From an optimization exercise on the open Yosys and OpenROAD flow, aimed at small area and a short achievable clock period; shortcuts taken in it are not production practice.
Where RTL was checked, it was by simulation tests only, not by an equivalence proof against the original.
The series may have gaps, and a smaller design here may also do less where the tests do not look.
Function not checked in runs 8 and 9: the RTL went through the layout flow alone.
Power and IR drop assume default switching activity.

## flow/run.sh

```bash
#!/bin/bash
# synth_recipe.tcl (not shown) runs the flow's synth.tcl, then flattens the netlist and writes it again
# the make line also repeats each setting of config.mk as NAME=value (left out here)
make -C /OpenROAD-flow-scripts/flow DESIGN_CONFIG=/design/flow/config.mk WORK_HOME=/design/flow/orfs CLKGATE_MAP_FILE= SYNTH_SCRIPT=/design/flow/synth_recipe.tcl finish
```

## flow/config.mk

```make
export PLATFORM = sky130hd
export DESIGN_NAME = reservation_station
export DESIGN_NICKNAME = reservation_station
export VERILOG_FILES = /design/flow/design.v
export SDC_FILE = /design/flow/constraint.sdc
export NUM_CORES = 4
export LEC_CHECK = 0
export CAP_MARGIN = 20
export CORE_MARGIN = 2
export CORE_UTILIZATION = 40
export PLACE_DENSITY = 0.6
export SETUP_SLACK_MARGIN = 0.15
export SLEW_MARGIN = 20
```

## flow/constraint.sdc

```tcl
create_clock -name core_clock -period 4.5 [get_ports {clk}]
set_input_delay 0.9000 -clock core_clock [delete_from_list [all_inputs] [get_ports {clk}]]
set_output_delay 0.9000 -clock core_clock [all_outputs]
set_load 0.01 [all_outputs]
```

## flow/design.v

```verilog
module reservation_station #(
    parameter RS_SIZE = 8,
    parameter PR_BITS = 6,
    parameter ROB_SIZE = 16,
    parameter ROB_BITS = $clog2(ROB_SIZE)
)(
    input  logic clk,
    input  logic rst,
    input  logic                  dispatch_en,
    input  logic [PR_BITS-1:0]    src1,
    input  logic [PR_BITS-1:0]    src2,
    input  logic [PR_BITS-1:0]    dst,
    input  logic                  src1_ready,
    input  logic                  src2_ready,
    input  logic                  use_imm,
    input  logic [31:0]           imm,
    input  logic [ROB_BITS-1:0]   alloc_rob_idx,
    input  logic                  dispatch_is_branch,
    input  logic [31:0]           dispatch_pc,
    input logic [1:0] dispatch_br_type,
    input  logic                  wb_valid,
    input  logic [PR_BITS-1:0]    wb_phys,
    input  logic                  issue_grant,
    output logic [1:0] issue_br_type,
    output logic                  issue_valid,
    output logic [PR_BITS-1:0]    issue_src1,
    output logic [PR_BITS-1:0]    issue_src2,
    output logic [PR_BITS-1:0]    issue_dst,
    output logic                  issue_use_imm,
    output logic [31:0]           issue_imm,
    output logic                  issue_is_branch,
    output logic [31:0]           issue_pc,
    output logic [ROB_BITS-1:0]   issue_rob_idx,
    output logic [$clog2(RS_SIZE)-1:0] issue_idx,
    output logic                  rs_full
);
    logic [RS_SIZE-1:0]   rs_valid;
    logic [RS_SIZE-1:0]   rs_rdy1;
    logic [RS_SIZE-1:0]   rs_rdy2;
    logic [PR_BITS-1:0]   rs_s1      [RS_SIZE];
    logic [PR_BITS-1:0]   rs_s2      [RS_SIZE];
    logic [PR_BITS-1:0]   rs_d       [RS_SIZE];
    logic [RS_SIZE-1:0]   rs_use_imm;
    logic [31:0]          rs_imm     [RS_SIZE];
    logic [ROB_BITS-1:0]  rs_rob_idx [RS_SIZE];
    logic [RS_SIZE-1:0]   rs_is_branch;
    logic [31:0]          rs_pc      [RS_SIZE];
    logic [1:0]           rs_br_type [RS_SIZE];
    logic                       free_found;
    logic [$clog2(RS_SIZE)-1:0] free_idx;
    always_comb begin
        free_found = 1'b0;
        free_idx   = '0;
        for (int i = 0; i < RS_SIZE; i++) begin
            if (!free_found && !rs_valid[i]) begin
                free_found = 1'b1;
                free_idx   = i;
            end
        end
    end
always_ff @(posedge clk or posedge rst) begin
    if (rst) begin
        for (int i = 0; i < RS_SIZE; i++) begin
            rs_valid[i]     <= 1'b0;
            rs_rdy1[i]      <= 1'b0;
            rs_rdy2[i]      <= 1'b0;
            rs_s1[i]        <= '0;
            rs_s2[i]        <= '0;
            rs_d[i]         <= '0;
            rs_use_imm[i]   <= 1'b0;
            rs_imm[i]       <= '0;
            rs_rob_idx[i]   <= '0;
            rs_is_branch[i] <= 1'b0;
            rs_pc[i]        <= '0;
            rs_br_type[i]   <= '0;
        end
    end else begin
        if (wb_valid) begin
            for (int i = 0; i < RS_SIZE; i++) begin
                if (rs_valid[i]) begin
                    if (rs_s1[i] == wb_phys && rs_s1[i] != 0)
                        rs_rdy1[i] <= 1'b1;
                    if (rs_s2[i] == wb_phys && rs_s2[i] != 0)
                        rs_rdy2[i] <= 1'b1;
                end
            end
        end
        if (dispatch_en && dst != 0) begin
            for (int i = 0; i < RS_SIZE; i++) begin
                if (free_found && free_idx == i) begin
                    rs_valid[i]     <= 1'b1;
                    rs_rdy1[i]      <= src1_ready || (src1 == 0);
                    rs_rdy2[i]      <= src2_ready || (src2 == 0);
                    rs_s1[i]        <= src1;
                    rs_s2[i]        <= src2;
                    rs_d[i]         <= dst;
                    rs_use_imm[i]   <= use_imm;
                    rs_imm[i]       <= imm;
                    rs_rob_idx[i]   <= alloc_rob_idx;
                    rs_is_branch[i] <= dispatch_is_branch;
                    rs_pc[i]        <= dispatch_pc;
                    rs_br_type[i]   <= dispatch_br_type;
                end
            end
        end
        if (issue_valid && issue_grant) begin
            for (int i = 0; i < RS_SIZE; i++) begin
                if (issue_idx == i)
                    rs_valid[i] <= 1'b0;
            end
        end
    end
end
always_comb begin
    issue_valid      = 1'b0;
    issue_idx        = '0;
    issue_src1       = '0;
    issue_src2       = '0;
    issue_dst        = '0;
    issue_use_imm    = 1'b0;
    issue_imm        = '0;
    issue_pc         = '0;
    issue_rob_idx    = '0;
    issue_is_branch  = 1'b0;
    issue_br_type    = 2'b00;
    rs_full = 1'b1;
    for (int i = 0; i < RS_SIZE; i++) begin
        if (!rs_valid[i])
            rs_full = 1'b0;
        if (!issue_valid &&
            rs_valid[i] &&
            rs_rdy1[i] &&
            rs_rdy2[i]) begin
            issue_valid     = 1'b1;
            issue_idx       = i;
            issue_src1      = rs_s1[i];
            issue_src2      = rs_s2[i];
            issue_dst       = rs_d[i];
            issue_use_imm   = rs_use_imm[i];
            issue_imm       = rs_imm[i];
            issue_pc        = rs_pc[i];
            issue_rob_idx   = rs_rob_idx[i];
            issue_is_branch = rs_is_branch[i];
            issue_br_type   = rs_br_type[i];
        end
    end
end
endmodule
```

Figure 1. Routed clock nets over the placement (run 1).
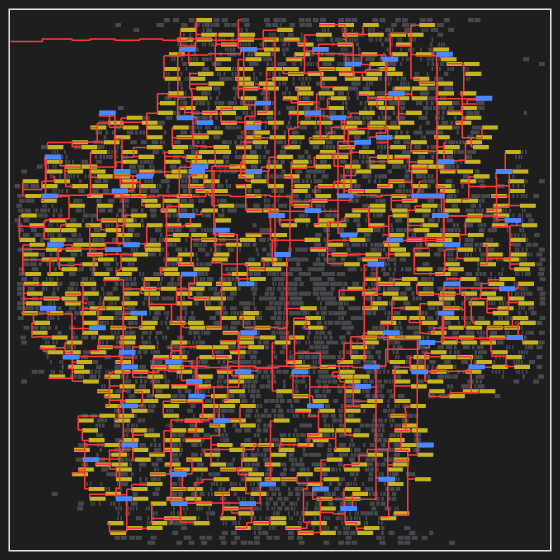
Key: yellow = flip-flops [count 744]; red = clock wires [length 9800 um]; blue = cells driving clock nets [count 82]
There are 83 routed clock nets.

Figure 2. Routing congestion map (run 1).
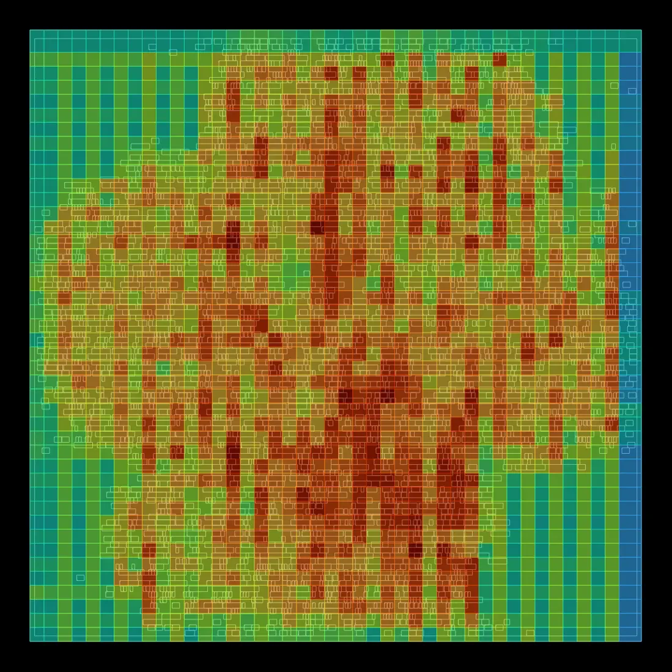
GRT Overall Usage: 25.4%
wire per inst: 24.5 um

Figure 3. Placement density heat map (run 1).
Bar = 100 um. 30 x 30 tiles, from white (low) to dark blue (high), 0 to 100% covered.
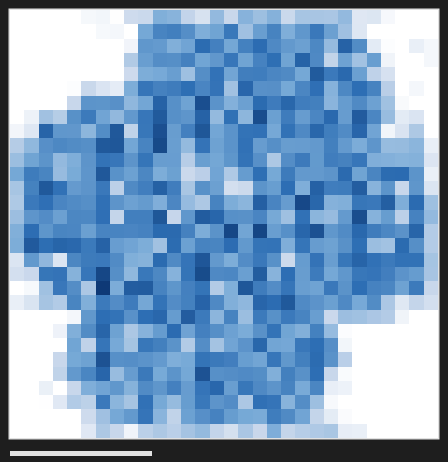
The fullest tile reaches 96%. 9.7% of the tiles are over 75% full. The mean over all tiles is 45%. 17% of the tiles are nearly empty.

==> metrics.md, run 1 <==
| Metric | Value |
|---|---|
| Final setup viols | `0` |
| VDD IR max | `0.510 mV` |
| Core ar. | `87000 um^2` |
| Post-DP HPWL | `68300 um` |
| Final setup margin | `0.179 ns` |
| Worst hold slack | `0.465 ns` |
| Highest-delay cell along the critical path | `clkdlybuf4s50_1` |
| DIE AREA | `90500 um^2` |
| DRC | `0` |
| Inverters | `7` |
| Vias in the first global route | `27100` |
| Worst Setup Path Type | `reg -> out` |
| Syn Nets | `3464` |
| Clkbuf count | `123` |
| Design Power | `32.2 mW` |
| Largest cell class by area | `registers` |
| Multi-In Gates | `2350` |
| Max_cap viols | `0` |
| Yosys top cell area share | `52.9%` |
| Register area share after synthesis | `52.9%` |
| FFs w/ async S/R, synth | `100%` |
| DP Worst Slack | `0.491 ns` |
| Filler instances | `7986` |
| Routability congestion estimate | `0.853` |
| Netlist cell types | `58` |
| WL final | `116000 um` |
| Hold_buf cts | `0` |
| Clock Pin Slew Worst Setup and Hold Paths | `0.06 ns` |
| Fin cells | `4750` |
| Share of cells above drive strength 1 | `24.1%` |
| Leakage | `19.1 nW` |
| Worst EP required | `3.60 ns` |
| Most common cell after layout, fill and taps aside | `dfrtp_1` |
| Grt total ovfl | `0` |
| Cells along the critical path | `and3_4 -> buf_12 -> nand3_1 -> a21oi_1 -> a211oi_1 -> o31ai_1 -> clkdlybuf4s50_1` |
| Resize count post-CTS | `28` |
| CTS tree | `done` |
| Initial antenna violation count | `5` |
| CTS Buf Count | `82` |
| Seq. cell area | `18600 um^2` |
| Nets | `3633` |
| Seq/total area | `44.0%` |
| Htree depth | `3` |
| Worst-Skew Late Latency | `0.65 ns` |
| DRT Pass-1 Iters | `5` |
| Initial DRC count | `2484` |
| CP peak stage delay | `0.63 ns` |
| Initial Utilization | `40.5%` |
| Slew margin rel. | `23.4%` |
| #FFs+latches synth | `744` |
| Drt via density | `5.76` |
| Final Hold Viols | `0` |
| Post-synth top area cell | `dfrtp_1` |
| Tcrit/Tclk final | `96.0%` |
| Top Ports | `198` |
| Critical path buffers and inverters | `2` |
| Worst-margin pin slew | `1.15 ns` |
| Mapped Cells | `3361` |
| Max Clk Rate | `231 MHz` |
| Tap cells | `1155` |
| Routed Antenna Nets | `0` |
| Most frequent cells in the layout | `742 x dfrtp_1, 682 x nand2_1, 457 x mux2_2, 317 x a21oi_1, 189 x clkdlybuf4s50_1` |
| Startpoint types | `flip-flop` |
| Pwr/cell area | `762 nW/um^2` |
| Final Critical Period | `4.32 ns` |
| Die span in x | `301 um` |
| Final setup skew | `0.0274 ns` |
| Bufs w/o clock | `345` |
| Clock network area share | `6.51%` |
| Area Growth Syn to Fin | `20.1%` |
| Buffering overhead | `8.74%` |
| Area contributors post-synth | `dfrtp_1 53%, mux2_2 15%, nand2_1 7.3%` |
| Largest net degree at the start of global routing | `106` |
| Area taken by multi-input logic gates | `15800 um^2` |
| RSZ-0062 raised after global routing | `yes` |
| CTS Sinks | `744` |
| Number of max-slew violations in the final report | `0` |
| First-pass GRT wire length | `176000 um` |
| Dpl cells | `4573` |
| Yosys Warn Count | `8` |
| Vias | `27400` |
| Crit Path Max Fanout | `81` |
| CP delay by family, top | `buffers and inverters` |
| Crit path DAT | `3.42 ns` |
| IO buf count | `197` |
| Mean post-synth cell area | `10.5 um^2` |
| Status | `complete, no violations` |
| Clock buffer depth | `3` |
| Syn Std Cell Area | `35200 um^2` |
| FFs & Latches | `744` |
| Hold crit path type | `reg -> reg` |
| Ant diodes | `2` |
| Setup bufs post-CTS | `8` |
| Post-synth EDFFs | `0` |
| Main flop type after synthesis | `dfrtp_1` |
| Post-layout util | `48.6%` |
| Die Y | `301 um` |
| Site Rows | `108` |
| CP endpoint kind | `output port` |
| Multi-input gate share of total cell area | `37.2%` |
| Root buf cell | `clkbuf_16` |
run 1: cell usage after synthesis (all sizes together), types with 16 or more instances:
cell	count
dfrtp	744
nand2	684
mux2	540
a21oi	318
o21ai	173
clkbuf	170
nor2	161
nand3	133
buf	90
xnor2	58
a2111oi	55
o22ai	38
xor2	22
a22oi	18
nand4	16
or4	16
run 1: flip-flops by register name (all words and copies together) (netlist names):
name and flops:
rs_valid 8, rs_rdy2 8, rs_rdy1 8, rs_rob_idx 32, rs_is_branch 8, rs_pc 256
rs_d 48, rs_s1 48, rs_use_imm 8, rs_imm 256, rs_br_type 16, rs_s2 48
run 1: worst paths after layout:
| path | end | slack [ns] | cells past startpoint | start |
|---|---|---|---|---|
| worst max-delay path | issue_pc[21] | 0.18 | 7 | rs_valid[2]$_DFF_PP0_ |
| worst min-delay path | rs_pc[7][11]$_DFFE_PP0P_ | 0.46 | 2 | rs_pc[7][11]$_DFFE_PP0P_ |
| worst max register to register | rs_pc[5][10]$_DFFE_PP0P_ | 1.26 | 5 | rs_valid[5]$_DFF_PP0_ |
| worst min register to register | rs_pc[7][11]$_DFFE_PP0P_ | 0.46 | 2 | rs_pc[7][11]$_DFFE_PP0P_ |
| max in group asynchronous | rs_pc[6][17]$_DFFE_PP0P_ | 2.74 | 3 | rst |
| min in group asynchronous | rs_s2[7][5]$_DFFE_PP0P_ | 0.73 | 2 | rst |
run 1: kinds of logic after synthesis:
kind of cell | Yosys count | synth area share [%]
simple gates | 1058 | 12.5
flops | 744 | 52.9
compound gates | 663 | 11.0
mux | 549 | 18.3
buf+inv | 267 | 3.37
xor+xnor | 80 | 1.99
run 1: per-stage QoR:
| stage | instance area, um^2 | setup TNS, ns |
|---|---|---|
| floorplan | 35200 | -4908.49 |
| global placement | 39000 | 0 |
| detailed placement | 39000 | 0 |
| CTS | 42000 | 0 |
| global route | 42300 | 0 |
| finish | 42300 | 0 |
run 1: per-layer routing:
layer	routed length (um)	vias up	global-route usage, %
met5	38	-	0
met4	2970	6	7.50
met3	7630	189	4.02
met2	54500	999	40.4
met1	51100	14100	35.9
li1	-	12100	-
run 1: where the power goes:
group / internal, mW / leakage (nW) / total (mW) / switching [mW]
Clock: 4.09 / 1.36 / 6.90 / 2.81
Combinational: 6.89 / 8.31 / 14.6 / 7.67
Sequential: 9.17 / 9.40 / 10.8 / 1.63
Figure 4. Wire density map (run 1).
30 x 30 tiles, from white (low) to dark blue (high), scaled to the fullest tile. Values are wire area over tile area, all layers added.
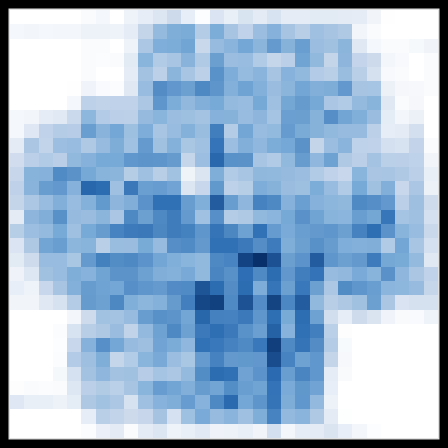

## Run 2: what changed since run 1
==> flow/design.v (replaced) <==
module reservation_station #(
    parameter RS_SIZE = 8,
    parameter PR_BITS = 6,
    parameter ROB_SIZE = 16,
    parameter ROB_BITS = $clog2(ROB_SIZE)
)(
    input  logic clk,
    input  logic rst,
    input  logic                  dispatch_en,
    input  logic [PR_BITS-1:0]    src1,
    input  logic [PR_BITS-1:0]    src2,
    input  logic [PR_BITS-1:0]    dst,
    input  logic                  src1_ready,
    input  logic                  src2_ready,
    input  logic                  use_imm,
    input  logic [31:0]           imm,
    input  logic [ROB_BITS-1:0]   alloc_rob_idx,
    input  logic                  dispatch_is_branch,
    input  logic [31:0]           dispatch_pc,
    input logic [1:0] dispatch_br_type,
    input  logic                  wb_valid,
    input  logic [PR_BITS-1:0]    wb_phys,
    input  logic                  issue_grant,
    output logic [1:0] issue_br_type,
    output logic                  issue_valid,
    output logic [PR_BITS-1:0]    issue_src1,
    output logic [PR_BITS-1:0]    issue_src2,
    output logic [PR_BITS-1:0]    issue_dst,
    output logic                  issue_use_imm,
    output logic [31:0]           issue_imm,
    output logic                  issue_is_branch,
    output logic [31:0]           issue_pc,
    output logic [ROB_BITS-1:0]   issue_rob_idx,
    output logic [$clog2(RS_SIZE)-1:0] issue_idx,
    output logic                  rs_full
);
    localparam int W = 3*PR_BITS + 1 + 32 + ROB_BITS + 1 + 32 + 2;
    logic [W-1:0] din;
    assign din = {src1, src2, dst, use_imm, imm, alloc_rob_idx,
                  dispatch_is_branch, dispatch_pc, dispatch_br_type};
    logic [RS_SIZE-1:0] rs_valid;
    logic [RS_SIZE-1:0] rs_rdy1;
    logic [RS_SIZE-1:0] rs_rdy2;
    logic [RS_SIZE-1:0] sel;
    logic [W-1:0] rs_data [RS_SIZE];
    always_ff @(posedge clk) begin
        for (int i = 0; i < RS_SIZE; i++)
            if (!rs_valid[i])
                rs_data[i] <= din;
    end
    logic [RS_SIZE-1:0] free_oh;
    always_comb begin
        logic all_lower;
        all_lower = 1'b1;
        for (int i = 0; i < RS_SIZE; i++) begin
            free_oh[i] = !rs_valid[i] && all_lower;
            all_lower  = all_lower && rs_valid[i];
        end
    end
    logic disp_ok;
    assign disp_ok = dispatch_en && (dst != '0);
    logic rdy1_in, rdy2_in;
    assign rdy1_in = src1_ready || (src1 == '0);
    assign rdy2_in = src2_ready || (src2 == '0);
    logic [RS_SIZE-1:0] valid_n, rdy1_n, rdy2_n, ready_n, sel_n;
    always_comb begin
        logic [PR_BITS-1:0] s1, s2;
        logic hit1, hit2, disp_i, any_lower;
        for (int i = 0; i < RS_SIZE; i++) begin
            s1 = rs_data[i][W-1 -: PR_BITS];
            s2 = rs_data[i][W-1-PR_BITS -: PR_BITS];
            hit1 = wb_valid && (s1 == wb_phys);
            hit2 = wb_valid && (s2 == wb_phys);
            disp_i = disp_ok && free_oh[i];
            valid_n[i] = disp_i || (rs_valid[i] && !(issue_grant && sel[i]));
            rdy1_n[i]  = rs_valid[i] ? (rs_rdy1[i] || hit1) : rdy1_in;
            rdy2_n[i]  = rs_valid[i] ? (rs_rdy2[i] || hit2) : rdy2_in;
            ready_n[i] = valid_n[i] && rdy1_n[i] && rdy2_n[i];
        end
        any_lower = 1'b0;
        for (int i = 0; i < RS_SIZE; i++) begin
            sel_n[i]  = ready_n[i] && !any_lower;
            any_lower = any_lower || ready_n[i];
        end
    end
    always_ff @(posedge clk or posedge rst) begin
        if (rst) begin
            rs_valid <= '0;
            sel      <= '0;
        end else begin
            rs_valid <= valid_n;
            sel      <= sel_n;
        end
    end
    always_ff @(posedge clk) begin
        rs_rdy1 <= rdy1_n;
        rs_rdy2 <= rdy2_n;
    end
    logic [W-1:0] dout;
    always_comb begin
        dout = '0;
        for (int i = 0; i < RS_SIZE; i++)
            dout = dout | ({W{sel[i]}} & rs_data[i]);
    end
    assign {issue_src1, issue_src2, issue_dst, issue_use_imm, issue_imm, issue_rob_idx,
            issue_is_branch, issue_pc, issue_br_type} = dout;
    assign issue_valid = |sel;
    assign issue_idx   = {sel[4] | sel[5] | sel[6] | sel[7],
                          sel[2] | sel[3] | sel[6] | sel[7],
                          sel[1] | sel[3] | sel[5] | sel[7]};
    assign rs_full     = &rs_valid;
endmodule
Figure 5. Wire density map (run 2).
27 x 27 tiles, from white (low) to dark blue (high), scaled to the fullest tile. Values are wire area over tile area, all layers added.
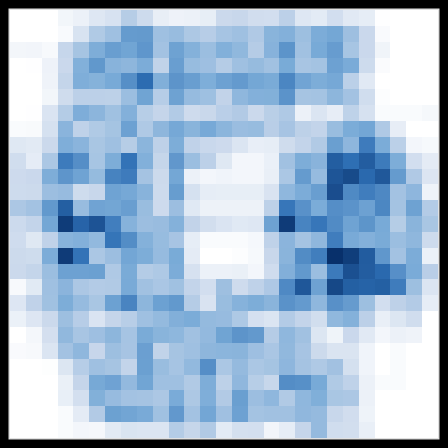
The mean over all tiles is 0.17. 19% of the tiles are over half the peak. The densest ninth of the die: middle right. The fullest tile reaches 0.52. 11% of the tiles are nearly empty.

==> run 2 against run 1 <==
Critical path depth shrank 3. Clock-buffer cell count shrank 19. Global-route usage fell by 4.7 points. Still clean on timing, DRC and antenna. Fmax rose by 7.3%. Largest power group is now registers. Largest cell class unchanged. Area after synthesis is 21% lower. Critical endpoint is now issue_br_type[1].
==> metrics.md, run 2 <==
| Metric | Value |
|---|---|
| Status | `complete, no violations` |
| Share of cells above drive strength 1 | `8.84% (-15 points)` |
| Compound-Gate Fraction of Synth Area | `11.2% (+0.21 points)` |
| Setup bufs post-CTS | `0 (-8)` |
| Slew margin rel. | `25.2% (+1.8 points)` |
| Final setup viols | `0 (unchanged)` |
| Startpoint types | `flip-flop` |
| Post-DP HPWL | `39900 um (-42%)` |
| Htree depth | `3 (unchanged)` |
| #FFs+latches synth | `752 (+1.1%)` |
| Final Hold Viols | `0 (unchanged)` |
| WL final | `74700 um (-36%)` |
| GRT Overall Usage | `20.7% (-4.7 points)` |
| Worst-margin pin slew | `1.12 ns (-0.0267 ns)` |
| DP Worst Slack | `0.830 ns (+0.339 ns)` |
| DRT Pass-1 Iters | `5 (unchanged)` |
| Final setup margin | `0.474 ns (+0.295 ns)` |
| Post-synth top area cell | `edfxtp_1` |
| Hold crit path type | `reg -> reg` |
| Root buf cell | `clkbuf_16` |
| Die Y | `267 um (-11%)` |
| IO buf count | `197 (unchanged)` |
| VDD IR max | `0.503 mV (-1.4%)` |
| Yosys Warn Count | `2 (-6)` |
| Clock buffer depth | `3 (unchanged)` |
| Mapped Cells | `1535 (-54%)` |
| Main flop type after synthesis | `edfxtp_1` |
| Hold_buf cts | `0 (unchanged)` |
| Clock Pin Slew Worst Setup and Hold Paths | `0.06 ns (about the same)` |
| Initial Utilization | `40.4% (about the same)` |
| Worst EP required | `3.60 ns (about the same)` |
| Area Growth Syn to Fin | `20.1% (about the same)` |
| Dpl cells | `2604 (-43%)` |
| Post-synthesis mux area share | `0% (-18 points)` |
| Largest register by flop count | `rs_data` |
| Routed Antenna Nets | `0 (unchanged)` |
| CTS Sinks | `752 (+1.1%)` |
| Pwr/cell area | `767 nW/um^2 (+0.58%)` |
| Core ar. | `68600 um^2 (-21%)` |
| Seq. cell area | `22400 um^2 (+20%)` |
| Syn Std Cell Area | `27700 um^2 (-21%)` |
| Crit Path Max Fanout | `49 (-40%)` |
| Vias | `15800 (-42%)` |
| Filler instances | `5683 (-29%)` |
| Wire per inst | `27.2 um (+11%)` |
| FFs w/ async S/R, synth | `2.13% (-98 points)` |
| Post-layout util | `48.6% (-0.057 points)` |
| Site Rows | `96 (-11%)` |
| Largest register FFs | `720` |
| Grt total ovfl | `0 (unchanged)` |
| Post-synthesis adder-cell area fraction | `0% (unchanged)` |
| Register area share after synthesis | `80.5% (+28 points)` |
| Leakage | `10.7 nW (-44%)` |
| CP peak stage delay | `1.08 ns (+0.45 ns)` |
| Mean post-synth cell area | `18.1 um^2 (+72%)` |
| Critical path buffers and inverters | `2 (unchanged)` |
| Fraction of synthesized cell area in xor and xnor cells | `3.03% (+1.0 points)` |
| Yosys top cell area share | `78.0% (+25 points)` |
| Tcrit/Tclk final | `89.5% (-6.5 points)` |
| Drt via density | `5.76 (about the same)` |
| Crit path DAT | `3.13 ns (-0.29 ns)` |
| Area taken by multi-input logic gates | `4970 um^2 (-68%)` |
| Vias in the first global route | `16000 (-41%)` |
| Nets | `1854 (-49%)` |
| Post-synth EDFFs | `720 (+720)` |
| First-pass GRT wire length | `108000 um (-38%)` |
| Commonest cells post-synth | `720 x edfxtp_1, 360 x a22oi_1, 107 x nand4_1, 81 x clkbuf_1` |
| CTS tree | `done` |
| Max Clk Rate | `248 MHz (+7.3%)` |
| Initial DRC count | `1635 (-34%)` |
| Netlist cell types | `43 (-26%)` |
| CP delay by family, top | `flip-flops` |
| Worst-Skew Late Latency | `0.61 ns (-0.04 ns)` |
| DRC | `0 (unchanged)` |
| Resize count post-CTS | `0 (-100%)` |
| CTS Buf Count | `76 (-7.3%)` |
| Area contributors post-synth | `edfxtp_1 78%, a22oi_1 9.7%, nand4_1 2.4%` |
| Combinational family with the most area after synthesis | `compound AO/OA/AOI/OAI gates` |
| Cells along the critical path | `buf_4 -> a22oi_1 -> nand4_1 -> clkdlybuf4s50_1` |
| Total negative slack | `0 ns (unchanged)` |
| Routability congestion estimate | `0.884 (+3.7%)` |
| Most frequent cells in the layout | `720 x edfxtp_1, 360 x a22oi_1, 197 x clkdlybuf4s50_1, 107 x nand4_1, 80 x clkbuf_16` |
| RSZ-0062 raised after global routing | `no` |
| Final Critical Period | `4.03 ns (-0.295 ns)` |
| Count leader, synth | `edfxtp_1` |
| Max_cap viols | `0 (unchanged)` |
| Syn Nets | `1638 (-53%)` |
| CP endpoint kind | `output port` |
| Top Ports | `198 (unchanged)` |
| Die span in x | `267 um (-11%)` |
| Final setup skew | `0.0167 ns (-0.0107 ns)` |
| DIE AREA | `71500 um^2 (-21%)` |
| Highest-delay cell along the critical path | `dfrtp_4` |
| Initial antenna violation count | `9 (+4)` |
| Fin cells | `2742 (-42%)` |
| Largest net degree at the start of global routing | `61 (-42%)` |
| Number of max-slew violations in the final report | `0 (unchanged)` |
| Most common cell after layout, fill and taps aside | `edfxtp_1` |
| Worst Setup Path Type | `reg -> out` |
| Simple-Gate Fraction of Synth Area | `3.73% (-8.8 points)` |
Figure 6. Signal wires on met3 (run 2).
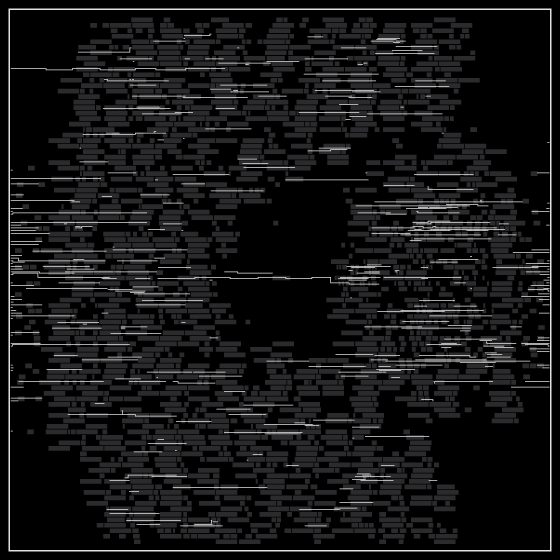
The layer carries 5280 um of wire. The wires run mostly horizontal. 197 nets have wire on it. The longest straight run is 73.1 um.

## run 2: cell types whose count changed in the layout (fill, tap and decap cells not counted), moves of 78 or more
cell      delta
a21oi_1    -313
dfrtp_1    -734
mux2_4      -78
mux2_2     -457
o21ai_0    -155
edfxtp_1   +720
nand4_1     +91
nor2_1     -142
nand2_1    -665
nand3_1    -122
a22oi_1    +342
## run 2: report_power, final
part / switching (mW) / internal, mW
Combinational: 4.62 / 2.99
Sequential: 1.37 / 10.5
Clock: 2.57 / 3.53
## run 2: worst paths after layout
kind / slack [ns] / endpoint / depth (start not counted) / startpoint
max: 0.47 / issue_br_type[1] / 4 / sel[4]$_DFF_PP0_
min: 0.50 / rs_rdy1[5]$_DFF_P_ / 2 / rs_rdy1[5]$_DFF_P_
max reg2reg: 1.48 / sel[7]$_DFF_PP0_ / 6 / rs_valid[7]$_DFF_PP0_
min reg2reg: 0.50 / rs_rdy1[5]$_DFF_P_ / 2 / rs_rdy1[5]$_DFF_P_
max in group asynchronous: 3.27 / sel[2]$_DFF_PP0_ / 2 / rst
min in group asynchronous: 0.70 / rs_valid[2]$_DFF_PP0_ / 2 / rst
## run 2: worst register-to-register path, cell delays in order (launching register included)
cell,delay (ns)
dfrtp_1,0.45
inv_4,0.53
buf_4,0.96
nor2_1,0.20
a2111o_1,0.45
a31oi_1,0.16
and4b_1,0.20
## run 2: cell type report
class	count	area share, %
antenna	2	0.0150
clock inverter	32	0.808
clock buffer	104	6.37
inverter	12	0.195
multi-input combinational	674	14.9
sequential	752	67.2
timing repair buffer	235	7.00
tap	931	3.50
## run 2: per-layer routing
metal / track usage [%] / vias up / routed length [um]
li1: - / 6828 / -
met1: 28.9 / 8267 / 32300
met2: 33.6 / 604 / 36000
met3: 4.09 / 87 / 5280
met4: 5.01 / 12 / 1020
met5: 0 / - / 70
## run 2: logic make-up (layout without fill, tap and decap cells)
logic type | Yosys count | after routing
flip-flops | 752 | 752
other | 0 | 2
XOR/XNOR | 96 | 96
AO/OA/AOI/OAI | 405 | 405
buffers and inverters | 109 | 383
AND/OR/NAND/NOR | 173 | 173
## run 2: per-stage QoR
step,total power [mW],hold slack [ns],instance area [um^2]
global route,26.6,0.528,33300
floorplan,15.1,0.447,27700
detailed placement,19.7,0.486,30900
global placement,19.6,0.470,30900
CTS,25.8,0.495,33300
finish,25.5,0.501,33300
Figure 7. Placement density heat map (run 2).
Bar = 100 um. 27 x 27 tiles, from white (low) to dark blue (high), 0 to 100% covered.
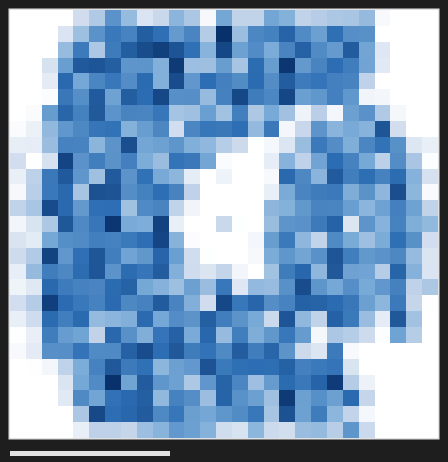

## Run 3: what changed since run 2
--- a/flow/config.mk
+++ b/flow/config.mk
@@ -11,3 +11,3 @@
 export PLACE_DENSITY = 0.6
-export SETUP_SLACK_MARGIN = 0.15
+export SETUP_SLACK_MARGIN = 2.2
 export SLEW_MARGIN = 20
Figure 8. Placement density heat map (run 3).
Bar = 100 um. 27 x 27 tiles, from white (low) to dark blue (high), 0 to 100% covered.
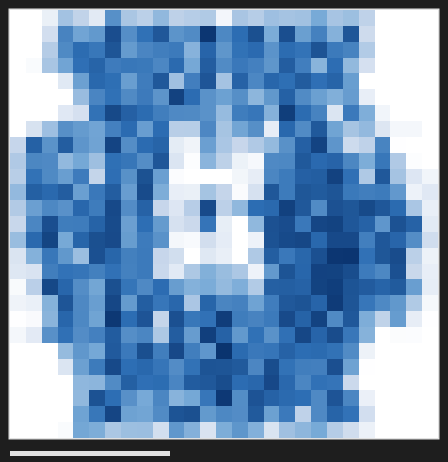
The mean over all tiles is 50%. 26% of the tiles are over 75% full. The emptiest ninth of the die: upper right.

==> run 3 against run 2 <==
Combinational power up 34%. Register-to-register slack better by 0.74 ns. Largest cell class unchanged. Largest power group unchanged. Critical path depth up 2.
==> metrics.md, run 3 <==
| Metric | Value |
|---|---|
| Status | `complete, no violations` |
| GRT Overall Usage | `23.9% (+3.2 points)` |
| Clock Pin Slew Worst Setup and Hold Paths | `0.06 ns (about the same)` |
| Number of max-slew violations in the final report | `0 (unchanged)` |
| CTS Sinks | `752 (unchanged)` |
| Most common cell after layout, fill and taps aside | `edfxtp_1` |
| Initial DRC count | `2138 (+31%)` |
| DRT Pass-1 Iters | `5 (unchanged)` |
| Post-synth EDFFs | `720 (unchanged)` |
| Area taken by multi-input logic gates | `6130 um^2 (+23%)` |
| Area Growth Syn to Fin | `32.3%` |
| Design area | `36700 um^2 (+10%)` |
| Wire per inst | `30.2 um (+11%)` |
| First-pass GRT wire length | `122000 um (+12%)` |
| Final setup viols | `0 (unchanged)` |
| VDD IR max | `0.434 mV (-14%)` |
| Max Clk Rate | `328 MHz (+32%)` |
| Core ar. | `68600 um^2 (unchanged)` |
| CP dominant cell by count | `buf_12` |
| Htree depth | `3 (unchanged)` |
| Initial Utilization | `40.4% (unchanged)` |
| Leakage | `12.2 nW (+14%)` |
| Startpoint types | `flip-flop` |
| Die span in x | `267 um (unchanged)` |
| Register area share after synthesis | `80.5% (unchanged)` |
| Vias in the first global route | `17000 (+6.4%)` |
| Highest-delay cell along the critical path | `dfrtp_4` |
| Drt via density | `5.91 (+2.5%)` |
| #FFs+latches synth | `752 (unchanged)` |
| Initial antenna violation count | `9 (unchanged)` |
| Final Hold Viols | `0 (unchanged)` |
| Crit path DAT | `2.15 ns (-0.98 ns)` |
| Worst Setup Path Type | `reg -> out` |
| Mean post-synth cell area | `18.1 um^2 (unchanged)` |
| Worst-margin pin slew | `1.07 ns (-0.0519 ns)` |
| Share of cells above drive strength 1 | `32.7% (+24 points)` |
| Syn Nets | `1638 (unchanged)` |
| CP peak stage delay | `0.53 ns (-0.55 ns)` |
| Total negative slack | `0 ns (unchanged)` |
| Max_cap viols | `0 (unchanged)` |
| Hold Path Stages | `2 (unchanged)` |
| CTS Buf Count | `80 (+5.3%)` |
| R2R depth | `11 (+5)` |
| Worst-Skew Late Latency | `0.64 ns (+0.03 ns)` |
| Site Rows | `96 (unchanged)` |
| Main flop type after synthesis | `edfxtp_1` |
| Largest register by flop count | `rs_data` |
| DRC | `0 (unchanged)` |
| Hold crit path type | `reg -> reg` |
| Top Ports | `198 (unchanged)` |
| Tcrit/Tclk final | `67.8% (-22 points)` |
| CP endpoint kind | `output port` |
| Nets | `2005 (+8.1%)` |
| Ant diodes | `0 (-2)` |
| CTS tree | `done` |
| Die Y | `267 um (unchanged)` |
| CP delay by family, top | `buffers and inverters` |
| FFs w/ async S/R, synth | `2.13% (unchanged)` |
| Cells along the critical path | `buf_12 -> buf_12 -> buf_16 -> a22oi_2 -> nand4_1 -> buf_2` |
| IO buf count | `197 (unchanged)` |
| Root buf cell | `clkbuf_16` |
| Vias | `17100 (+8.3%)` |
| Worst EP required | `3.60 ns (about the same)` |
| Largest register FFs | `720 (unchanged)` |
| Crit Path Max Fanout | `8 (-84%)` |
| Area contributors post-synth | `edfxtp_1 78%, a22oi_1 9.7%, nand4_1 2.4%` |
| Routability congestion estimate | `0.886 (+0.17%)` |
| Commonest cells post-synth | `720 x edfxtp_1, 360 x a22oi_1, 107 x nand4_1, 81 x clkbuf_1` |
| Seq. cell area | `22400 um^2 (about the same)` |
| Mapped Cells | `1535 (unchanged)` |
| Pwr/cell area | `769 nW/um^2 (+0.34%)` |
| Placed Instance Area | `31000 um^2 (+0.34%)` |
| Yosys Warn Count | `2 (unchanged)` |
| Most frequent cells in the layout | `720 x edfxtp_1, 193 x a22oi_1, 167 x a22oi_2, 107 x nand4_1, 96 x clkbuf_16` |
| Final setup skew | `0.0337 ns (+0.0169 ns)` |
| WL final | `87400 um (+17%)` |
| Routed Antenna Nets | `0 (unchanged)` |
| RSZ-0062 raised after global routing | `yes` |
| Levels on crit path | `6 (+2)` |
| Grt total ovfl | `0 (unchanged)` |
| Clock buffer depth | `3 (unchanged)` |
| Hold_buf cts | `0 (unchanged)` |
| Post-synth top area cell | `edfxtp_1` |
| Count leader, synth | `edfxtp_1` |
| Syn Std Cell Area | `27700 um^2 (unchanged)` |
| DIE AREA | `71500 um^2 (unchanged)` |
| Post-DP HPWL | `39700 um (-0.32%)` |
| Largest net degree at the start of global routing | `94 (+54%)` |
| Critical path buffers and inverters | `4 (+2)` |
| Final Critical Period | `3.05 ns (-0.974 ns)` |
| Filler instances | `5318 (-6.4%)` |
| Slew margin rel. | `28.3% (+3.1 points)` |
| Yosys top cell area share | `78.0% (unchanged)` |
| Netlist cell types | `43 (unchanged)` |
Figure 9. Signal wires on met3 (run 3).
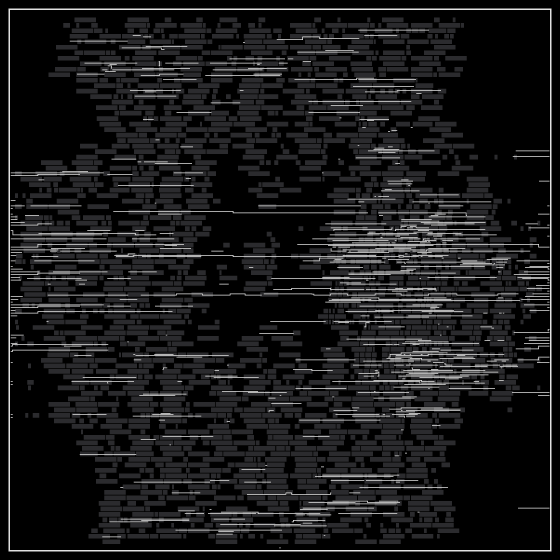
309 nets have wire on it. The layer carries 7930 um of wire. The layer holds 9.1% of the routed length.

## run 3: layer usage
metal	global-route usage [%]	vias to the layer above	wire length [um]
li1	-	7159	-
met1	33.1	8875	36200
met2	37.5	888	40900
met3	5.54	170	7930
met4	7.53	12	2280
met5	0	-	92
## run 3: layout make-up
type / count / share of cell area [%]
clock buffer: 111 / 6.21
clock inverter: 34 / 0.934
inverter: 12 / 0.205
multi-input combinational: 674 / 16.7
sequential: 752 / 61.0
tap: 931 / 3.17
timing repair buffer: 380 / 11.7
timing repair inverter: 2 / 0.0341
## run 3: where the power goes
group	leakage [nW]	total [mW]	internal [mW]	switching [mW]
clock	1.28	6.56	3.93	2.63
combinational	3.68	10.2	3.94	6.24
sequential	7.28	11.5	10.5	0.998
## run 3: path summary, 6_finish.rpt
| path | startpoint | end | slack (ns) |
|---|---|---|---|
| worst max register to register | sel[3]$_DFF_PP0_ | sel[7]$_DFF_PP0_ | 2.22 |
| worst min register to register | rs_rdy1[7]$_DFF_P_ | rs_rdy1[7]$_DFF_P_ | 0.52 |
| worst max-delay path | sel[3]$_DFF_PP0_ | issue_pc[11] | 1.45 |
| min in group asynchronous | rst | sel[3]$_DFF_PP0_ | 0.71 |
| max in group asynchronous | rst | sel[2]$_DFF_PP0_ | 3.19 |
| worst min-delay path | rs_rdy1[7]$_DFF_P_ | rs_rdy1[7]$_DFF_P_ | 0.52 |
## run 3: logic make-up after synthesis
logic type | synth area share [%]
simple gates | 3.73
compound gates | 11.2
xor+xnor | 3.03
buf+inv | 1.53
flops | 80.5
## run 3: what timing repair did
item                                    CTS  global route
gates cloned                             19            10
pin swaps                                68            98
resized for setup                       669           155
endpoints found under the setup margin  382           153
setup buffers                            98            15
## run 3: per-stage QoR
| stage | util [%] | setup WS (ns) | cells | total power [mW] | hold WS [ns] |
|---|---|---|---|---|---|
| finish | 53.5 | 1.45 | 2896 | 28.2 | 0.519 |
| global placement | 45.2 | 0.898 | 2609 | 19.7 | 0.468 |
| global route | 53.5 | 1.41 | 2896 | 29.3 | 0.546 |
| detailed placement | 45.2 | 0.828 | 2609 | 19.8 | 0.485 |
| CTS | 52.2 | 1.46 | 2871 | 27.5 | 0.493 |
| floorplan | - | 1.52 | 1535 | 15.0 | 0.447 |
Figure 10. Wire density map (run 3).
27 x 27 tiles, from white (low) to dark blue (high), scaled to the fullest tile. Values are wire area over tile area, all layers added.
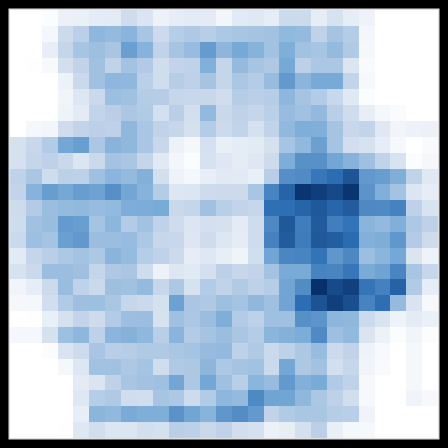

## Run 4: what changed since run 3
--- a/flow/design.v
+++ b/flow/design.v
@@ -44,2 +44,5 @@
     logic [RS_SIZE-1:0] sel;
+    assign sel = sel_d[0];
+    localparam int NDUP = 3;
+    logic [RS_SIZE-1:0] sel_d [NDUP];
     logic [W-1:0] rs_data [RS_SIZE];
@@ -85,2 +88,20 @@
     end
+    logic [RS_SIZE-1:0] sel_nd [NDUP];
+    always_comb begin
+        logic [RS_SIZE-1:0] rk;
+        logic lower;
+        for (int k = 0; k < NDUP; k++) begin
+            for (int i = 0; i < RS_SIZE; i++)
+                case (k)
+                    0: rk[i] = (valid_n[i] && rdy1_n[i]) && rdy2_n[i];
+                    1: rk[i] = valid_n[i] && (rdy1_n[i] && rdy2_n[i]);
+                    default: rk[i] = (valid_n[i] && rdy2_n[i]) && rdy1_n[i];
+                endcase
+            lower = 1'b0;
+            for (int i = 0; i < RS_SIZE; i++) begin
+                sel_nd[k][i] = rk[i] && !lower;
+                lower = lower || rk[i];
+            end
+        end
+    end
     always_ff @(posedge clk or posedge rst) begin
@@ -88,6 +109,6 @@
             rs_valid <= '0;
-            sel      <= '0;
+            for (int k = 0; k < NDUP; k++) sel_d[k] <= '0;
         end else begin
             rs_valid <= valid_n;
-            sel      <= sel_n;
+            for (int k = 0; k < NDUP; k++) sel_d[k] <= sel_nd[k];
         end
@@ -102,3 +123,4 @@
         for (int i = 0; i < RS_SIZE; i++)
-            dout = dout | ({W{sel[i]}} & rs_data[i]);
+            for (int b = 0; b < W; b++)
+                dout[b] = dout[b] | (sel_d[b % NDUP][i] & rs_data[i][b]);
     end
Figure 11. Wire density map (run 4).
27 x 27 tiles, from white (low) to dark blue (high), scaled to the fullest tile. Values are wire area over tile area, all layers added.
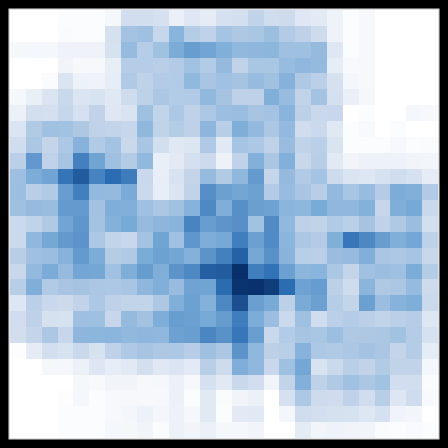
8.8% of the tiles are nearly empty. The fullest tile reaches 0.66. The mean over all tiles is 0.19.

==> run 4 against run 3 <==
Clock-buffer cell count shrank 13. Fmax grew 0.67%. Synthesized cell count grew 2.3%. Non-clock buffer count grew 16. Clock power shrank 2%.
==> metrics.md, run 4 <==
| Metric | Value |
|---|---|
| Htree depth | `3 (unchanged)` |
| FFs w/ async S/R, synth | `4.17% (+2.0 points)` |
| Share of cells above drive strength 1 | `33.4% (+0.69 points)` |
| Largest register by flop count | `rs_data` |
| Clock Pin Slew Worst Setup and Hold Paths | `0.06 ns (about the same)` |
| CTS Sinks | `768 (+2.1%)` |
| Commonest cells post-synth | `720 x edfxtp_1, 360 x a22oi_1, 106 x nand4_1, 77 x clkbuf_1, 57 x xnor2_1` |
| Total negative slack | `0 ns (unchanged)` |
| Syn Std Cell Area | `28300 um^2 (+1.9%)` |
| IO buf count | `197 (unchanged)` |
| Routed Antenna Nets | `0 (unchanged)` |
| Worst Setup Path Type | `reg -> out` |
| Post-synth top area cell | `edfxtp_1` |
| Largest register FFs | `720 (unchanged)` |
| Area Growth Syn to Fin | `30.7%` |
| Crit path to | `issue_idx[1]` |
| Die Y | `270 um (+0.92%)` |
| Slew margin rel. | `51.4% (+23 points)` |
| VDD IR max | `0.536 mV (+24%)` |
| Worst-Skew Late Latency | `0.64 ns (about the same)` |
| CP startpoint | `sel_d[0][2]$_DFF_PP0_` |
| Hold_buf cts | `0 (unchanged)` |
| Area contributors post-synth | `edfxtp_1 77%, a22oi_1 9.6%, dfrtp_1 2.8%` |
| Vias | `17000 (-0.90%)` |
| RSZ-0062 raised after global routing | `yes` |
| Top flop regs | `rs_data: 720 flops, sel_d: 24 flops` |
| R2r endpoint | `sel_d[1][6]$_DFF_PP0_` |
| R2R depth | `7 (-4)` |
| Crit Path Max Fanout | `7 (-1)` |
| Most frequent cells in the layout | `720 x edfxtp_1, 219 x a22oi_1, 141 x a22oi_2, 106 x nand4_1, 102 x buf_4` |
| Clock buffer depth | `3 (unchanged)` |
| DRT Pass-1 Iters | `5 (unchanged)` |
| #FFs+latches synth | `768 (+2.1%)` |
| Hold crit path type | `in -> async` |
| WL final | `82800 um (-5.2%)` |
| Initial antenna violation count | `9 (unchanged)` |
| DRC | `0 (unchanged)` |
| R2R setup slack | `2.24 ns (+0.02 ns)` |
| Root buf cell | `clkbuf_16` |
| Most common cell after layout, fill and taps aside | `edfxtp_1` |
| Max Clk Rate | `330 MHz (+0.67%)` |
| DP Worst Slack | `0.698 ns (-0.130 ns)` |
| Final Hold Viols | `0 (unchanged)` |
| Initial DRC count | `1648 (-23%)` |
| Syn Nets | `1673 (+2.1%)` |
| Pwr/cell area | `744 nW/um^2 (-3.3%)` |
| Placed Instance Area | `31500 um^2 (+1.7%)` |
| Drt via density | `5.72 (-3.1%)` |
| Final setup margin | `1.47 ns (+0.0204 ns)` |
| Mapped Cells | `1570 (+2.3%)` |
| Count leader, synth | `edfxtp_1` |
| Final Critical Period | `3.03 ns (-0.0204 ns)` |
| Netlist cell types | `46 (+7.0%)` |
| Max_cap viols | `0 (unchanged)` |
| DIE AREA | `72800 um^2 (+1.9%)` |
| Initial Utilization | `40.4% (-0.088 points)` |
| Post-DP HPWL | `43900 um (+10%)` |
| Largest net degree at the start of global routing | `58 (-38%)` |
| Routability congestion estimate | `0.877 (-0.99%)` |
| Post-synth EDFFs | `720 (unchanged)` |
| Grt total ovfl | `0 (unchanged)` |
| Tcrit/Tclk final | `67.4% (-0.45 points)` |
| Die span in x | `270 um (+0.92%)` |
| Fin cells | `2963 (+2.3%)` |
| Status | `complete, no violations` |
| Mean post-synth cell area | `18.0 um^2 (-0.39%)` |
| Nets | `2060 (+2.7%)` |
| CP endpoint kind | `output port` |
| Core ar. | `70000 um^2 (+2.1%)` |
| Register area share after synthesis | `80.5% (about the same)` |
| Final setup viols | `0 (unchanged)` |
| Yosys Warn Count | `4 (+2)` |
| Wire per inst | `28.0 um (-7.4%)` |
| Number of max-slew violations in the final report | `0 (unchanged)` |
| Worst-margin pin slew | `0.729 ns (-0.341 ns)` |
| CTS tree | `done` |
| First-pass GRT wire length | `117000 um (-4.2%)` |
| RR Startpoint | `rs_data[4][88]$_DFFE_PN_` |
| Top Ports | `198 (unchanged)` |
| Main flop type after synthesis | `edfxtp_1` |
| Yosys top cell area share | `76.5% (-1.4 points)` |
| Site Rows | `97 (+1.0%)` |
| Worst EP required | `3.60 ns (about the same)` |
| Crit path DAT | `2.13 ns (-0.02 ns)` |
| Leakage | `12.4 nW (+1.2%)` |
| CTS Buf Count | `80 (unchanged)` |
| Final setup skew | `0.0262 ns (-0.00746 ns)` |
| Dpl cells | `2668 (+2.3%)` |
| Startpoint types | `flip-flop` |
| Design area | `36900 um^2 (+0.69%)` |
| Vias in the first global route | `17300 (+1.7%)` |
Figure 12. Routing congestion map (run 4).
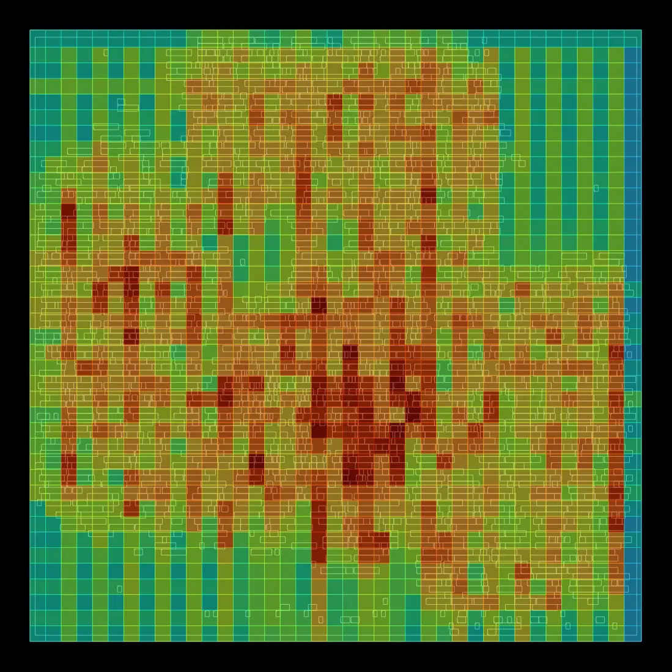
GRT Overall Usage: 21.8%
routing usage on met1: 28.5%
grt peak-use layer: met2
met3 Usage GRT: 5.54%
post-layout util: 52.8%

-- run 4: cell types whose count changed in the layout (fill, tap and decap cells not counted), moves of 13 or more --
| cell | previous run | this run |
|---|---|---|
| buf_16 | 24 | 7 |
| buf_2 | 80 | 67 |
| buf_4 | 81 | 102 |
| buf_6 | 31 | 69 |
| a22oi_2 | 167 | 141 |
| a22oi_1 | 193 | 219 |
| buf_12 | 41 | 24 |
-- run 4: cell families after synthesis --
| group | Yosys count | synth area share [%] |
|---|---|---|
| xor+xnor | 96 | 2.98 |
| simple gates | 186 | 3.93 |
| buf+inv | 112 | 1.61 |
| compound gates | 408 | 11.0 |
| flops | 768 | 80.5 |
-- run 4: what timing repair did --
action                     in CTS  in global routing
cloned                         11                  8
setup endpoints to repair     353                173
pin swaps                      80                 88
setup buffers                  78                 50
gates resized for setup       635                256
-- run 4: layout make-up --
| cell class | count | area, um^2 |
|---|---|---|
| antenna | 6 | 15.0 |
| clock buffer | 98 | 2090 |
| clock inverter | 44 | 478 |
| fill | 5585 | 33100 |
| inverter | 17 | 93.8 |
| multi-input combinational | 691 | 6280 |
| sequential | 768 | 22800 |
| tap | 940 | 1180 |
| timing repair buffer | 396 | 3980 |
| timing repair inverter | 3 | 20.0 |
-- run 4: layer usage --
metal  vias to the layer above  track usage (%)  routed length (um)
met4                         8             8.23                2930
met5                         -                0                  57
li1                       7294                -                   -
met1                      8831             28.5               34000
met2                       639             35.3               39600
met3                       178             5.54                6190
-- run 4: per-stage QoR --
stage	total power, mW	hold slack, ns
after floorplan	15.1	0.447
after global placement	19.5	0.465
after detailed placement	19.6	0.467
after CTS	26.7	0.411
after global routing	28.6	0.415
final	27.5	0.433
-- run 4: where the power goes --
| part | internal (mW) | switching, mW |
|---|---|---|
| clock | 3.68 | 2.75 |
| combinational | 3.64 | 5.76 |
| sequential | 10.6 | 1.06 |
| total | 17.9 | 9.57 |
-- run 4: critical path, cell delays in order, from the launching register on --
cell	delay, ns
dfrtp_4	0.61
buf_12	0.19
or4_1	0.52
buf_2	0.16
Figure 13. Placement density heat map (run 4).
Bar = 100 um. 27 x 27 tiles, from white (low) to dark blue (high), 0 to 100% covered.
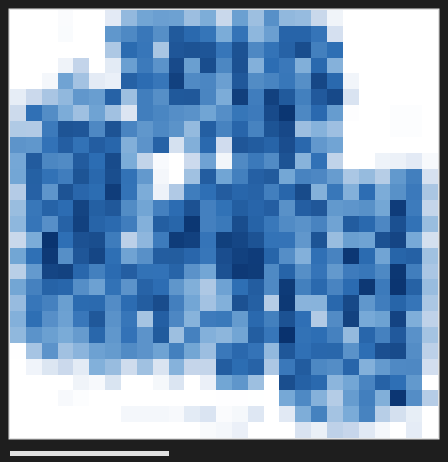

## Run 5: what changed since run 4
--- a/flow/config.mk
+++ b/flow/config.mk
@@ -11,3 +11,3 @@
 export PLACE_DENSITY = 0.6
-export SETUP_SLACK_MARGIN = 2.2
+export SETUP_SLACK_MARGIN = 1.6
 export SLEW_MARGIN = 20
Figure 14. Placement density heat map (run 5).
Bar = 100 um. 27 x 27 tiles, from white (low) to dark blue (high), 0 to 100% covered.
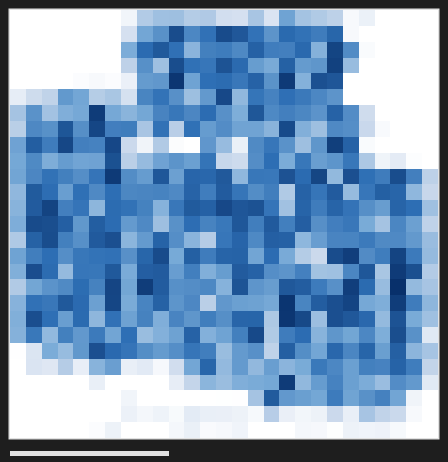
The mean over all tiles is 47%. 18% of the tiles are nearly empty. The fullest tile reaches 100%. 20% of the tiles are over 75% full.

Figure 15. Routed clock nets over the placement (run 5).
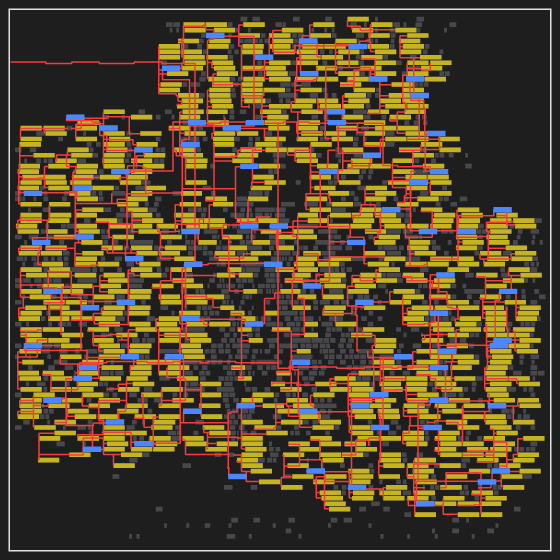
Key: yellow = flip-flops [count 768]; blue = cells driving clock nets [count 80]; red = clock wires [length 8540 um]
Position of the flops: all over the die.

==> run 5 against run 4 <==
Still clean. Synthesized cell count did not move. Non-clock buffer count down 63. Setup slack better by 0.0057 ns. Fmax rose by 0.19%. Critical endpoint is now issue_valid.
==> metrics.md, run 5 <==
| Metric | Value |
|---|---|
| DRT Pass-1 Iters | `5 (unchanged)` |
| Core ar. | `70000 um^2 (unchanged)` |
| Yosys top cell area share | `76.5% (unchanged)` |
| Die span in x | `270 um (unchanged)` |
| Max_cap viols | `0 (unchanged)` |
| #FFs+latches synth | `768 (unchanged)` |
| Simple-Gate Fraction of Synth Area | `3.93% (unchanged)` |
| Final setup viols | `0 (unchanged)` |
| Slew margin rel. | `26.5% (-25 points)` |
| Mapped Cells | `1570 (unchanged)` |
| DRC | `0 (unchanged)` |
| Drt via density | `5.77 (+0.87%)` |
| DP Worst Slack | `0.719 ns (+0.0213 ns)` |
| DIE AREA | `72800 um^2 (unchanged)` |
| Compound-Gate Fraction of Synth Area | `11.0% (unchanged)` |
| Placed Instance Area | `31400 um^2 (-0.29%)` |
| Yosys Warn Count | `4 (unchanged)` |
| RSZ-0062 raised after global routing | `yes` |
| VDD IR max | `0.522 mV (-2.6%)` |
| Count leader, synth | `edfxtp_1` |
| Leakage | `11.9 nW (-4.1%)` |
| Combinational family with the most area after synthesis | `compound AO/OA/AOI/OAI gates` |
| Final setup margin | `1.47 ns (+0.00571 ns)` |
| R2R depth | `5 (-2)` |
| Crit path DAT | `2.13 ns (about the same)` |
| Post-layout util | `50.8% (-2.0 points)` |
| Worst-margin pin slew | `1.10 ns (+0.373 ns)` |
| CTS tree | `done` |
| FFs w/ async S/R, synth | `4.17% (unchanged)` |
| Register area share after synthesis | `80.5% (unchanged)` |
| Largest register by flop count | `rs_data` |
| Largest register FFs | `720 (unchanged)` |
| Area Growth Syn to Fin | `25.8%` |
| Tcrit/Tclk final | `67.2% (-0.13 points)` |
| CP endpoint kind | `output port` |
| Syn Std Cell Area | `28300 um^2 (unchanged)` |
| Wire per inst | `28.0 um (+0.32%)` |
| RR Startpoint | `rs_valid[5]$_DFF_PP0_` |
| Root buf cell | `clkbuf_16` |
| Vias in the first global route | `16800 (-2.8%)` |
| Seq. cell area | `22800 um^2 (about the same)` |
| Top flop regs | `rs_data: 720 flops, sel_d: 24 flops` |
| Post-synth EDFFs | `720 (unchanged)` |
| Most frequent cells in the layout | `720 x edfxtp_1, 293 x a22oi_1, 106 x nand4_1, 83 x clkdlybuf4s50_1, 82 x clkbuf_16` |
| Largest net degree at the start of global routing | `61 (+5.2%)` |
| Post-synthesis adder-cell area fraction | `0% (unchanged)` |
| Filler instances | `5695 (+2.0%)` |
| Syn Nets | `1673 (unchanged)` |
| CTS Buf Count | `80 (unchanged)` |
| Routability congestion estimate | `0.840 (-4.2%)` |
| Area contributors post-synth | `edfxtp_1 77%, a22oi_1 9.6%, dfrtp_1 2.8%` |
| Number of max-slew violations in the final report | `0 (unchanged)` |
| Hold crit path type | `reg -> reg` |
| Share of cells above drive strength 1 | `24.2% (-9.2 points)` |
| Vias | `16700 (-1.6%)` |
| Initial Utilization | `40.4% (unchanged)` |
| Top Ports | `198 (unchanged)` |
| Design area | `35600 um^2 (-3.8%)` |
| Initial DRC count | `1613 (-2.1%)` |
| Fin cells | `2889 (-2.5%)` |
| Final Critical Period | `3.03 ns (-0.00571 ns)` |
| Worst Setup Path Type | `reg -> out` |
| Site Rows | `97 (unchanged)` |
| CP peak stage delay | `0.53 ns (-0.08 ns)` |
| WHS Endpoint | `rs_rdy2[7]$_DFF_P_` |
| Worst hold slack | `0.487 ns (+0.0538 ns)` |
| R2r endpoint | `sel_d[1][7]$_DFF_PP0_` |
| IO buf count | `197 (unchanged)` |
| Critical path buffers and inverters | `2 (unchanged)` |
| Worst EP required | `3.60 ns (about the same)` |
| Highest-delay cell along the critical path | `dfrtp_4` |
| Hold Path Stages | `2` |
| Total negative slack | `0 ns (unchanged)` |
| R2R setup slack | `1.83 ns (-0.41 ns)` |
| Max Clk Rate | `331 MHz (+0.19%)` |
| Main flop type after synthesis | `edfxtp_1` |
| Clock buffer depth | `3 (unchanged)` |
| Pwr/cell area | `740 nW/um^2 (-0.53%)` |
| Grt total ovfl | `0 (unchanged)` |
| Final setup skew | `0.0237 ns (-0.00246 ns)` |
| GRT Overall Usage | `21.9% (+0.081 points)` |
| WL final | `81000 um (-2.2%)` |
| Hold Path Origin | `rs_rdy2[7]$_DFF_P_` |
| Routed Antenna Nets | `0 (unchanged)` |
| Most common cell after layout, fill and taps aside | `edfxtp_1` |
| Status | `complete, no violations` |
| Commonest cells post-synth | `720 x edfxtp_1, 360 x a22oi_1, 106 x nand4_1, 77 x clkbuf_1, 57 x xnor2_1` |
| Dpl cells | `2658 (-0.37%)` |
| Post-synth top area cell | `edfxtp_1` |
| Mean post-synth cell area | `18.0 um^2 (unchanged)` |
| Nets | `1993 (-3.3%)` |
| Post-DP HPWL | `42300 um (-3.5%)` |
| Startpoint types | `flip-flop` |
| CTS Sinks | `768 (unchanged)` |
| Final Hold Viols | `0 (unchanged)` |
| First-pass GRT wire length | `117000 um (+0.24%)` |
| Area taken by multi-input logic gates | `5540 um^2 (-12%)` |
| CP delay by family, top | `simple AND/OR/NAND/NOR gates` |
| Netlist cell types | `46 (unchanged)` |
| Htree depth | `3 (unchanged)` |
| Crit Path Max Fanout | `3 (-4)` |
| Worst-Skew Late Latency | `0.64 ns (about the same)` |
| Design Power | `26.3 mW (-4.3%)` |
| Clock Pin Slew Worst Setup and Hold Paths | `0.06 ns (about the same)` |
| Post-synthesis mux area share | `0% (unchanged)` |
| Cells along the critical path | `buf_12 -> or4_4 -> nand2b_4 -> buf_6` |
| Die Y | `270 um (unchanged)` |
| Initial antenna violation count | `10 (+1)` |
| Fraction of synthesized cell area in xor and xnor cells | `2.98% (unchanged)` |
-- run 5: kinds of logic (layout without fill, tap and decap cells) --
kind of cell | Yosys count | after routing
xor gates and xnor gates | 96 | 96
and+or+nand+nor | 186 | 186
DFF | 768 | 768
buffers and inverters | 112 | 490
AOI/OAI and AO/OA | 408 | 408
other | 0 | 1
-- run 5: final cells by class --
cell class / count / area share, %
Antenna cell: 1 / 0.00704
Clock buffer: 104 / 5.91
Clock inverter: 36 / 1.02
Inverter: 17 / 0.264
Multi-Input combinational cell: 690 / 15.6
Sequential cell: 768 / 64.2
Tap cell: 940 / 3.31
Timing Repair Buffer: 333 / 9.73
-- run 5: what timing repair did --
item / in CTS / in global routing
hold buffers: 0 / 0
pin swaps: 32 / 29
gates resized for setup: 435 / 135
cloned: 6 / 2
setup buffers: 72 / 10
endpoints found under the setup margin: 113 / 90
-- run 5: worst max path at each step --
stage,start,endpoint,slack [ns],cells past startpoint
detailed placement,wb_phys[1],sel_d[1][7]$_DFF_PP0_,0.72,7
finish,sel_d[0][5]$_DFF_PP0_,issue_valid,1.47,4
CTS,sel_d[0][5]$_DFF_PP0_,issue_valid,1.42,4
global placement,wb_phys[1],sel_d[1][5]$_DFF_PP0_,0.78,6
global route,sel_d[0][5]$_DFF_PP0_,issue_valid,1.43,4
floorplan,rs_valid[3]$_DFF_PP0_,rs_full,1.42,3
-- run 5: worst reg2reg max path: cells and delay by family (launching register included) --
kind                   cells  cell delay, ns
AOI/OAI and AO/OA          2            0.56
buffers and inverters      2            1.16
DFF                        1            0.46
and+or+nand+nor            1            0.38
-- run 5: where the power goes --
group / switching (mW) / leakage, nW / internal [mW]
registers: 0.956 / 7.43 / 10.6
logic: 5.38 / 3.24 / 3.10
clock network: 2.74 / 1.21 / 3.51
-- run 5: per-layer routing --
metal / vias up / track usage, % / routed length (um)
met5: - / 0 / 90
met4: 16 / 5.66 / 1850
met3: 144 / 5.72 / 6240
met2: 695 / 35.6 / 39000
met1: 8661 / 29.4 / 33800
li1: 7155 / - / -
Figure 16. Routing congestion map (run 5).
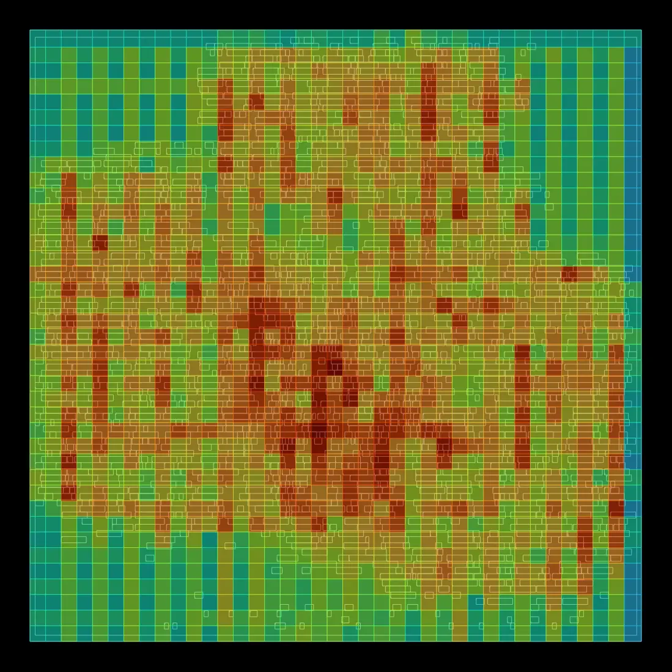

## Run 6: what changed since run 5
==> flow/flow/run.sh (new file) <==
#!/bin/bash
# Standard ORFS layout, with plain buffers on the ports instead of the
# delay-cell buffers that buffer_ports picks by default.
set -euo pipefail
EXTRA=()
[[ -f flow/extra.mk ]] && while IFS= read -r l; do [[ -n "$l" ]] && EXTRA+=("$l"); done < flow/extra.mk
bash standard.sh "BUFFER_PORTS_ARGS=-buffer_cell sky130_fd_sc_hd__buf_1" "${EXTRA[@]}" finish > flow_standard.log 2>&1
==> flow/flow/extra.mk (new file) <==
==> flow/standard.sh (new file) <==
#!/bin/bash
# synth_recipe.tcl (not shown) runs the flow's synth.tcl, then flattens the netlist and writes it again
# the make line also repeats each setting of config.mk as NAME=value (left out here)
make -C /OpenROAD-flow-scripts/flow DESIGN_CONFIG=/design/flow/config.mk WORK_HOME=/design/flow/orfs CLKGATE_MAP_FILE= SYNTH_SCRIPT=/design/flow/synth_recipe.tcl "${@:-finish}"
removed: flow/run.sh
Figure 17. Routing congestion map (run 6).
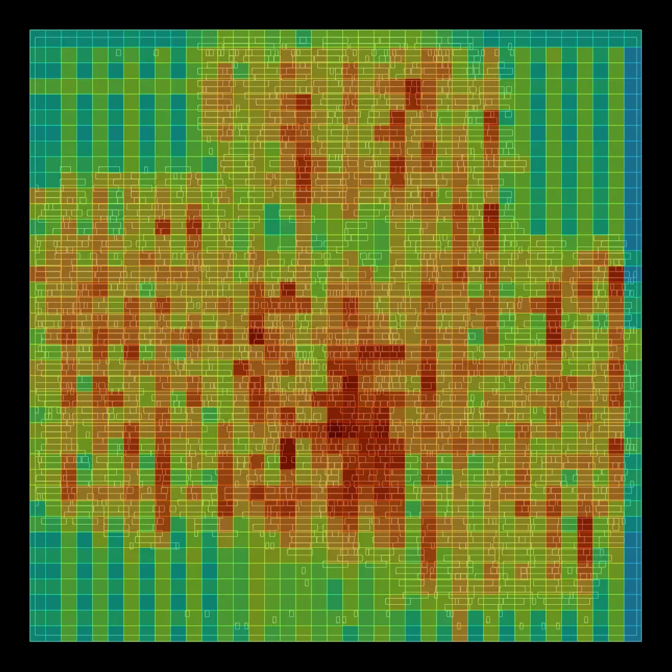
wire per inst: 27.9 um
met2 GRT Util: 34.2%
post-layout util: 49.4%

Figure 18. Wire density map (run 6).
27 x 27 tiles, from white (low) to dark blue (high), scaled to the fullest tile. Values are wire area over tile area, all layers added.
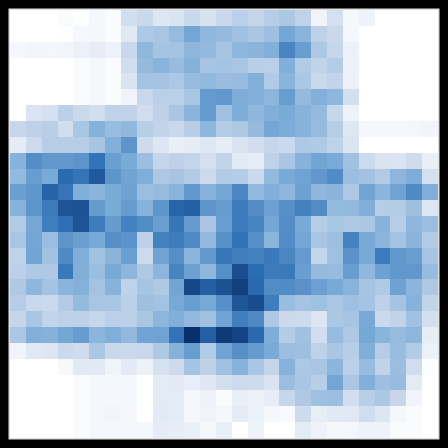
12% of the tiles are nearly empty. The fullest tile reaches 0.57. The emptiest ninth of the die: upper right. 22% of the tiles are over half the peak.

==> run 6 against run 5 <==
Flip-flop and latch count is the same. Sequential share of layout area grew 1.8 points. Setup slack gained 0.086 ns. Critical path type unchanged. Largest power group unchanged.
==> metrics.md, run 6 <==
| Metric | Value |
|---|---|
| Root buf cell | `clkbuf_16` |
| Core ar. | `70000 um^2 (unchanged)` |
| Yosys Warn Count | `4 (unchanged)` |
| Worst EP required | `3.60 ns (about the same)` |
| GRT Overall Usage | `21.6% (-0.35 points)` |
| Register share of total power | `44.4% (+0.4 points)` |
| Seq. cell area | `22800 um^2 (about the same)` |
| Final setup margin | `1.56 ns (+0.0863 ns)` |
| Worst Setup Path Type | `reg -> out` |
| Max_cap viols | `0 (unchanged)` |
| Fin cells | `2898 (+0.31%)` |
| DRC | `0 (unchanged)` |
| Final setup viols | `0 (unchanged)` |
| Initial Utilization | `40.4% (unchanged)` |
| Site Rows | `97 (unchanged)` |
| Tcrit/Tclk final | `65.3% (-1.9 points)` |
| Main flop type after synthesis | `edfxtp_1` |
| Dpl cells | `2662 (+0.15%)` |
| Worst-margin pin slew | `1.01 ns (-0.0944 ns)` |
| DP Worst Slack | `0.937 ns (+0.218 ns)` |
| Nets | `1996 (+0.15%)` |
| Area contributors post-synth | `edfxtp_1 77%, a22oi_1 9.6%, dfrtp_1 2.8%` |
| Vias in the first global route | `16500 (-2.3%)` |
| Max Clk Rate | `340 MHz (+2.9%)` |
| Largest net degree at the start of global routing | `64 (+4.9%)` |
| IO buf count | `197 (unchanged)` |
| Top Ports | `198 (unchanged)` |
| Post-synth EDFFs | `720 (unchanged)` |
| Number of max-slew violations in the final report | `0 (unchanged)` |
| WL final | `80900 um (-0.11%)` |
| Grt total ovfl | `0 (unchanged)` |
| Drt via density | `5.76 (-0.14%)` |
| Yosys top cell area share | `76.5% (unchanged)` |
| #FFs+latches synth | `768 (unchanged)` |
| Filler instances | `5849 (+2.7%)` |
| CP peak stage delay | `0.56 ns (+0.03 ns)` |
| Ant diodes | `0 (-1)` |
| Most frequent cells in the layout | `720 x edfxtp_1, 322 x a22oi_1, 164 x buf_1, 106 x nand4_1, 84 x clkbuf_16` |
| Largest register by flop count | `rs_data` |
| CTS tree | `done` |
| Status | `complete, no violations` |
| FFs w/ async S/R, synth | `4.17% (unchanged)` |
| Clock share of power | `25.4% (+1.7 points)` |
| Placed Instance Area | `30300 um^2 (-3.8%)` |
| Initial antenna violation count | `6 (-4)` |
| Die span in x | `270 um (unchanged)` |
| Post-synth top area cell | `edfxtp_1` |
| Vias | `16700 (+0.17%)` |
| Total negative slack | `0 ns (unchanged)` |
| Initial DRC count | `1770 (+9.7%)` |
| Area Growth Syn to Fin | `22.4%` |
| Netlist cell types | `46 (unchanged)` |
| P_int | `17.1 mW (-0.72%)` |
| P_sw | `9.02 mW (-0.65%)` |
| Mean post-synth cell area | `18.0 um^2 (unchanged)` |
| Final Hold Viols | `0 (unchanged)` |
| Pwr/cell area | `755 nW/um^2 (+2.0%)` |
| CTS Buf Count | `81 (+1.3%)` |
| Crit path DAT | `2.04 ns (-0.09 ns)` |
| CP endpoint kind | `output port` |
| Share of cells above drive strength 1 | `19.7% (-4.5 points)` |
| Worst-Skew Late Latency | `0.65 ns (about the same)` |
| Sw Share | `34.5% (about the same)` |
| RSZ-0062 raised after global routing | `yes` |
| Post-DP HPWL | `43900 um (+3.7%)` |
| Design area | `34600 um^2 (-2.7%)` |
| Startpoint types | `flip-flop` |
| Highest-delay cell along the critical path | `dfrtp_4` |
| Clock buffer depth | `3 (unchanged)` |
| Largest register FFs | `720 (unchanged)` |
| R2r endpoint | `sel_d[1][5]$_DFF_PP0_` |
| Commonest cells post-synth | `720 x edfxtp_1, 360 x a22oi_1, 106 x nand4_1, 77 x clkbuf_1, 57 x xnor2_1` |
| Syn Nets | `1673 (unchanged)` |
| Crit Path Max Fanout | `7 (+4)` |
| Hold crit path type | `in -> async` |
| Design Power | `26.1 mW (-0.69%)` |
| Cells along the critical path | `buf_12 -> or4_4 -> buf_6` |
run 6: cell counts after synthesis:
Identical to the previous run, type by type.
run 6: critical path, delay by kind of cell (launching register included):
| family | cells | cell delay, ns |
|---|---|---|
| flip-flops | 1 | 0.56 |
| AND/OR/NAND/NOR | 1 | 0.52 |
| buffers and inverters | 2 | 0.32 |
run 6: worst max path at each step:
stage	from	end	slack [ns]	depth (start not counted)
final	sel_d[0][3]$_DFF_PP0_	issue_idx[1]	1.56	3
after global routing	sel_d[1][7]$_DFF_PP0_	issue_src2[1]	1.52	5
after CTS	sel_d[0][1]$_DFF_PP0_	issue_idx[0]	1.50	3
after detailed placement	wb_phys[2]	sel_d[1][5]$_DFF_PP0_	0.94	7
after global placement	wb_phys[1]	sel_d[1][5]$_DFF_PP0_	1.04	8
after floorplan	rs_valid[3]$_DFF_PP0_	rs_full	1.42	3
run 6: through the flow:
stage	hold WS, ns	utilization, %
2_1_floorplan	0.447	-
3_3_place_gp	0.468	43.2
3_5_place_dp	0.468	43.2
4_1_cts	0.312	48.6
5_1_grt	0.358	49.4
6_report	0.343	49.4
run 6: routing by layer:
layer	global-route usage (%)	part of all wire [%]	wire [um]	up-vias
li1	-	-	-	7166
met1	29.5	42	33900	8696
met2	34.2	48	38800	689
met3	5.49	7.9	6360	136
met4	6.23	2.3	1830	12
met5	0	0.094	76	-
run 6: area by class of cell:
cell class | instances | share of cell area (%)
multi-input cells | 690 | 15.4
clock buffers | 99 | 6.05
well taps | 940 | 3.40
repair inverters | 1 | 0.0145
inverters | 17 | 0.271
flip-flops and latches | 768 | 65.9
clock inverters | 49 | 1.61
repair buffers | 334 | 7.27
run 6: power groups by stage:
stage	combinational [mW]	sequential [mW]	clock [mW]
finish	7.88	11.6	6.65
detailed placement	6.38	12.0	0
global route	8.40	11.8	7.04
CTS	7.56	11.6	6.73
global placement	6.29	12.0	0
floorplan	3.78	11.3	0
run 6: cell families (layout without fill, tap and decap cells):
logic type | after synthesis | count (layout) | synth area share, %
AND/OR/NAND/NOR | 186 | 186 | 3.93
XOR/XNOR | 96 | 96 | 2.98
flip-flops | 768 | 768 | 80.5
AO/OA/AOI/OAI | 408 | 408 | 11.0
buffers and inverters | 112 | 500 | 1.61
run 6: timing repair:
action	CTS	global route
pin swaps	11	22
gates cloned	4	3
setup endpoints to repair	110	69
buffers inserted	64	17
endpoints found under the hold margin	0	0
resized for setup	84	103
Figure 19. Routed clock nets over the placement (run 6).
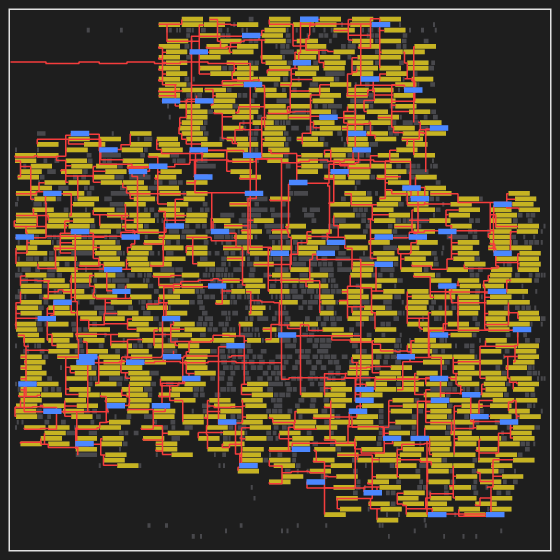

## Run 7: what changed since run 6
==> flow/flow/extra.mk (replaced) <==
CTS_ARGS=-sink_clustering_enable -repair_clock_nets -dont_use_dummy_load
--- a/flow/config.mk
+++ b/flow/config.mk
@@ -9,4 +9,4 @@
 export CORE_MARGIN = 2
-export CORE_UTILIZATION = 40
-export PLACE_DENSITY = 0.6
+export CORE_UTILIZATION = 65
+export PLACE_DENSITY = 0.75
 export SETUP_SLACK_MARGIN = 1.6
Figure 20. Routed clock nets over the placement (run 7).
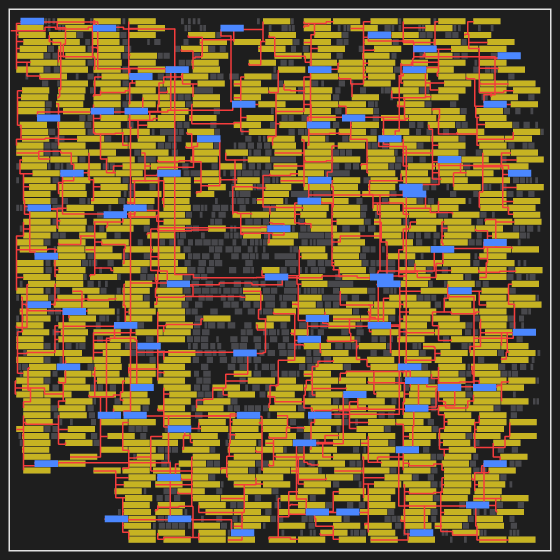
Key: blue = cells driving clock nets [count 73]; yellow = flip-flops [count 768]; red = clock wires [length 7410 um]
Position of the flops: all over the die.

==> run 7 against run 6 <==
Still clean. Via count shrank 2.2%. Flip-flop and latch count is the same. Clock power shrank 23%. Non-clock buffer count shrank 76. Largest cell class unchanged. Largest power group unchanged. Highest routed layer is now met4.
==> metrics.md, run 7 <==
| Metric | Value |
|---|---|
| Clock Pin Slew Worst Setup and Hold Paths | `0.06 ns` |
| Clock buffer depth | `3 (unchanged)` |
| Initial DRC count | `2065 (+17%)` |
| Die span in x | `213 um (-21%)` |
| Initial antenna violation count | `1 (-5)` |
| Area Growth Syn to Fin | `13.1%` |
| Area contributors post-synth | `edfxtp_1 77%, a22oi_1 9.6%, dfrtp_1 2.8%` |
| Hold crit path type | `in -> async` |
| Worst EP required | `3.60 ns (about the same)` |
| Post-synthesis adder-cell area fraction | `0% (unchanged)` |
| Combinational family with the most area after synthesis | `compound AO/OA/AOI/OAI gates` |
| Commonest cells post-synth | `720 x edfxtp_1, 360 x a22oi_1, 106 x nand4_1, 77 x clkbuf_1, 57 x xnor2_1` |
| FFs w/ async S/R, synth | `4.17% (unchanged)` |
| Worst-Skew Late Latency | `0.59 ns (-0.06 ns)` |
| Max Clk Rate | `348 MHz (+2.2%)` |
| Most frequent cells in the layout | `720 x edfxtp_1, 360 x a22oi_1, 193 x buf_1, 106 x nand4_1, 73 x clkbuf_16` |
| Final setup skew | `0.0345 ns` |
| Post-synth top area cell | `edfxtp_1` |
| CTS Sinks | `768` |
| Filler instances | `2574 (-56%)` |
| Drt via density | `6.82 (+18%)` |
| Main flop type after synthesis | `edfxtp_1` |
| Routed Antenna Nets | `0` |
| Final Hold Viols | `0 (unchanged)` |
| Share of cells above drive strength 1 | `10.6% (-9.1 points)` |
| Post-synthesis mux area share | `0% (unchanged)` |
| Initial Utilization | `65.7% (+25 points)` |
| Vias in the first global route | `16100 (-2.1%)` |
| Top Ports | `198 (unchanged)` |
| Yosys Warn Count | `4 (unchanged)` |
| CTS tree | `done` |
| Nets | `1912 (-4.2%)` |
| Met2 GRT Util | `49.5% (+15 points)` |
| Grt peak-use layer | `met2` |
| Post-DP HPWL | `38300 um (-13%)` |
| Number of max-slew violations in the final report | `0 (unchanged)` |
| Largest net degree at the start of global routing | `59 (-7.8%)` |
| Post-synth EDFFs | `720 (unchanged)` |
| Design Power | `23.4 mW (-10%)` |
| Compound-Gate Fraction of Synth Area | `11.0% (unchanged)` |
| IO buf count | `197 (unchanged)` |
| Worst-margin pin slew | `1.05 ns (+0.0453 ns)` |
| Routing usage on met1 | `45.1% (+16 points)` |
| RSZ-0062 raised after global routing | `yes` |
| Count leader, synth | `edfxtp_1` |
| Netlist cell types | `46 (unchanged)` |
| CP endpoint kind | `output port` |
| CTS Buf Count | `73 (-9.9%)` |
| Crit path DAT | `1.98 ns (-0.06 ns)` |
| Largest register by flop count | `rs_data` |
| Core ar. | `43000 um^2 (-39%)` |
| Startpoint types | `flip-flop` |
| Yosys top cell area share | `76.5% (unchanged)` |
| Simple-Gate Fraction of Synth Area | `3.93% (unchanged)` |
| Worst Setup Path Type | `reg -> out` |
| Vias | `16300 (-2.2%)` |
| Largest register FFs | `720 (unchanged)` |
| Final setup viols | `0 (unchanged)` |
| Register area share after synthesis | `80.5%` |
| Site Rows | `76 (-22%)` |
| Max_cap viols | `0 (unchanged)` |
| Root buf cell | `clkbuf_16` |
| #FFs+latches synth | `768 (unchanged)` |
| Status | `complete, no violations` |
| Total negative slack | `0 ns (unchanged)` |
| Pwr/cell area | `732 nW/um^2 (-3.1%)` |
| WL final | `71500 um (-12%)` |
| Tcrit/Tclk final | `63.9% (-1.4 points)` |
| Fraction of synthesized cell area in xor and xnor cells | `2.98% (unchanged)` |
| Crit Path Max Fanout | `16 (+9)` |
| GRT Overall Usage | `31.7% (+10 points)` |
| Wire per inst | `29.8 um (+6.8%)` |
| DRC | `0 (unchanged)` |
| Grt total ovfl | `0 (unchanged)` |
| Syn Nets | `1673 (unchanged)` |
| Mean post-synth cell area | `18.0 um^2 (unchanged)` |
Figure 21. Routing congestion map (run 7).
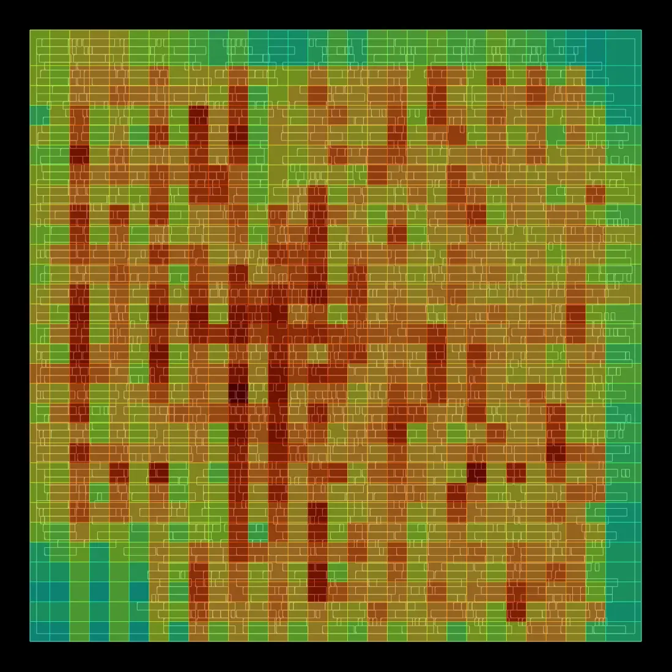
post-layout util: 74.4%
met3 Usage GRT: 7.03%

## run 7: final timing paths
| check | start | to | slack [ns] | cells past startpoint |
|---|---|---|---|---|
| setup / recovery | sel_d[1][3]$_DFF_PP0_ | issue_pc[17] | 1.62 | 4 |
| hold / removal | rst | rs_valid[7]$_DFF_PP0_ | 0.41 | 3 |
| setup reg to reg | rs_valid[5]$_DFF_PP0_ | sel_d[2][7]$_DFF_PP0_ | 1.73 | 6 |
| hold reg to reg | rs_rdy2[7]$_DFF_P_ | rs_rdy2[7]$_DFF_P_ | 0.48 | 2 |
| max in group asynchronous | rst | rs_valid[0]$_DFF_PP0_ | 3.76 | 3 |
| min in group core_clock | rs_rdy2[7]$_DFF_P_ | rs_rdy2[7]$_DFF_P_ | 0.48 | 2 |
## run 7: kinds of logic after synthesis
| family | count (synthesis) |
|---|---|
| buf+inv | 112 |
| flops | 768 |
| simple gates | 186 |
| xor+xnor | 96 |
| compound gates | 408 |
## run 7: worst max-delay path, stage by stage (launching register included)
cell and delay [ns]:
dfrtp_4 0.63, buf_16 0.23, a22oi_1 0.20, nand4_1 0.14, buf_1 0.16
## run 7: cell type report
cell class,count,area (um^2),share of cell area [%]
well taps,585,732,2.29
flip-flops and latches,768,22800,71.4
inverters,17,93.8,0.293
multi-input cells,690,5080,15.9
diodes,3,7.51,0.0235
repair buffers,258,1400,4.39
clock buffers,73,1830,5.71
repair inverters,1,5.00,0.0157
## run 7: per-layer routing
layer  up-vias  part of all wire [%]
met1      8204                    38
li1       6919                     -
met4         0                   2.8
met5         -                     0
met3       142                    12
met2      1063                    47
## run 7: repair_timing
item                       in CTS  in global routing
setup endpoints to repair      95                 40
resized for setup              35                  9
setup buffers                  11                 15
gates cloned                    1                  0
## run 7: stage by stage
stage	cell area (um^2)	std cells	hold WS [ns]	setup WS, ns	util (%)
floorplan	28300	1570	0.447	1.42	-
global placement	29700	2292	0.463	1.11	69.0
CTS	31700	2377	0.409	1.60	73.8
finish	32000	2395	0.411	1.62	74.4
global route	32000	2393	0.437	1.56	74.4
detailed placement	29700	2292	0.472	1.11	69.0
## run 7: report_power, final
group | internal, mW | switching [mW] | total (mW)
Sequential | 10.6 | 1.32 | 11.9
Clock | 2.85 | 2.28 | 5.13
Combinational | 1.89 | 4.46 | 6.35
Figure 22. Wire density map (run 7).
21 x 21 tiles, from white (low) to dark blue (high), scaled to the fullest tile. Values are wire area over tile area, all layers added.
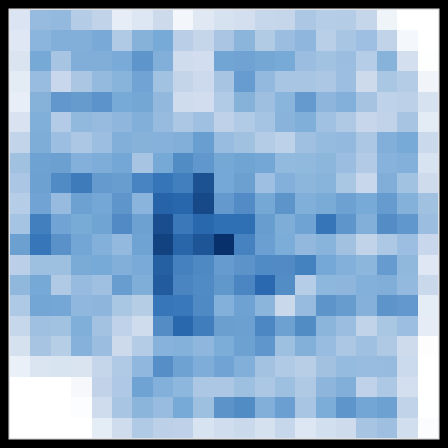

## Run 8: files that changed since run 7, shown whole
==> flow/design.v <==
module reservation_station #(
    parameter RS_SIZE = 8,
    parameter PR_BITS = 6,
    parameter ROB_SIZE = 16,
    parameter ROB_BITS = $clog2(ROB_SIZE)
)(
    input  logic clk,
    input  logic rst,
    input  logic                  dispatch_en,
    input  logic [PR_BITS-1:0]    src1,
    input  logic [PR_BITS-1:0]    src2,
    input  logic [PR_BITS-1:0]    dst,
    input  logic                  src1_ready,
    input  logic                  src2_ready,
    input  logic                  use_imm,
    input  logic [31:0]           imm,
    input  logic [ROB_BITS-1:0]   alloc_rob_idx,
    input  logic                  dispatch_is_branch,
    input  logic [31:0]           dispatch_pc,
    input logic [1:0] dispatch_br_type,
    input  logic                  wb_valid,
    input  logic [PR_BITS-1:0]    wb_phys,
    input  logic                  issue_grant,
    output logic [1:0] issue_br_type,
    output logic                  issue_valid,
    output logic [PR_BITS-1:0]    issue_src1,
    output logic [PR_BITS-1:0]    issue_src2,
    output logic [PR_BITS-1:0]    issue_dst,
    output logic                  issue_use_imm,
    output logic [31:0]           issue_imm,
    output logic                  issue_is_branch,
    output logic [31:0]           issue_pc,
    output logic [ROB_BITS-1:0]   issue_rob_idx,
    output logic [$clog2(RS_SIZE)-1:0] issue_idx,
    output logic                  rs_full
);
    localparam int W = 3*PR_BITS + 1 + 32 + ROB_BITS + 1 + 32 + 2;
    localparam int NSEL = 3;
    logic [W-1:0] din;
    assign din = {src1, src2, dst, use_imm, imm, alloc_rob_idx,
                  dispatch_is_branch, dispatch_pc, dispatch_br_type};
    logic [RS_SIZE-1:0] rs_valid;
    logic [RS_SIZE-1:0] rs_rdy1;    
    logic [RS_SIZE-1:0] rs_rdy2;
    logic [W-1:0]       rs_data [RS_SIZE];
    logic [RS_SIZE-1:0] sel_q [NSEL];
    logic [RS_SIZE-1:0] sel;
    assign sel = sel_q[0];
    always_ff @(posedge clk) begin
        for (int i = 0; i < RS_SIZE; i++)
            if (!rs_valid[i])
                rs_data[i] <= din;
    end
    logic [RS_SIZE-1:0] free_oh, free_below;
    always_comb begin
        logic all_lower;
        all_lower = 1'b1;
        for (int i = 0; i < RS_SIZE; i++) begin
            free_oh[i]    = !rs_valid[i] && all_lower;
            free_below[i] = !all_lower;
            all_lower     = all_lower && rs_valid[i];
        end
    end
    logic disp_ok, rdy1_in, rdy2_in, disp_rdy;
    assign disp_ok  = dispatch_en && (dst != '0);
    assign rdy1_in  = src1_ready || (src1 == '0);
    assign rdy2_in  = src2_ready || (src2 == '0);
    assign disp_rdy = disp_ok && rdy1_in && rdy2_in;
    logic [RS_SIZE-1:0] keep, ok1, ok2, valid_n, rdy1_n, rdy2_n;
    always_comb begin
        for (int i = 0; i < RS_SIZE; i++) begin
            ok1[i]     = rs_rdy1[i] || (wb_valid && rs_data[i][W-1 -: PR_BITS] == wb_phys);
            ok2[i]     = rs_rdy2[i] || (wb_valid && rs_data[i][W-1-PR_BITS -: PR_BITS] == wb_phys);
            keep[i]    = rs_valid[i] && !(issue_grant && sel[i]);
            valid_n[i] = keep[i] || (disp_ok && free_oh[i]);
            rdy1_n[i]  = rs_valid[i] ? ok1[i] : rdy1_in;
            rdy2_n[i]  = rs_valid[i] ? ok2[i] : rdy2_in;
        end
    end
    logic [RS_SIZE-1:0] sel_n [NSEL];
    always_comb begin
        logic [RS_SIZE-1:0] r;
        logic lower;
        for (int k = 0; k < NSEL; k++) begin
            for (int i = 0; i < RS_SIZE; i++)
                case (k)
                    0:       r[i] = (keep[i] && ok1[i]) && ok2[i];
                    1:       r[i] = keep[i] && (ok1[i] && ok2[i]);
                    default: r[i] = (keep[i] && ok2[i]) && ok1[i];
                endcase
            lower = 1'b0;
            for (int i = 0; i < RS_SIZE; i++) begin
                sel_n[k][i] = (r[i] && !lower && !(disp_rdy && free_below[i])) ||
                              (disp_rdy && free_oh[i] && !lower);
                lower = lower || r[i];
            end
        end
    end
    always_ff @(posedge clk or posedge rst) begin
        if (rst) begin
            rs_valid <= '0;
            for (int k = 0; k < NSEL; k++) sel_q[k] <= '0;
        end else begin
            rs_valid <= valid_n;
            for (int k = 0; k < NSEL; k++) sel_q[k] <= sel_n[k];
        end
    end
    always_ff @(posedge clk) begin
        rs_rdy1 <= rdy1_n;
        rs_rdy2 <= rdy2_n;
    end
    logic [W-1:0] dout;
    always_comb begin
        dout = '0;
        for (int i = 0; i < RS_SIZE; i++)
            for (int b = 0; b < W; b++)
                dout[b] = dout[b] | (sel_q[b % NSEL][i] & rs_data[i][b]);
    end
    assign {issue_src1, issue_src2, issue_dst, issue_use_imm, issue_imm, issue_rob_idx,
            issue_is_branch, issue_pc, issue_br_type} = dout;
    assign issue_valid = |sel;
    assign issue_idx   = {sel[4] | sel[5] | sel[6] | sel[7],
                          sel[2] | sel[3] | sel[6] | sel[7],
                          sel[1] | sel[3] | sel[5] | sel[7]};
    assign rs_full     = &rs_valid;
endmodule
==> flow/flow/extra.mk <==
==> flow/config.mk <==
export PLATFORM = sky130hd
export DESIGN_NAME = reservation_station
export DESIGN_NICKNAME = reservation_station
export VERILOG_FILES = /design/flow/design.v
export SDC_FILE = /design/flow/constraint.sdc
export NUM_CORES = 4
export LEC_CHECK = 0
export CAP_MARGIN = 20
export CORE_MARGIN = 2
export CORE_UTILIZATION = 40
export PLACE_DENSITY = 0.6
export SETUP_SLACK_MARGIN = 1.6
export SLEW_MARGIN = 20
Figure 23. Wire density map (run 8).
27 x 27 tiles, from white (low) to dark blue (high), scaled to the fullest tile. Values are wire area over tile area, all layers added.
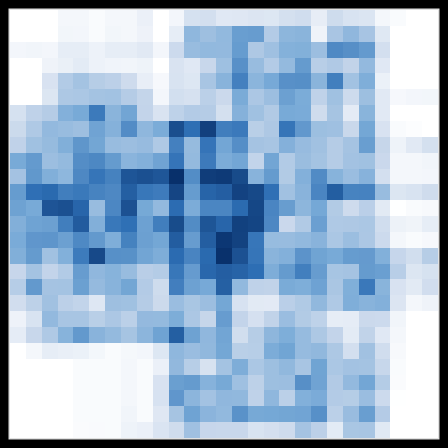
10% of the tiles are nearly empty. The mean over all tiles is 0.19. The emptiest ninth of the die: lower left.

Figure 24. Routing congestion map (run 8).
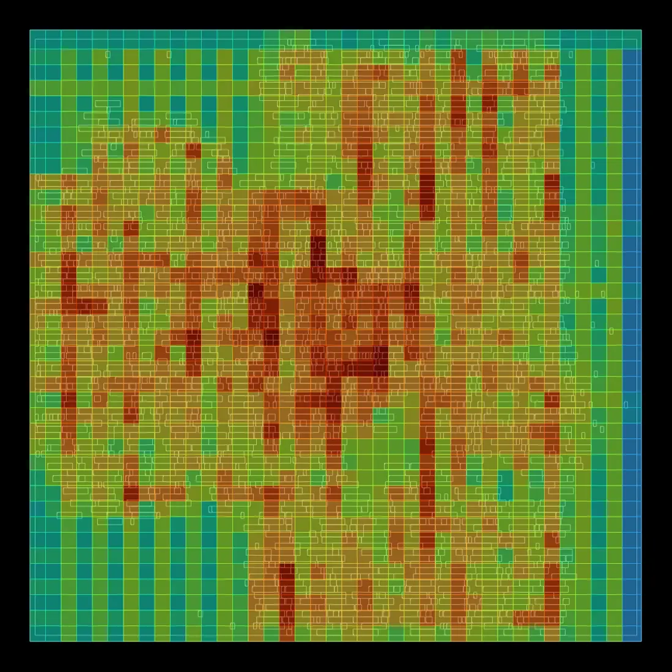
met2 GRT Util: 34.8%
wire per inst: 28.7 um
met3 Usage GRT: 5.38%

==> run 8 against run 7 <==
Still clean. Critical path depth is 1 lower. Design area is 7.6% higher. Die area is 62% higher. Final cell count is 21% higher. Clock-buffer cell count is 21 higher. Area after synthesis is 0.64% higher. Fmax is 2.5% lower. Non-clock buffer count is 67 higher. Largest power group unchanged.
==> metrics.md, run 8 <==
| Metric | Value |
|---|---|
| Worst EP required | `3.60 ns (about the same)` |
| Syn Nets | `1680 (+0.42%)` |
| Max_cap viols | `0 (unchanged)` |
| Total negative slack | `0 ns (unchanged)` |
| Most common cell after layout, fill and taps aside | `edfxtp_1` |
| CP startpoint | `sel_q[0][5]$_DFF_PP0_` |
| Area Growth Syn to Fin | `20.9%` |
| Crit path DAT | `2.05 ns (+0.07 ns)` |
| Crit path to | `issue_valid` |
| Clock Pin Slew Worst Setup and Hold Paths | `0.06 ns (about the same)` |
| FFs w/ async S/R, synth | `4.17% (unchanged)` |
| Core ar. | `70300 um^2 (+63%)` |
| Grt peak-use layer | `met2` |
| P_sw | `9.43 mW (+17%)` |
| Grt total ovfl | `0 (unchanged)` |
| Commonest cells post-synth | `720 x edfxtp_1, 361 x a22oi_1, 95 x nand4_1, 81 x clkbuf_1, 68 x xor2_1` |
| Largest net degree at the start of global routing | `60 (+1.7%)` |
| Pwr/cell area | `773 nW/um^2 (+5.6%)` |
| Design Power | `26.6 mW (+14%)` |
| First-pass GRT wire length | `116000 um` |
| GRT Overall Usage | `21.7% (-10 points)` |
| Placed Instance Area | `30300 um^2 (+2.0%)` |
| Die Y | `271 um` |
| Sw Share | `35.5% (+1.0 points)` |
| WL final | `83000 um (+16%)` |
| Most frequent cells in the layout | `720 x edfxtp_1, 326 x a22oi_1, 172 x buf_1, 95 x nand4_1, 80 x clkbuf_16` |
| DP Worst Slack | `1.15 ns (+0.0361 ns)` |
| DRC | `0 (unchanged)` |
| Worst hold slack | `0.459 ns (+0.0482 ns)` |
| Filler instances | `5789 (+120%)` |
| Clock share of power | `23.7% (+1.8 points)` |
| Post-synth top area cell | `edfxtp_1` |
| Post-synth EDFFs | `720 (unchanged)` |
| Hold crit path type | `in -> async` |
| Largest register FFs | `720 (unchanged)` |
| Number of max-slew violations in the final report | `0 (unchanged)` |
| Initial DRC count | `1705 (-17%)` |
| CP endpoint kind | `output port` |
| Initial antenna violation count | `14 (+13)` |
| Initial Utilization | `40.5% (-25 points)` |
| Dpl cells | `2659 (+16%)` |
| Post-DP HPWL | `43900 um (+15%)` |
| Worst-Skew Late Latency | `0.63 ns (+0.04 ns)` |
| Tcrit/Tclk final | `65.5% (+1.6 points)` |
| CTS Sinks | `768 (unchanged)` |
| Design area | `34400 um^2 (+7.6%)` |
| R2R depth | `7 (+1)` |
| CTS tree | `done` |
| Final setup skew | `0.0170 ns (-0.0175 ns)` |
| Share of cells above drive strength 1 | `18.5% (+7.9 points)` |
| CTS Buf Count | `78 (+6.8%)` |
| Yosys top cell area share | `76.0% (-0.49 points)` |
| Register area share after synthesis | `80.0% (-0.51 points)` |
| Worst Setup Path Type | `reg -> out` |
| Post-layout util | `48.9% (-25 points)` |
| Drt via density | `5.80 (-15%)` |
| Startpoint types | `flip-flop` |
| Worst-margin pin slew | `1.06 ns (+0.0105 ns)` |
| Count leader, synth | `edfxtp_1` |
| RSZ-0062 raised after global routing | `yes` |
| Final setup margin | `1.55 ns (-0.0728 ns)` |
| Netlist cell types | `57 (+24%)` |
| Final Hold Viols | `0 (unchanged)` |
| Site Rows | `97 (+28%)` |
| Area contributors post-synth | `edfxtp_1 76%, a22oi_1 9.5%, dfrtp_1 2.8%` |
| Mean post-synth cell area | `18.0 um^2 (+0.20%)` |
| Die span in x | `271 um (+27%)` |
| Root buf cell | `clkbuf_16` |
| Largest register by flop count | `rs_data` |
| Final setup viols | `0 (unchanged)` |
| Yosys Warn Count | `4 (unchanged)` |
| R2R setup slack | `1.94 ns (+0.21 ns)` |
| Nets | `1990 (+4.1%)` |
| Status | `complete, no violations` |
| RR Startpoint | `sel_q[0][0]$_DFF_PP0_` |
| Main flop type after synthesis | `edfxtp_1` |
| Register share of total power | `44.7% (-6.3 points)` |
| Clock buffer depth | `3 (unchanged)` |
| Routing usage on met1 | `29.0% (-16 points)` |
| R2r endpoint | `sel_q[2][7]$_DFF_PP0_` |
| #FFs+latches synth | `768 (unchanged)` |
[run 8: power groups by stage]
stage | Clock (mW) | Sequential, mW | Combinational (mW)
global route | 6.68 | 12.0 | 8.95
CTS | 6.40 | 12.0 | 7.82
finish | 6.31 | 11.9 | 8.40
detailed placement | 0 | 12.5 | 6.51
floorplan | 0 | 11.4 | 4.07
global placement | 0 | 12.4 | 6.48
[run 8: critical path, stage by stage, from the launching register on]
cell	delay, ns
dfrtp_4	0.59
or4_4	0.56
nand2b_4	0.16
buf_6	0.12
[run 8: cells by family after synthesis]
group	share of synthesized area [%]
flip-flops	80.0
multiplexers	0.422
XOR/XNOR	2.96
AO/OA/AOI/OAI	11.1
buffers and inverters	1.75
AND/OR/NAND/NOR	3.84
[run 8: worst min path at each step]
stage	start	to	depth (start not counted)
6_report	rst	sel_q[0][2]$_DFF_PP0_	2
4_1_cts	rst	sel_q[0][4]$_DFF_PP0_	2
5_1_grt	rst	sel_q[0][4]$_DFF_PP0_	2
3_3_place_gp	rs_rdy1[2]$_DFF_P_	rs_rdy1[2]$_DFF_P_	2
3_5_place_dp	rs_rdy1[2]$_DFF_P_	rs_rdy1[2]$_DFF_P_	2
2_1_floorplan	rs_rdy2[2]$_DFF_P_	rs_rdy2[2]$_DFF_P_	2
[run 8: area by class of cell]
cell class	count	area, um^2	area share (%)
inverters	10	61.3	0.178
clock buffers	94	2030	5.91
diodes	4	10.0	0.0291
well taps	940	1180	3.42
clock inverters	50	453	1.32
flip-flops and latches	768	22800	66.4
multi-input cells	704	5420	15.8
repair buffers	325	2400	6.97
[run 8: what timing repair did]
action	in CTS	in global routing
pin swaps	6	18
resized for setup	70	94
endpoints found under the setup margin	95	52
setup buffers	67	20
gates cloned	0	1
[run 8: metal layers]
| metal | up-vias | share of wire, % |
|---|---|---|
| li1 | 7180 | - |
| met2 | 703 | 47 |
| met4 | 20 | 3.1 |
| met1 | 8722 | 41 |
| met5 | - | 0.15 |
| met3 | 158 | 7.9 |
Figure 25. Routed clock nets over the placement (run 8).
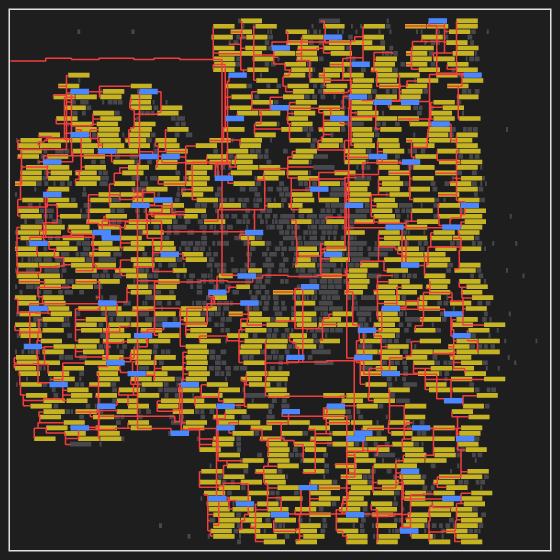

## Run 9: what changed since run 8
==> flow/flow/extra.mk (replaced) <==
CTS_ARGS=-sink_clustering_enable -repair_clock_nets -dont_use_dummy_load -sink_clustering_size 30 -sink_clustering_max_diameter 80
--- a/flow/config.mk
+++ b/flow/config.mk
@@ -9,5 +9,5 @@
 export CORE_MARGIN = 2
-export CORE_UTILIZATION = 40
-export PLACE_DENSITY = 0.6
-export SETUP_SLACK_MARGIN = 1.6
+export CORE_UTILIZATION = 65
+export PLACE_DENSITY = 0.75
+export SETUP_SLACK_MARGIN = 2.0
 export SLEW_MARGIN = 20
Figure 26. Routed clock nets over the placement (run 9).
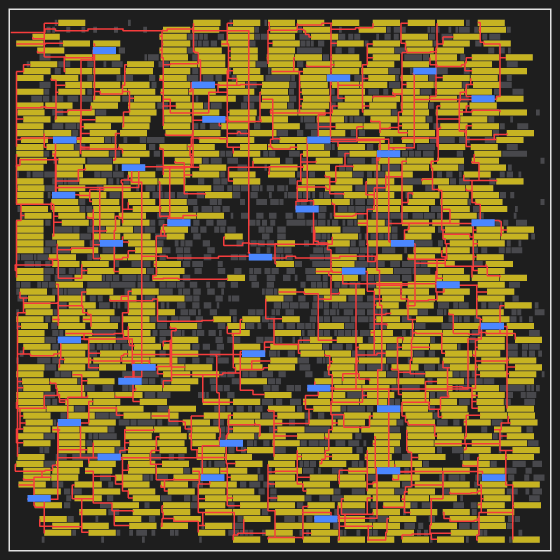
Key: yellow = flip-flops [count 768]; red = clock wires [length 6850 um]; blue = cells driving clock nets [count 34]
Position of the flops: all over the die. There are 35 routed clock nets.

==> run 9 against run 8 <==
Still clean. Register-to-register slack gained 0.16 ns. Setup slack gained 0.020 ns. Flip-flop and latch count is the same. Clock-buffer cell count shrank 60. Non-clock buffer count grew 16. Critical path type unchanged. Largest cell class unchanged.
==> metrics.md, run 9 <==
| Metric | Value |
|---|---|
| Slew margin rel. | `29.3%` |
| Total negative slack | `0 ns (unchanged)` |
| Status | `complete, no violations` |
| Most common cell after layout, fill and taps aside | `edfxtp_1` |
| Worst-margin pin slew | `1.06 ns (-0.00569 ns)` |
| Clock Pin Slew Worst Setup and Hold Paths | `0.11 ns (+0.05 ns)` |
| Fin cells | `2446` |
| Worst Setup Path Type | `reg -> out` |
| Commonest cells post-synth | `720 x edfxtp_1, 361 x a22oi_1, 95 x nand4_1, 81 x clkbuf_1, 68 x xor2_1` |
| Multi-input gate share of total cell area | `18.5% (+2.7 points)` |
| DIE AREA | `45400 um^2` |
| Tap cells | `585 (-38%)` |
| Crit path DAT | `2.03 ns (-0.02 ns)` |
| Clock network area share | `2.53% (-4.7 points)` |
| Register area share after synthesis | `80.0% (unchanged)` |
| Hold crit path type | `in -> async` |
| Final setup skew | `0.0559 ns (+0.0389 ns)` |
| Worst EP required | `3.60 ns (about the same)` |
| Startpoint types | `flip-flop` |
| Count leader, synth | `edfxtp_1` |
| Inverters | `10 (unchanged)` |
| Share of cells above drive strength 1 | `28.5% (+10 points)` |
| Nets | `1962 (-1.4%)` |
| Drt via density | `6.87 (+19%)` |
| Clkbuf count | `34 (-64%)` |
| Initial DRC count | `1915 (+12%)` |
| Top Ports | `198` |
| Syn Nets | `1680 (unchanged)` |
| Mean post-synth cell area | `18.0 um^2 (unchanged)` |
| Routability congestion estimate | `0.921` |
| Routed Antenna Nets | `0` |
| Multi-In Gates | `704 (unchanged)` |
| Die span in x | `213 um (-21%)` |
| CP endpoint kind | `output port` |
| Filler instances | `2346 (-59%)` |
| DRC | `0 (unchanged)` |
| Root buf cell | `clkbuf_16` |
| Syn Std Cell Area | `28400 um^2` |
| Netlist cell types | `57 (unchanged)` |
| Vias in the first global route | `16500` |
| Crit Path Max Fanout | `3` |
| Initial Utilization | `65.9% (+25 points)` |
| Core ar. | `43200 um^2 (-39%)` |
| Post-DP HPWL | `38900 um (-11%)` |
| Max Clk Rate | `342 MHz` |
| VDD IR max | `0.523 mV` |
| Pwr/cell area | `726 nW/um^2 (-6.1%)` |
| Setup bufs post-CTS | `69 (+3.0%)` |
| Ant diodes | `4 (unchanged)` |
| Final Critical Period | `2.93 ns` |
| Largest register FFs | `720 (unchanged)` |
| RSZ-0062 raised after global routing | `yes` |
| Clock buffer depth | `3 (unchanged)` |
| CTS Buf Count | `34 (-56%)` |
| Hold_buf cts | `0` |
| FFs w/ async S/R, synth | `4.17% (unchanged)` |
| Vias | `16800` |
| FFs & Latches | `768 (unchanged)` |
| Max_cap viols | `0 (unchanged)` |
| Design Power | `24.4 mW (-8.2%)` |
| Post-synth EDFFs | `720 (unchanged)` |
| Number of max-slew violations in the final report | `0 (unchanged)` |
| WL final | `76100 um (-8.3%)` |
| Resize count post-CTS | `339 (+380%)` |
| Mapped Cells | `1577` |
| Area contributors post-synth | `edfxtp_1 76%, a22oi_1 9.5%, dfrtp_1 2.8%` |
| Die Y | `213 um (-21%)` |
| Yosys Warn Count | `4 (unchanged)` |
| Final setup viols | `0 (unchanged)` |
| Wire per inst | `31.1 um (+8.5%)` |
| Area taken by multi-input logic gates | `6210 um^2 (+15%)` |
| Buffering overhead | `8.76% (+1.8 points)` |
| Largest cell class by area | `registers` |
| Bufs w/o clock | `341 (+4.9%)` |
| Top flop regs | `rs_data: 720 flops, sel_q: 24 flops` |
| #FFs+latches synth | `768 (unchanged)` |
| Leakage | `11.1 nW` |
| Tcrit/Tclk final | `65.1% (-0.45 points)` |
| Area Growth Syn to Fin | `18.3%` |
| Dpl cells | `2306 (-13%)` |
| Worst-Skew Late Latency | `0.58 ns (-0.05 ns)` |
| Largest register by flop count | `rs_data` |
| Most frequent cells in the layout | `720 x edfxtp_1, 187 x a22oi_2, 174 x a22oi_1, 95 x nand4_1, 94 x buf_1` |
| Site Rows | `76 (-22%)` |
| Seq. cell area | `22800 um^2 (about the same)` |
| Initial antenna violation count | `6 (-8)` |
| Main flop type after synthesis | `edfxtp_1` |
| Seq/total area | `67.8% (+1.4 points)` |
| IO buf count | `197` |
| Htree depth | `2` |
| GRT Overall Usage | `33.2% (+12 points)` |
| Largest net degree at the start of global routing | `76 (+27%)` |
| CTS tree | `done` |
| CTS Sinks | `768 (unchanged)` |
| Yosys top cell area share | `76.0% (unchanged)` |
| First-pass GRT wire length | `107000 um (-7.2%)` |
| Grt total ovfl | `0 (unchanged)` |
| DRT Pass-1 Iters | `9` |
| Post-synth top area cell | `edfxtp_1` |
| Final Hold Viols | `0 (unchanged)` |
Figure 27. Placement density heat map (run 9).
Bar = 50 um. 21 x 21 tiles, from white (low) to dark blue (high), 0 to 100% covered.
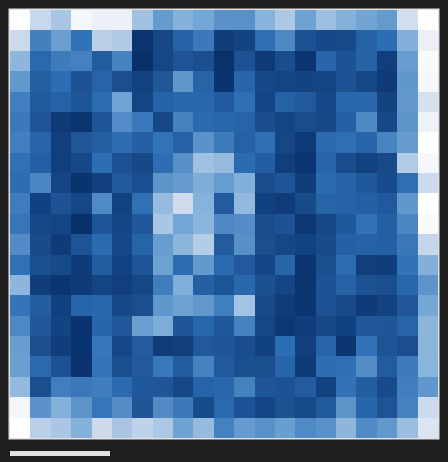
61% of the tiles are over 75% full. 1.1% of the tiles are nearly empty. The fullest tile reaches 100%.

[run 9: cell types whose count changed in the layout (fill, tap and decap cells not counted), sizes merged]
cell / change
inv: -9
clkbuf: -55
clkinv: -35
buf: +9
bufinv: -6
clkdlybuf4s15: +2
[run 9: worst paths after layout]
path / startpoint / end / slack [ns] / cells past startpoint
setup reg to reg: sel_q[0][1]$_DFF_PP0_ / sel_q[2][5]$_DFF_PP0_ / 2.10 / 8
min in group core_clock: rs_rdy1[5]$_DFF_P_ / rs_rdy1[5]$_DFF_P_ / 0.54 / 2
setup / recovery: sel_q[0][7]$_DFF_PP0_ / issue_valid / 1.57 / 4
max in group asynchronous: rst / sel_q[1][0]$_DFF_PP0_ / 3.55 / 2
hold reg to reg: rs_rdy1[5]$_DFF_P_ / rs_rdy1[5]$_DFF_P_ / 0.54 / 2
hold / removal: rst / sel_q[0][5]$_DFF_PP0_ / 0.43 / 2
[run 9: cell families (layout without fill, tap and decap cells)]
kind of cell | count (synthesis) | in the layout | synth area share (%)
DFF | 768 | 768 | 80.0
and+or+nand+nor | 186 | 186 | 3.84
buffers and inverters | 105 | 385 | 1.75
muxes | 12 | 12 | 0.422
AOI/OAI and AO/OA | 410 | 410 | 11.1
other | 0 | 4 | 0
xor gates and xnor gates | 96 | 96 | 2.96
[run 9: worst max-delay path: stages, from the launching register on]
cell,delay (ns)
dfrtp_4,0.53
buf_12,0.15
or4_4,0.50
nand2b_4,0.16
buf_6,0.12
[run 9: power breakdown]
part           leakage [nW]  internal (mW)  switching (mW)  total [mW]
registers              7.57           10.7            1.20        11.9
logic                  3.14           3.48            5.64        9.11
clock network         0.419           1.37            2.00        3.37
[run 9: per-layer routing]
metal | vias up | track usage (%) | share of wire, %
met5 | - | 0 | 0.034
li1 | 7046 | - | -
met4 | 4 | 11.1 | 3.1
met2 | 921 | 53.3 | 50
met3 | 155 | 7.37 | 9.4
met1 | 8689 | 46.1 | 38
[run 9: through the flow]
stage / area [um^2] / setup slack, ns / hold WS, ns / util (%)
floorplan: 28500 / 1.61 / 0.469 / -
global placement: 29900 / 1.19 / 0.496 / 69.2
detailed placement: 29900 / 1.15 / 0.516 / 69.2
CTS: 32900 / 1.54 / 0.421 / 76.3
global route: 33600 / 1.54 / 0.479 / 77.9
finish: 33600 / 1.57 / 0.435 / 77.9
Figure 28. Wire density map (run 9).
21 x 21 tiles, from white (low) to dark blue (high), scaled to the fullest tile. Values are wire area over tile area, all layers added.
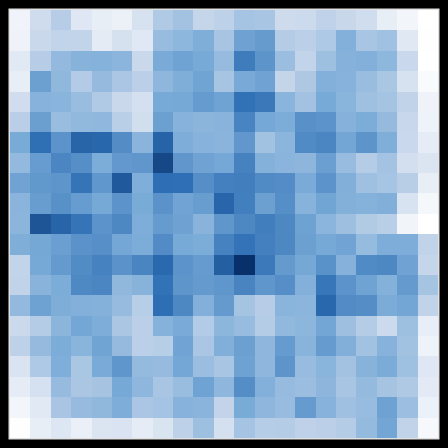

## Run 10: what changed since run 9
--- a/flow/design.v
+++ b/flow/design.v
@@ -37,3 +37,3 @@
     localparam int W = 3*PR_BITS + 1 + 32 + ROB_BITS + 1 + 32 + 2;
-    localparam int NSEL = 3;
+    localparam int NSEL = 6;
     logic [W-1:0] din;
@@ -48,2 +48,4 @@
     assign sel = sel_q[0];
+    logic       valid_q, full_q;
+    logic [2:0] idx_q;
     always_ff @(posedge clk) begin
@@ -85,3 +87,3 @@
             for (int i = 0; i < RS_SIZE; i++)
-                case (k)
+                case (k % 3)
                     0:       r[i] = (keep[i] && ok1[i]) && ok2[i];
@@ -92,4 +94,8 @@
             for (int i = 0; i < RS_SIZE; i++) begin
-                sel_n[k][i] = (r[i] && !lower && !(disp_rdy && free_below[i])) ||
-                              (disp_rdy && free_oh[i] && !lower);
+                if (k < 3)
+                    sel_n[k][i] = (r[i] && !lower && !(disp_rdy && free_below[i])) ||
+                                  (disp_rdy && free_oh[i] && !lower);
+                else
+                    sel_n[k][i] = !lower && ((r[i] && !(disp_rdy && free_below[i])) ||
+                                             (disp_rdy && free_oh[i]));
                 lower = lower || r[i];
@@ -102,2 +108,5 @@
             for (int k = 0; k < NSEL; k++) sel_q[k] <= '0;
+            valid_q  <= 1'b0;
+            idx_q    <= '0;
+            full_q   <= 1'b0;
         end else begin
@@ -105,2 +114,7 @@
             for (int k = 0; k < NSEL; k++) sel_q[k] <= sel_n[k];
+            valid_q  <= |sel_n[0];
+            idx_q    <= {sel_n[0][4] | sel_n[0][5] | sel_n[0][6] | sel_n[0][7],
+                         sel_n[0][2] | sel_n[0][3] | sel_n[0][6] | sel_n[0][7],
+                         sel_n[0][1] | sel_n[0][3] | sel_n[0][5] | sel_n[0][7]};
+            full_q   <= &valid_n;
         end
@@ -120,7 +134,5 @@
             issue_is_branch, issue_pc, issue_br_type} = dout;
-    assign issue_valid = |sel;
-    assign issue_idx   = {sel[4] | sel[5] | sel[6] | sel[7],
-                          sel[2] | sel[3] | sel[6] | sel[7],
-                          sel[1] | sel[3] | sel[5] | sel[7]};
-    assign rs_full     = &rs_valid;
+    assign issue_valid = valid_q;
+    assign issue_idx   = idx_q;
+    assign rs_full     = full_q;
 endmodule
--- a/flow/config.mk
+++ b/flow/config.mk
@@ -11,3 +11,3 @@
 export PLACE_DENSITY = 0.75
-export SETUP_SLACK_MARGIN = 2.0
+export SETUP_SLACK_MARGIN = 1.9
 export SLEW_MARGIN = 20
Figure 29. Wire density map (run 10).
22 x 22 tiles, from white (low) to dark blue (high), scaled to the fullest tile. Values are wire area over tile area, all layers added.
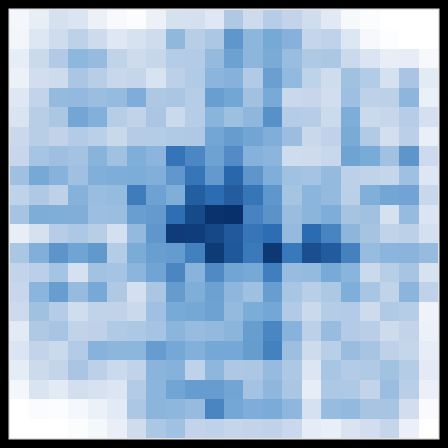
The fullest tile reaches 0.81. The densest ninth of the die: centre. The mean over all tiles is 0.29. 2.9% of the tiles are nearly empty. 19% of the tiles are over half the peak.

==> run 10 against run 9 <==
Critical path depth unchanged. Non-clock buffer count up 1. Total power down 2.9%.
==> metrics.md, run 10 <==
| Metric | Value |
|---|---|
| Largest register by flop count | `rs_data` |
| Slew margin rel. | `27.5% (-1.9 points)` |
| Final setup margin | `1.70 ns (+0.129 ns)` |
| Mean post-synth cell area | `17.9 um^2 (-0.64%)` |
| Count leader, synth | `edfxtp_1` |
| Hold_buf cts | `0 (unchanged)` |
| First-pass GRT wire length | `111000 um (+3.7%)` |
| Clock buffer depth | `3 (unchanged)` |
| Site Rows | `77 (+1.3%)` |
| Pwr/cell area | `697 nW/um^2 (-4.0%)` |
| Status | `complete, no violations` |
| Area contributors post-synth | `edfxtp_1 75%, a22oi_1 9.3%, dfrtp_1 5.0%` |
| Post-layout util | `77.1% (-0.83 points)` |
| Routability congestion estimate | `0.960 (+4.2%)` |
| Crit Path Max Fanout | `19 (+16)` |
| Grt total ovfl | `0 (unchanged)` |
| DRT Pass-1 Iters | `5 (-4)` |
| Max_cap viols | `0 (unchanged)` |
| Vias in the first global route | `16900 (+2.2%)` |
| R2R depth | `7 (-1)` |
| Main flop type after synthesis | `edfxtp_1` |
| Final Critical Period | `2.80 ns (-0.129 ns)` |
| Filler instances | `2367 (+0.90%)` |
| DRC | `0 (unchanged)` |
| Area Growth Syn to Fin | `17.3%` |
| Netlist cell types | `45 (-21%)` |
| Clock Pin Slew Worst Setup and Hold Paths | `0.10 ns (about the same)` |
| Total negative slack | `0 ns (unchanged)` |
| Combinational family with the most area after synthesis | `compound AO/OA/AOI/OAI gates` |
| CTS Buf Count | `35 (+2.9%)` |
| Worst-Skew Late Latency | `0.59 ns (about the same)` |
| CP endpoint kind | `output port` |
| CP peak stage delay | `0.54 ns (about the same)` |
| Largest register FFs | `720 (unchanged)` |
| Most common cell after layout, fill and taps aside | `edfxtp_1` |
| Post-synth top area cell | `edfxtp_1` |
| Share of cells above drive strength 1 | `25.2% (-3.3 points)` |
| Area taken by multi-input logic gates | `6070 um^2 (-2.3%)` |
| IO buf count | `197 (unchanged)` |
| Crit path DAT | `1.90 ns (-0.13 ns)` |
| Met2 GRT Util | `51.7% (-1.6 points)` |
| R2R setup slack | `1.92 ns (-0.18 ns)` |
| Dpl cells | `2354 (+2.1%)` |
| Highest-delay cell along the critical path | `dfrtp_4` |
| FFs w/ async S/R, synth | `7.30% (+3.1 points)` |
| Initial DRC count | `2393 (+25%)` |
| CTS Sinks | `794 (+3.4%)` |
| Register area share after synthesis | `80.7% (+0.72 points)` |
| Design Power | `23.7 mW (-2.9%)` |
| Tcrit/Tclk final | `62.2% (-2.9 points)` |
| Syn Std Cell Area | `29000 um^2 (+1.9%)` |
| Max Clk Rate | `357 MHz (+4.6%)` |
| Drt via density | `6.98 (+1.6%)` |
| Post-synthesis adder-cell area fraction | `0% (unchanged)` |
| Number of max-slew violations in the final report | `0 (unchanged)` |
| DP Worst Slack | `0.655 ns (-0.497 ns)` |
| P_int | `15.2 mW (-2.2%)` |
| Die span in x | `215 um (+0.95%)` |
| Post-synthesis mux area share | `0.414% (-0.0081 points)` |
| Hold crit path type | `in -> async` |
| Design area | `34000 um^2 (+1.1%)` |
| Most frequent cells in the layout | `720 x edfxtp_1, 245 x a22oi_1, 115 x a22oi_2, 104 x buf_1, 95 x nand4_1` |
| Nets | `2016 (+2.8%)` |
| Post-DP HPWL | `42200 um (+8.5%)` |
Figure 30. Placement density heat map (run 10).
Bar = 50 um. 22 x 22 tiles, from white (low) to dark blue (high), 0 to 100% covered.
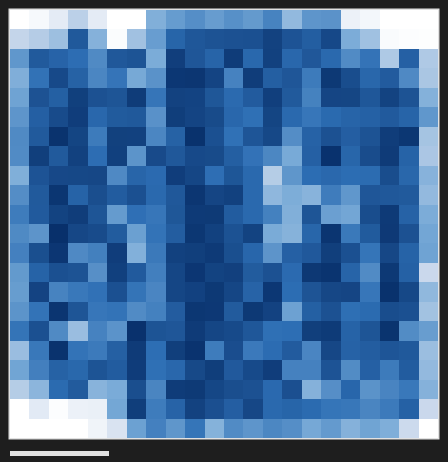
3.1% of the tiles are nearly empty. The fullest tile reaches 100%. 59% of the tiles are over 75% full.

[run 10: cell types whose count changed after synthesis, sizes merged, moves of 4 or more]
| cell | before | now |
|---|---|---|
| and3b | 0 | 7 |
| clkbuf | 81 | 67 |
| nor2 | 24 | 50 |
| or3 | 3 | 7 |
| o21ai | 3 | 7 |
| buf | 14 | 18 |
| dfrtp | 32 | 58 |
[run 10: how the worst max path moves through the flow]
stage / from / end / slack, ns / cells after the start
after CTS: sel_q[3][0]$_DFF_PP0_ / issue_imm[27] / 1.71 / 4
after floorplan: dst[1] / valid_q$_DFF_PP0_ / 1.38 / 8
after global routing: sel_q[3][7]$_DFF_PP0_ / issue_dst[3] / 1.66 / 4
final: sel_q[3][0]$_DFF_PP0_ / issue_dst[3] / 1.70 / 4
after global placement: dst[1] / valid_q$_DFF_PP0_ / 0.77 / 8
after detailed placement: dst[1] / valid_q$_DFF_PP0_ / 0.65 / 8
[run 10: logic make-up (layout without fill, tap and decap cells)]
kind of cell	Yosys count	in the layout
AO/OA/AOI/OAI	402	402
XOR/XNOR	96	96
buffers and inverters	94	387
flip-flops	794	794
multiplexers	12	12
other	0	5
AND/OR/NAND/NOR	220	220
[run 10: metal layers]
layer / wire (um) / up-vias
met5: 13 / -
met4: 3110 / 2
met3: 8910 / 197
met2: 37600 / 1221
met1: 28900 / 8908
li1: - / 7190
[run 10: cell type report]
cell class                 instances  area share, %
sequential                       794           69.2
multi-input combinational        730           17.8
timing repair buffer             342           8.00
clock buffer                      35           2.58
tap                              592           2.18
inverter                           9          0.184
antenna                            5         0.0368
timing repair inverter             1         0.0147
[run 10: worst register-to-register path, delay by kind of cell (launching register included)]
kind	cells	cell delay, ns
xor+xnor	1	0.31
compound gates	1	0.35
simple gates	5	1.37
flops	1	0.43
[run 10: power by group through the flow]
stage	clock network [mW]	registers [mW]	logic (mW)
2_1_floorplan	0	11.5	3.71
3_5_place_dp	0	12.5	5.65
6_report	3.44	12.2	8.02
3_3_place_gp	0	12.4	5.57
5_1_grt	3.69	12.4	8.41
4_1_cts	3.45	12.1	7.36
[run 10: timing repair]
| item | 4_1_cts | 5_1_grt |
|---|---|---|
| gates cloned | 5 | 0 |
| resized for setup | 293 | 147 |
| setup buffers | 77 | 32 |
| setup endpoints to repair | 127 | 124 |
| pin swaps | 55 | 42 |

==> notes/layouts.md <==
Pictures saved along the way, in no particular order.

Routed clock nets over the placement.
image #1
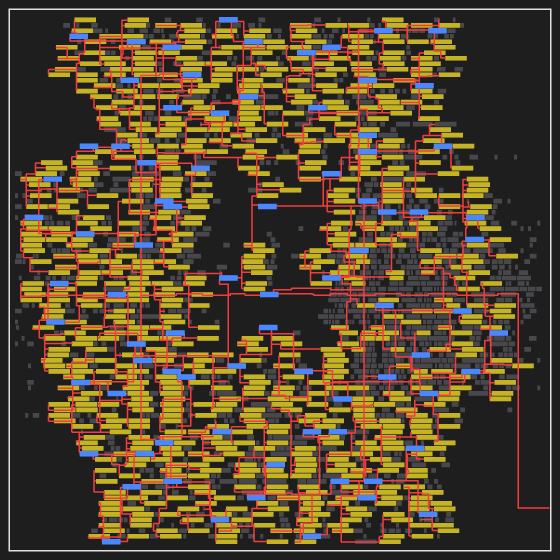
image #2
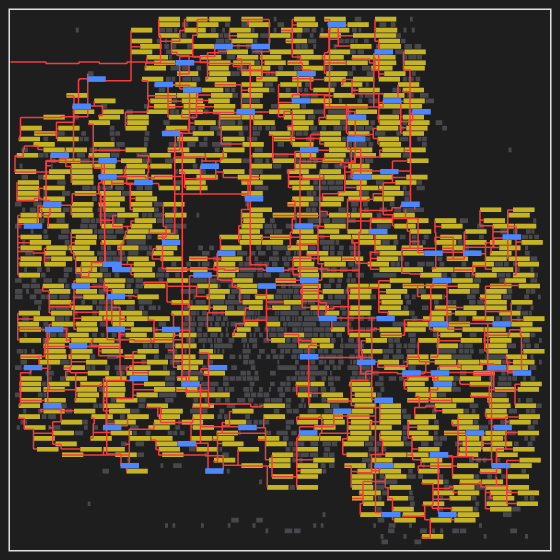
image #3
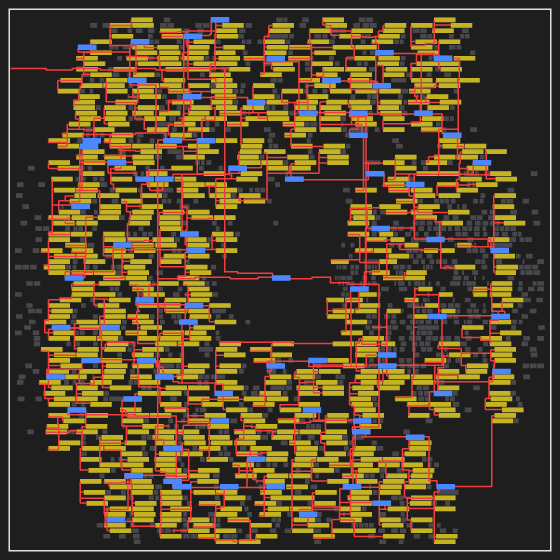
image #4
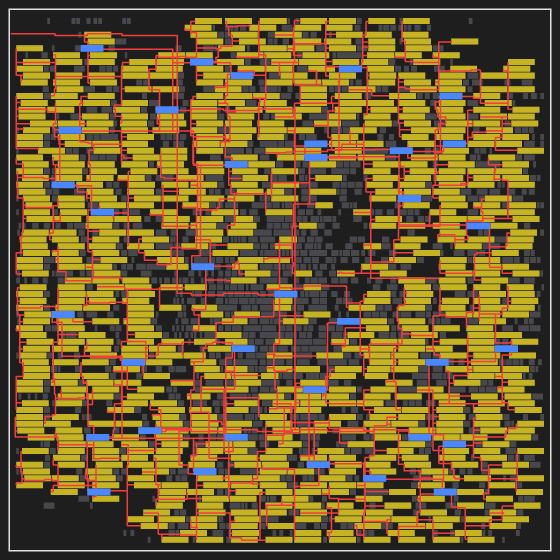
| from | picture |
|---|---|
| run 10 | image #4 |
| run 4 | image #2 |
| run 2 | image #3 |
| run 3 | image #1 |


## Gallery

Placement density heat map.
(a)
Bar = 100 um. 27 x 27 tiles, from white (low) to dark blue (high), 0 to 100% covered.
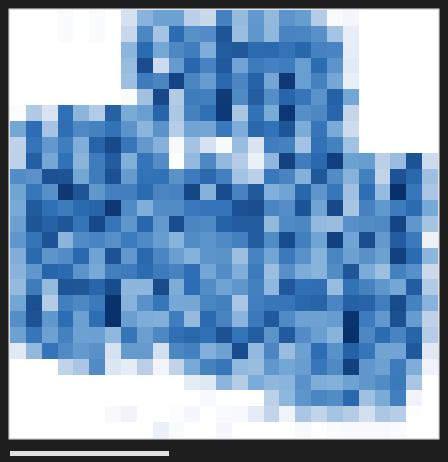
(b)
Bar = 50 um. 21 x 21 tiles, from white (low) to dark blue (high), 0 to 100% covered.
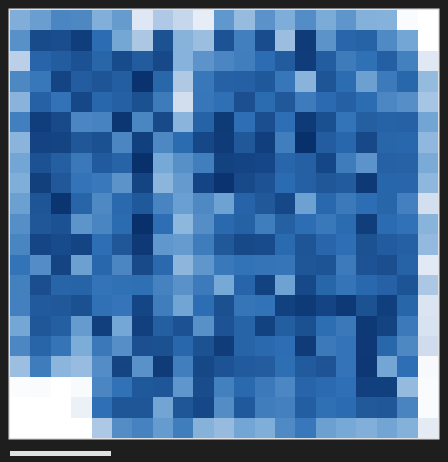
(c)
Bar = 100 um. 27 x 27 tiles, from white (low) to dark blue (high), 0 to 100% covered.
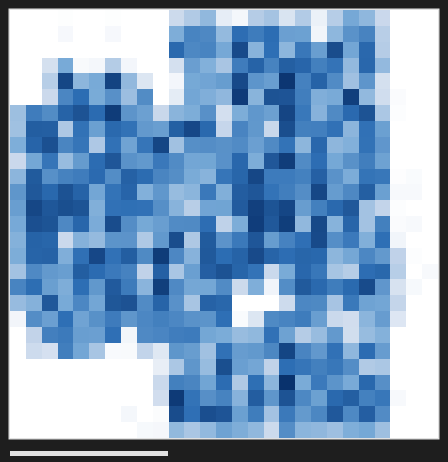
Of these, smallest die: (b)
(b) comes from run 7.
(a) comes from run 6.
(c) comes from run 8.

Key to (c):
The fullest tile reaches 99%. The emptiest ninth of the die: lower left. 21% of the tiles are nearly empty. 19% of the tiles are over 75% full.

## separate check: timing with driven ports
How much do the figures lean on ideal ports? The routed layouts below were timed once more, with nothing changed but the port constraints. Step 1, drivers: a clkbuf_16 drives clk and a buf_2 each remaining input, both assumed. Step 2, shift: input delay + t, output delay - t, t = (earliest + latest rising clock arrival at the registers) / 2. This alone moves slack from input paths to output paths. Three values: ideal ports, drivers, drivers and shift; two values: the first two.
run	shift t [ns]	slack for setup (ns)	slew at the worst register clock pin (ns)
run 1	0.701	0.179 / 0.115 / 0.614	0.06 / 0.06
run 2	0.667	0.474 / 0.414 / 0.764	0.07 / 0.07
run 3	0.686	1.449 / 1.385 / 1.552	0.06 / 0.06
run 4	0.688	1.469 / 1.410 / 1.378	0.06 / 0.06
run 5	0.689	1.475 / 1.417 / 1.006	0.06 / 0.06
run 6	0.688	1.561 / 1.503 / 0.977	0.07 / 0.07
run 7	0.636	1.624 / 1.566 / 1.103	0.06 / 0.06
run 8	0.675	1.552 / 1.494 / 0.897	0.06 / 0.06
run 9	0.612	1.572 / 1.517 / 1.454	0.11 / 0.11
run 10	0.621	1.701 / 1.642 / 1.100	0.11 / 0.11
After both steps every run listed still meets setup and hold. The setup slack of run 8, which loses most, moves by -0.058 ns with the drivers and by -0.655 ns with both steps.
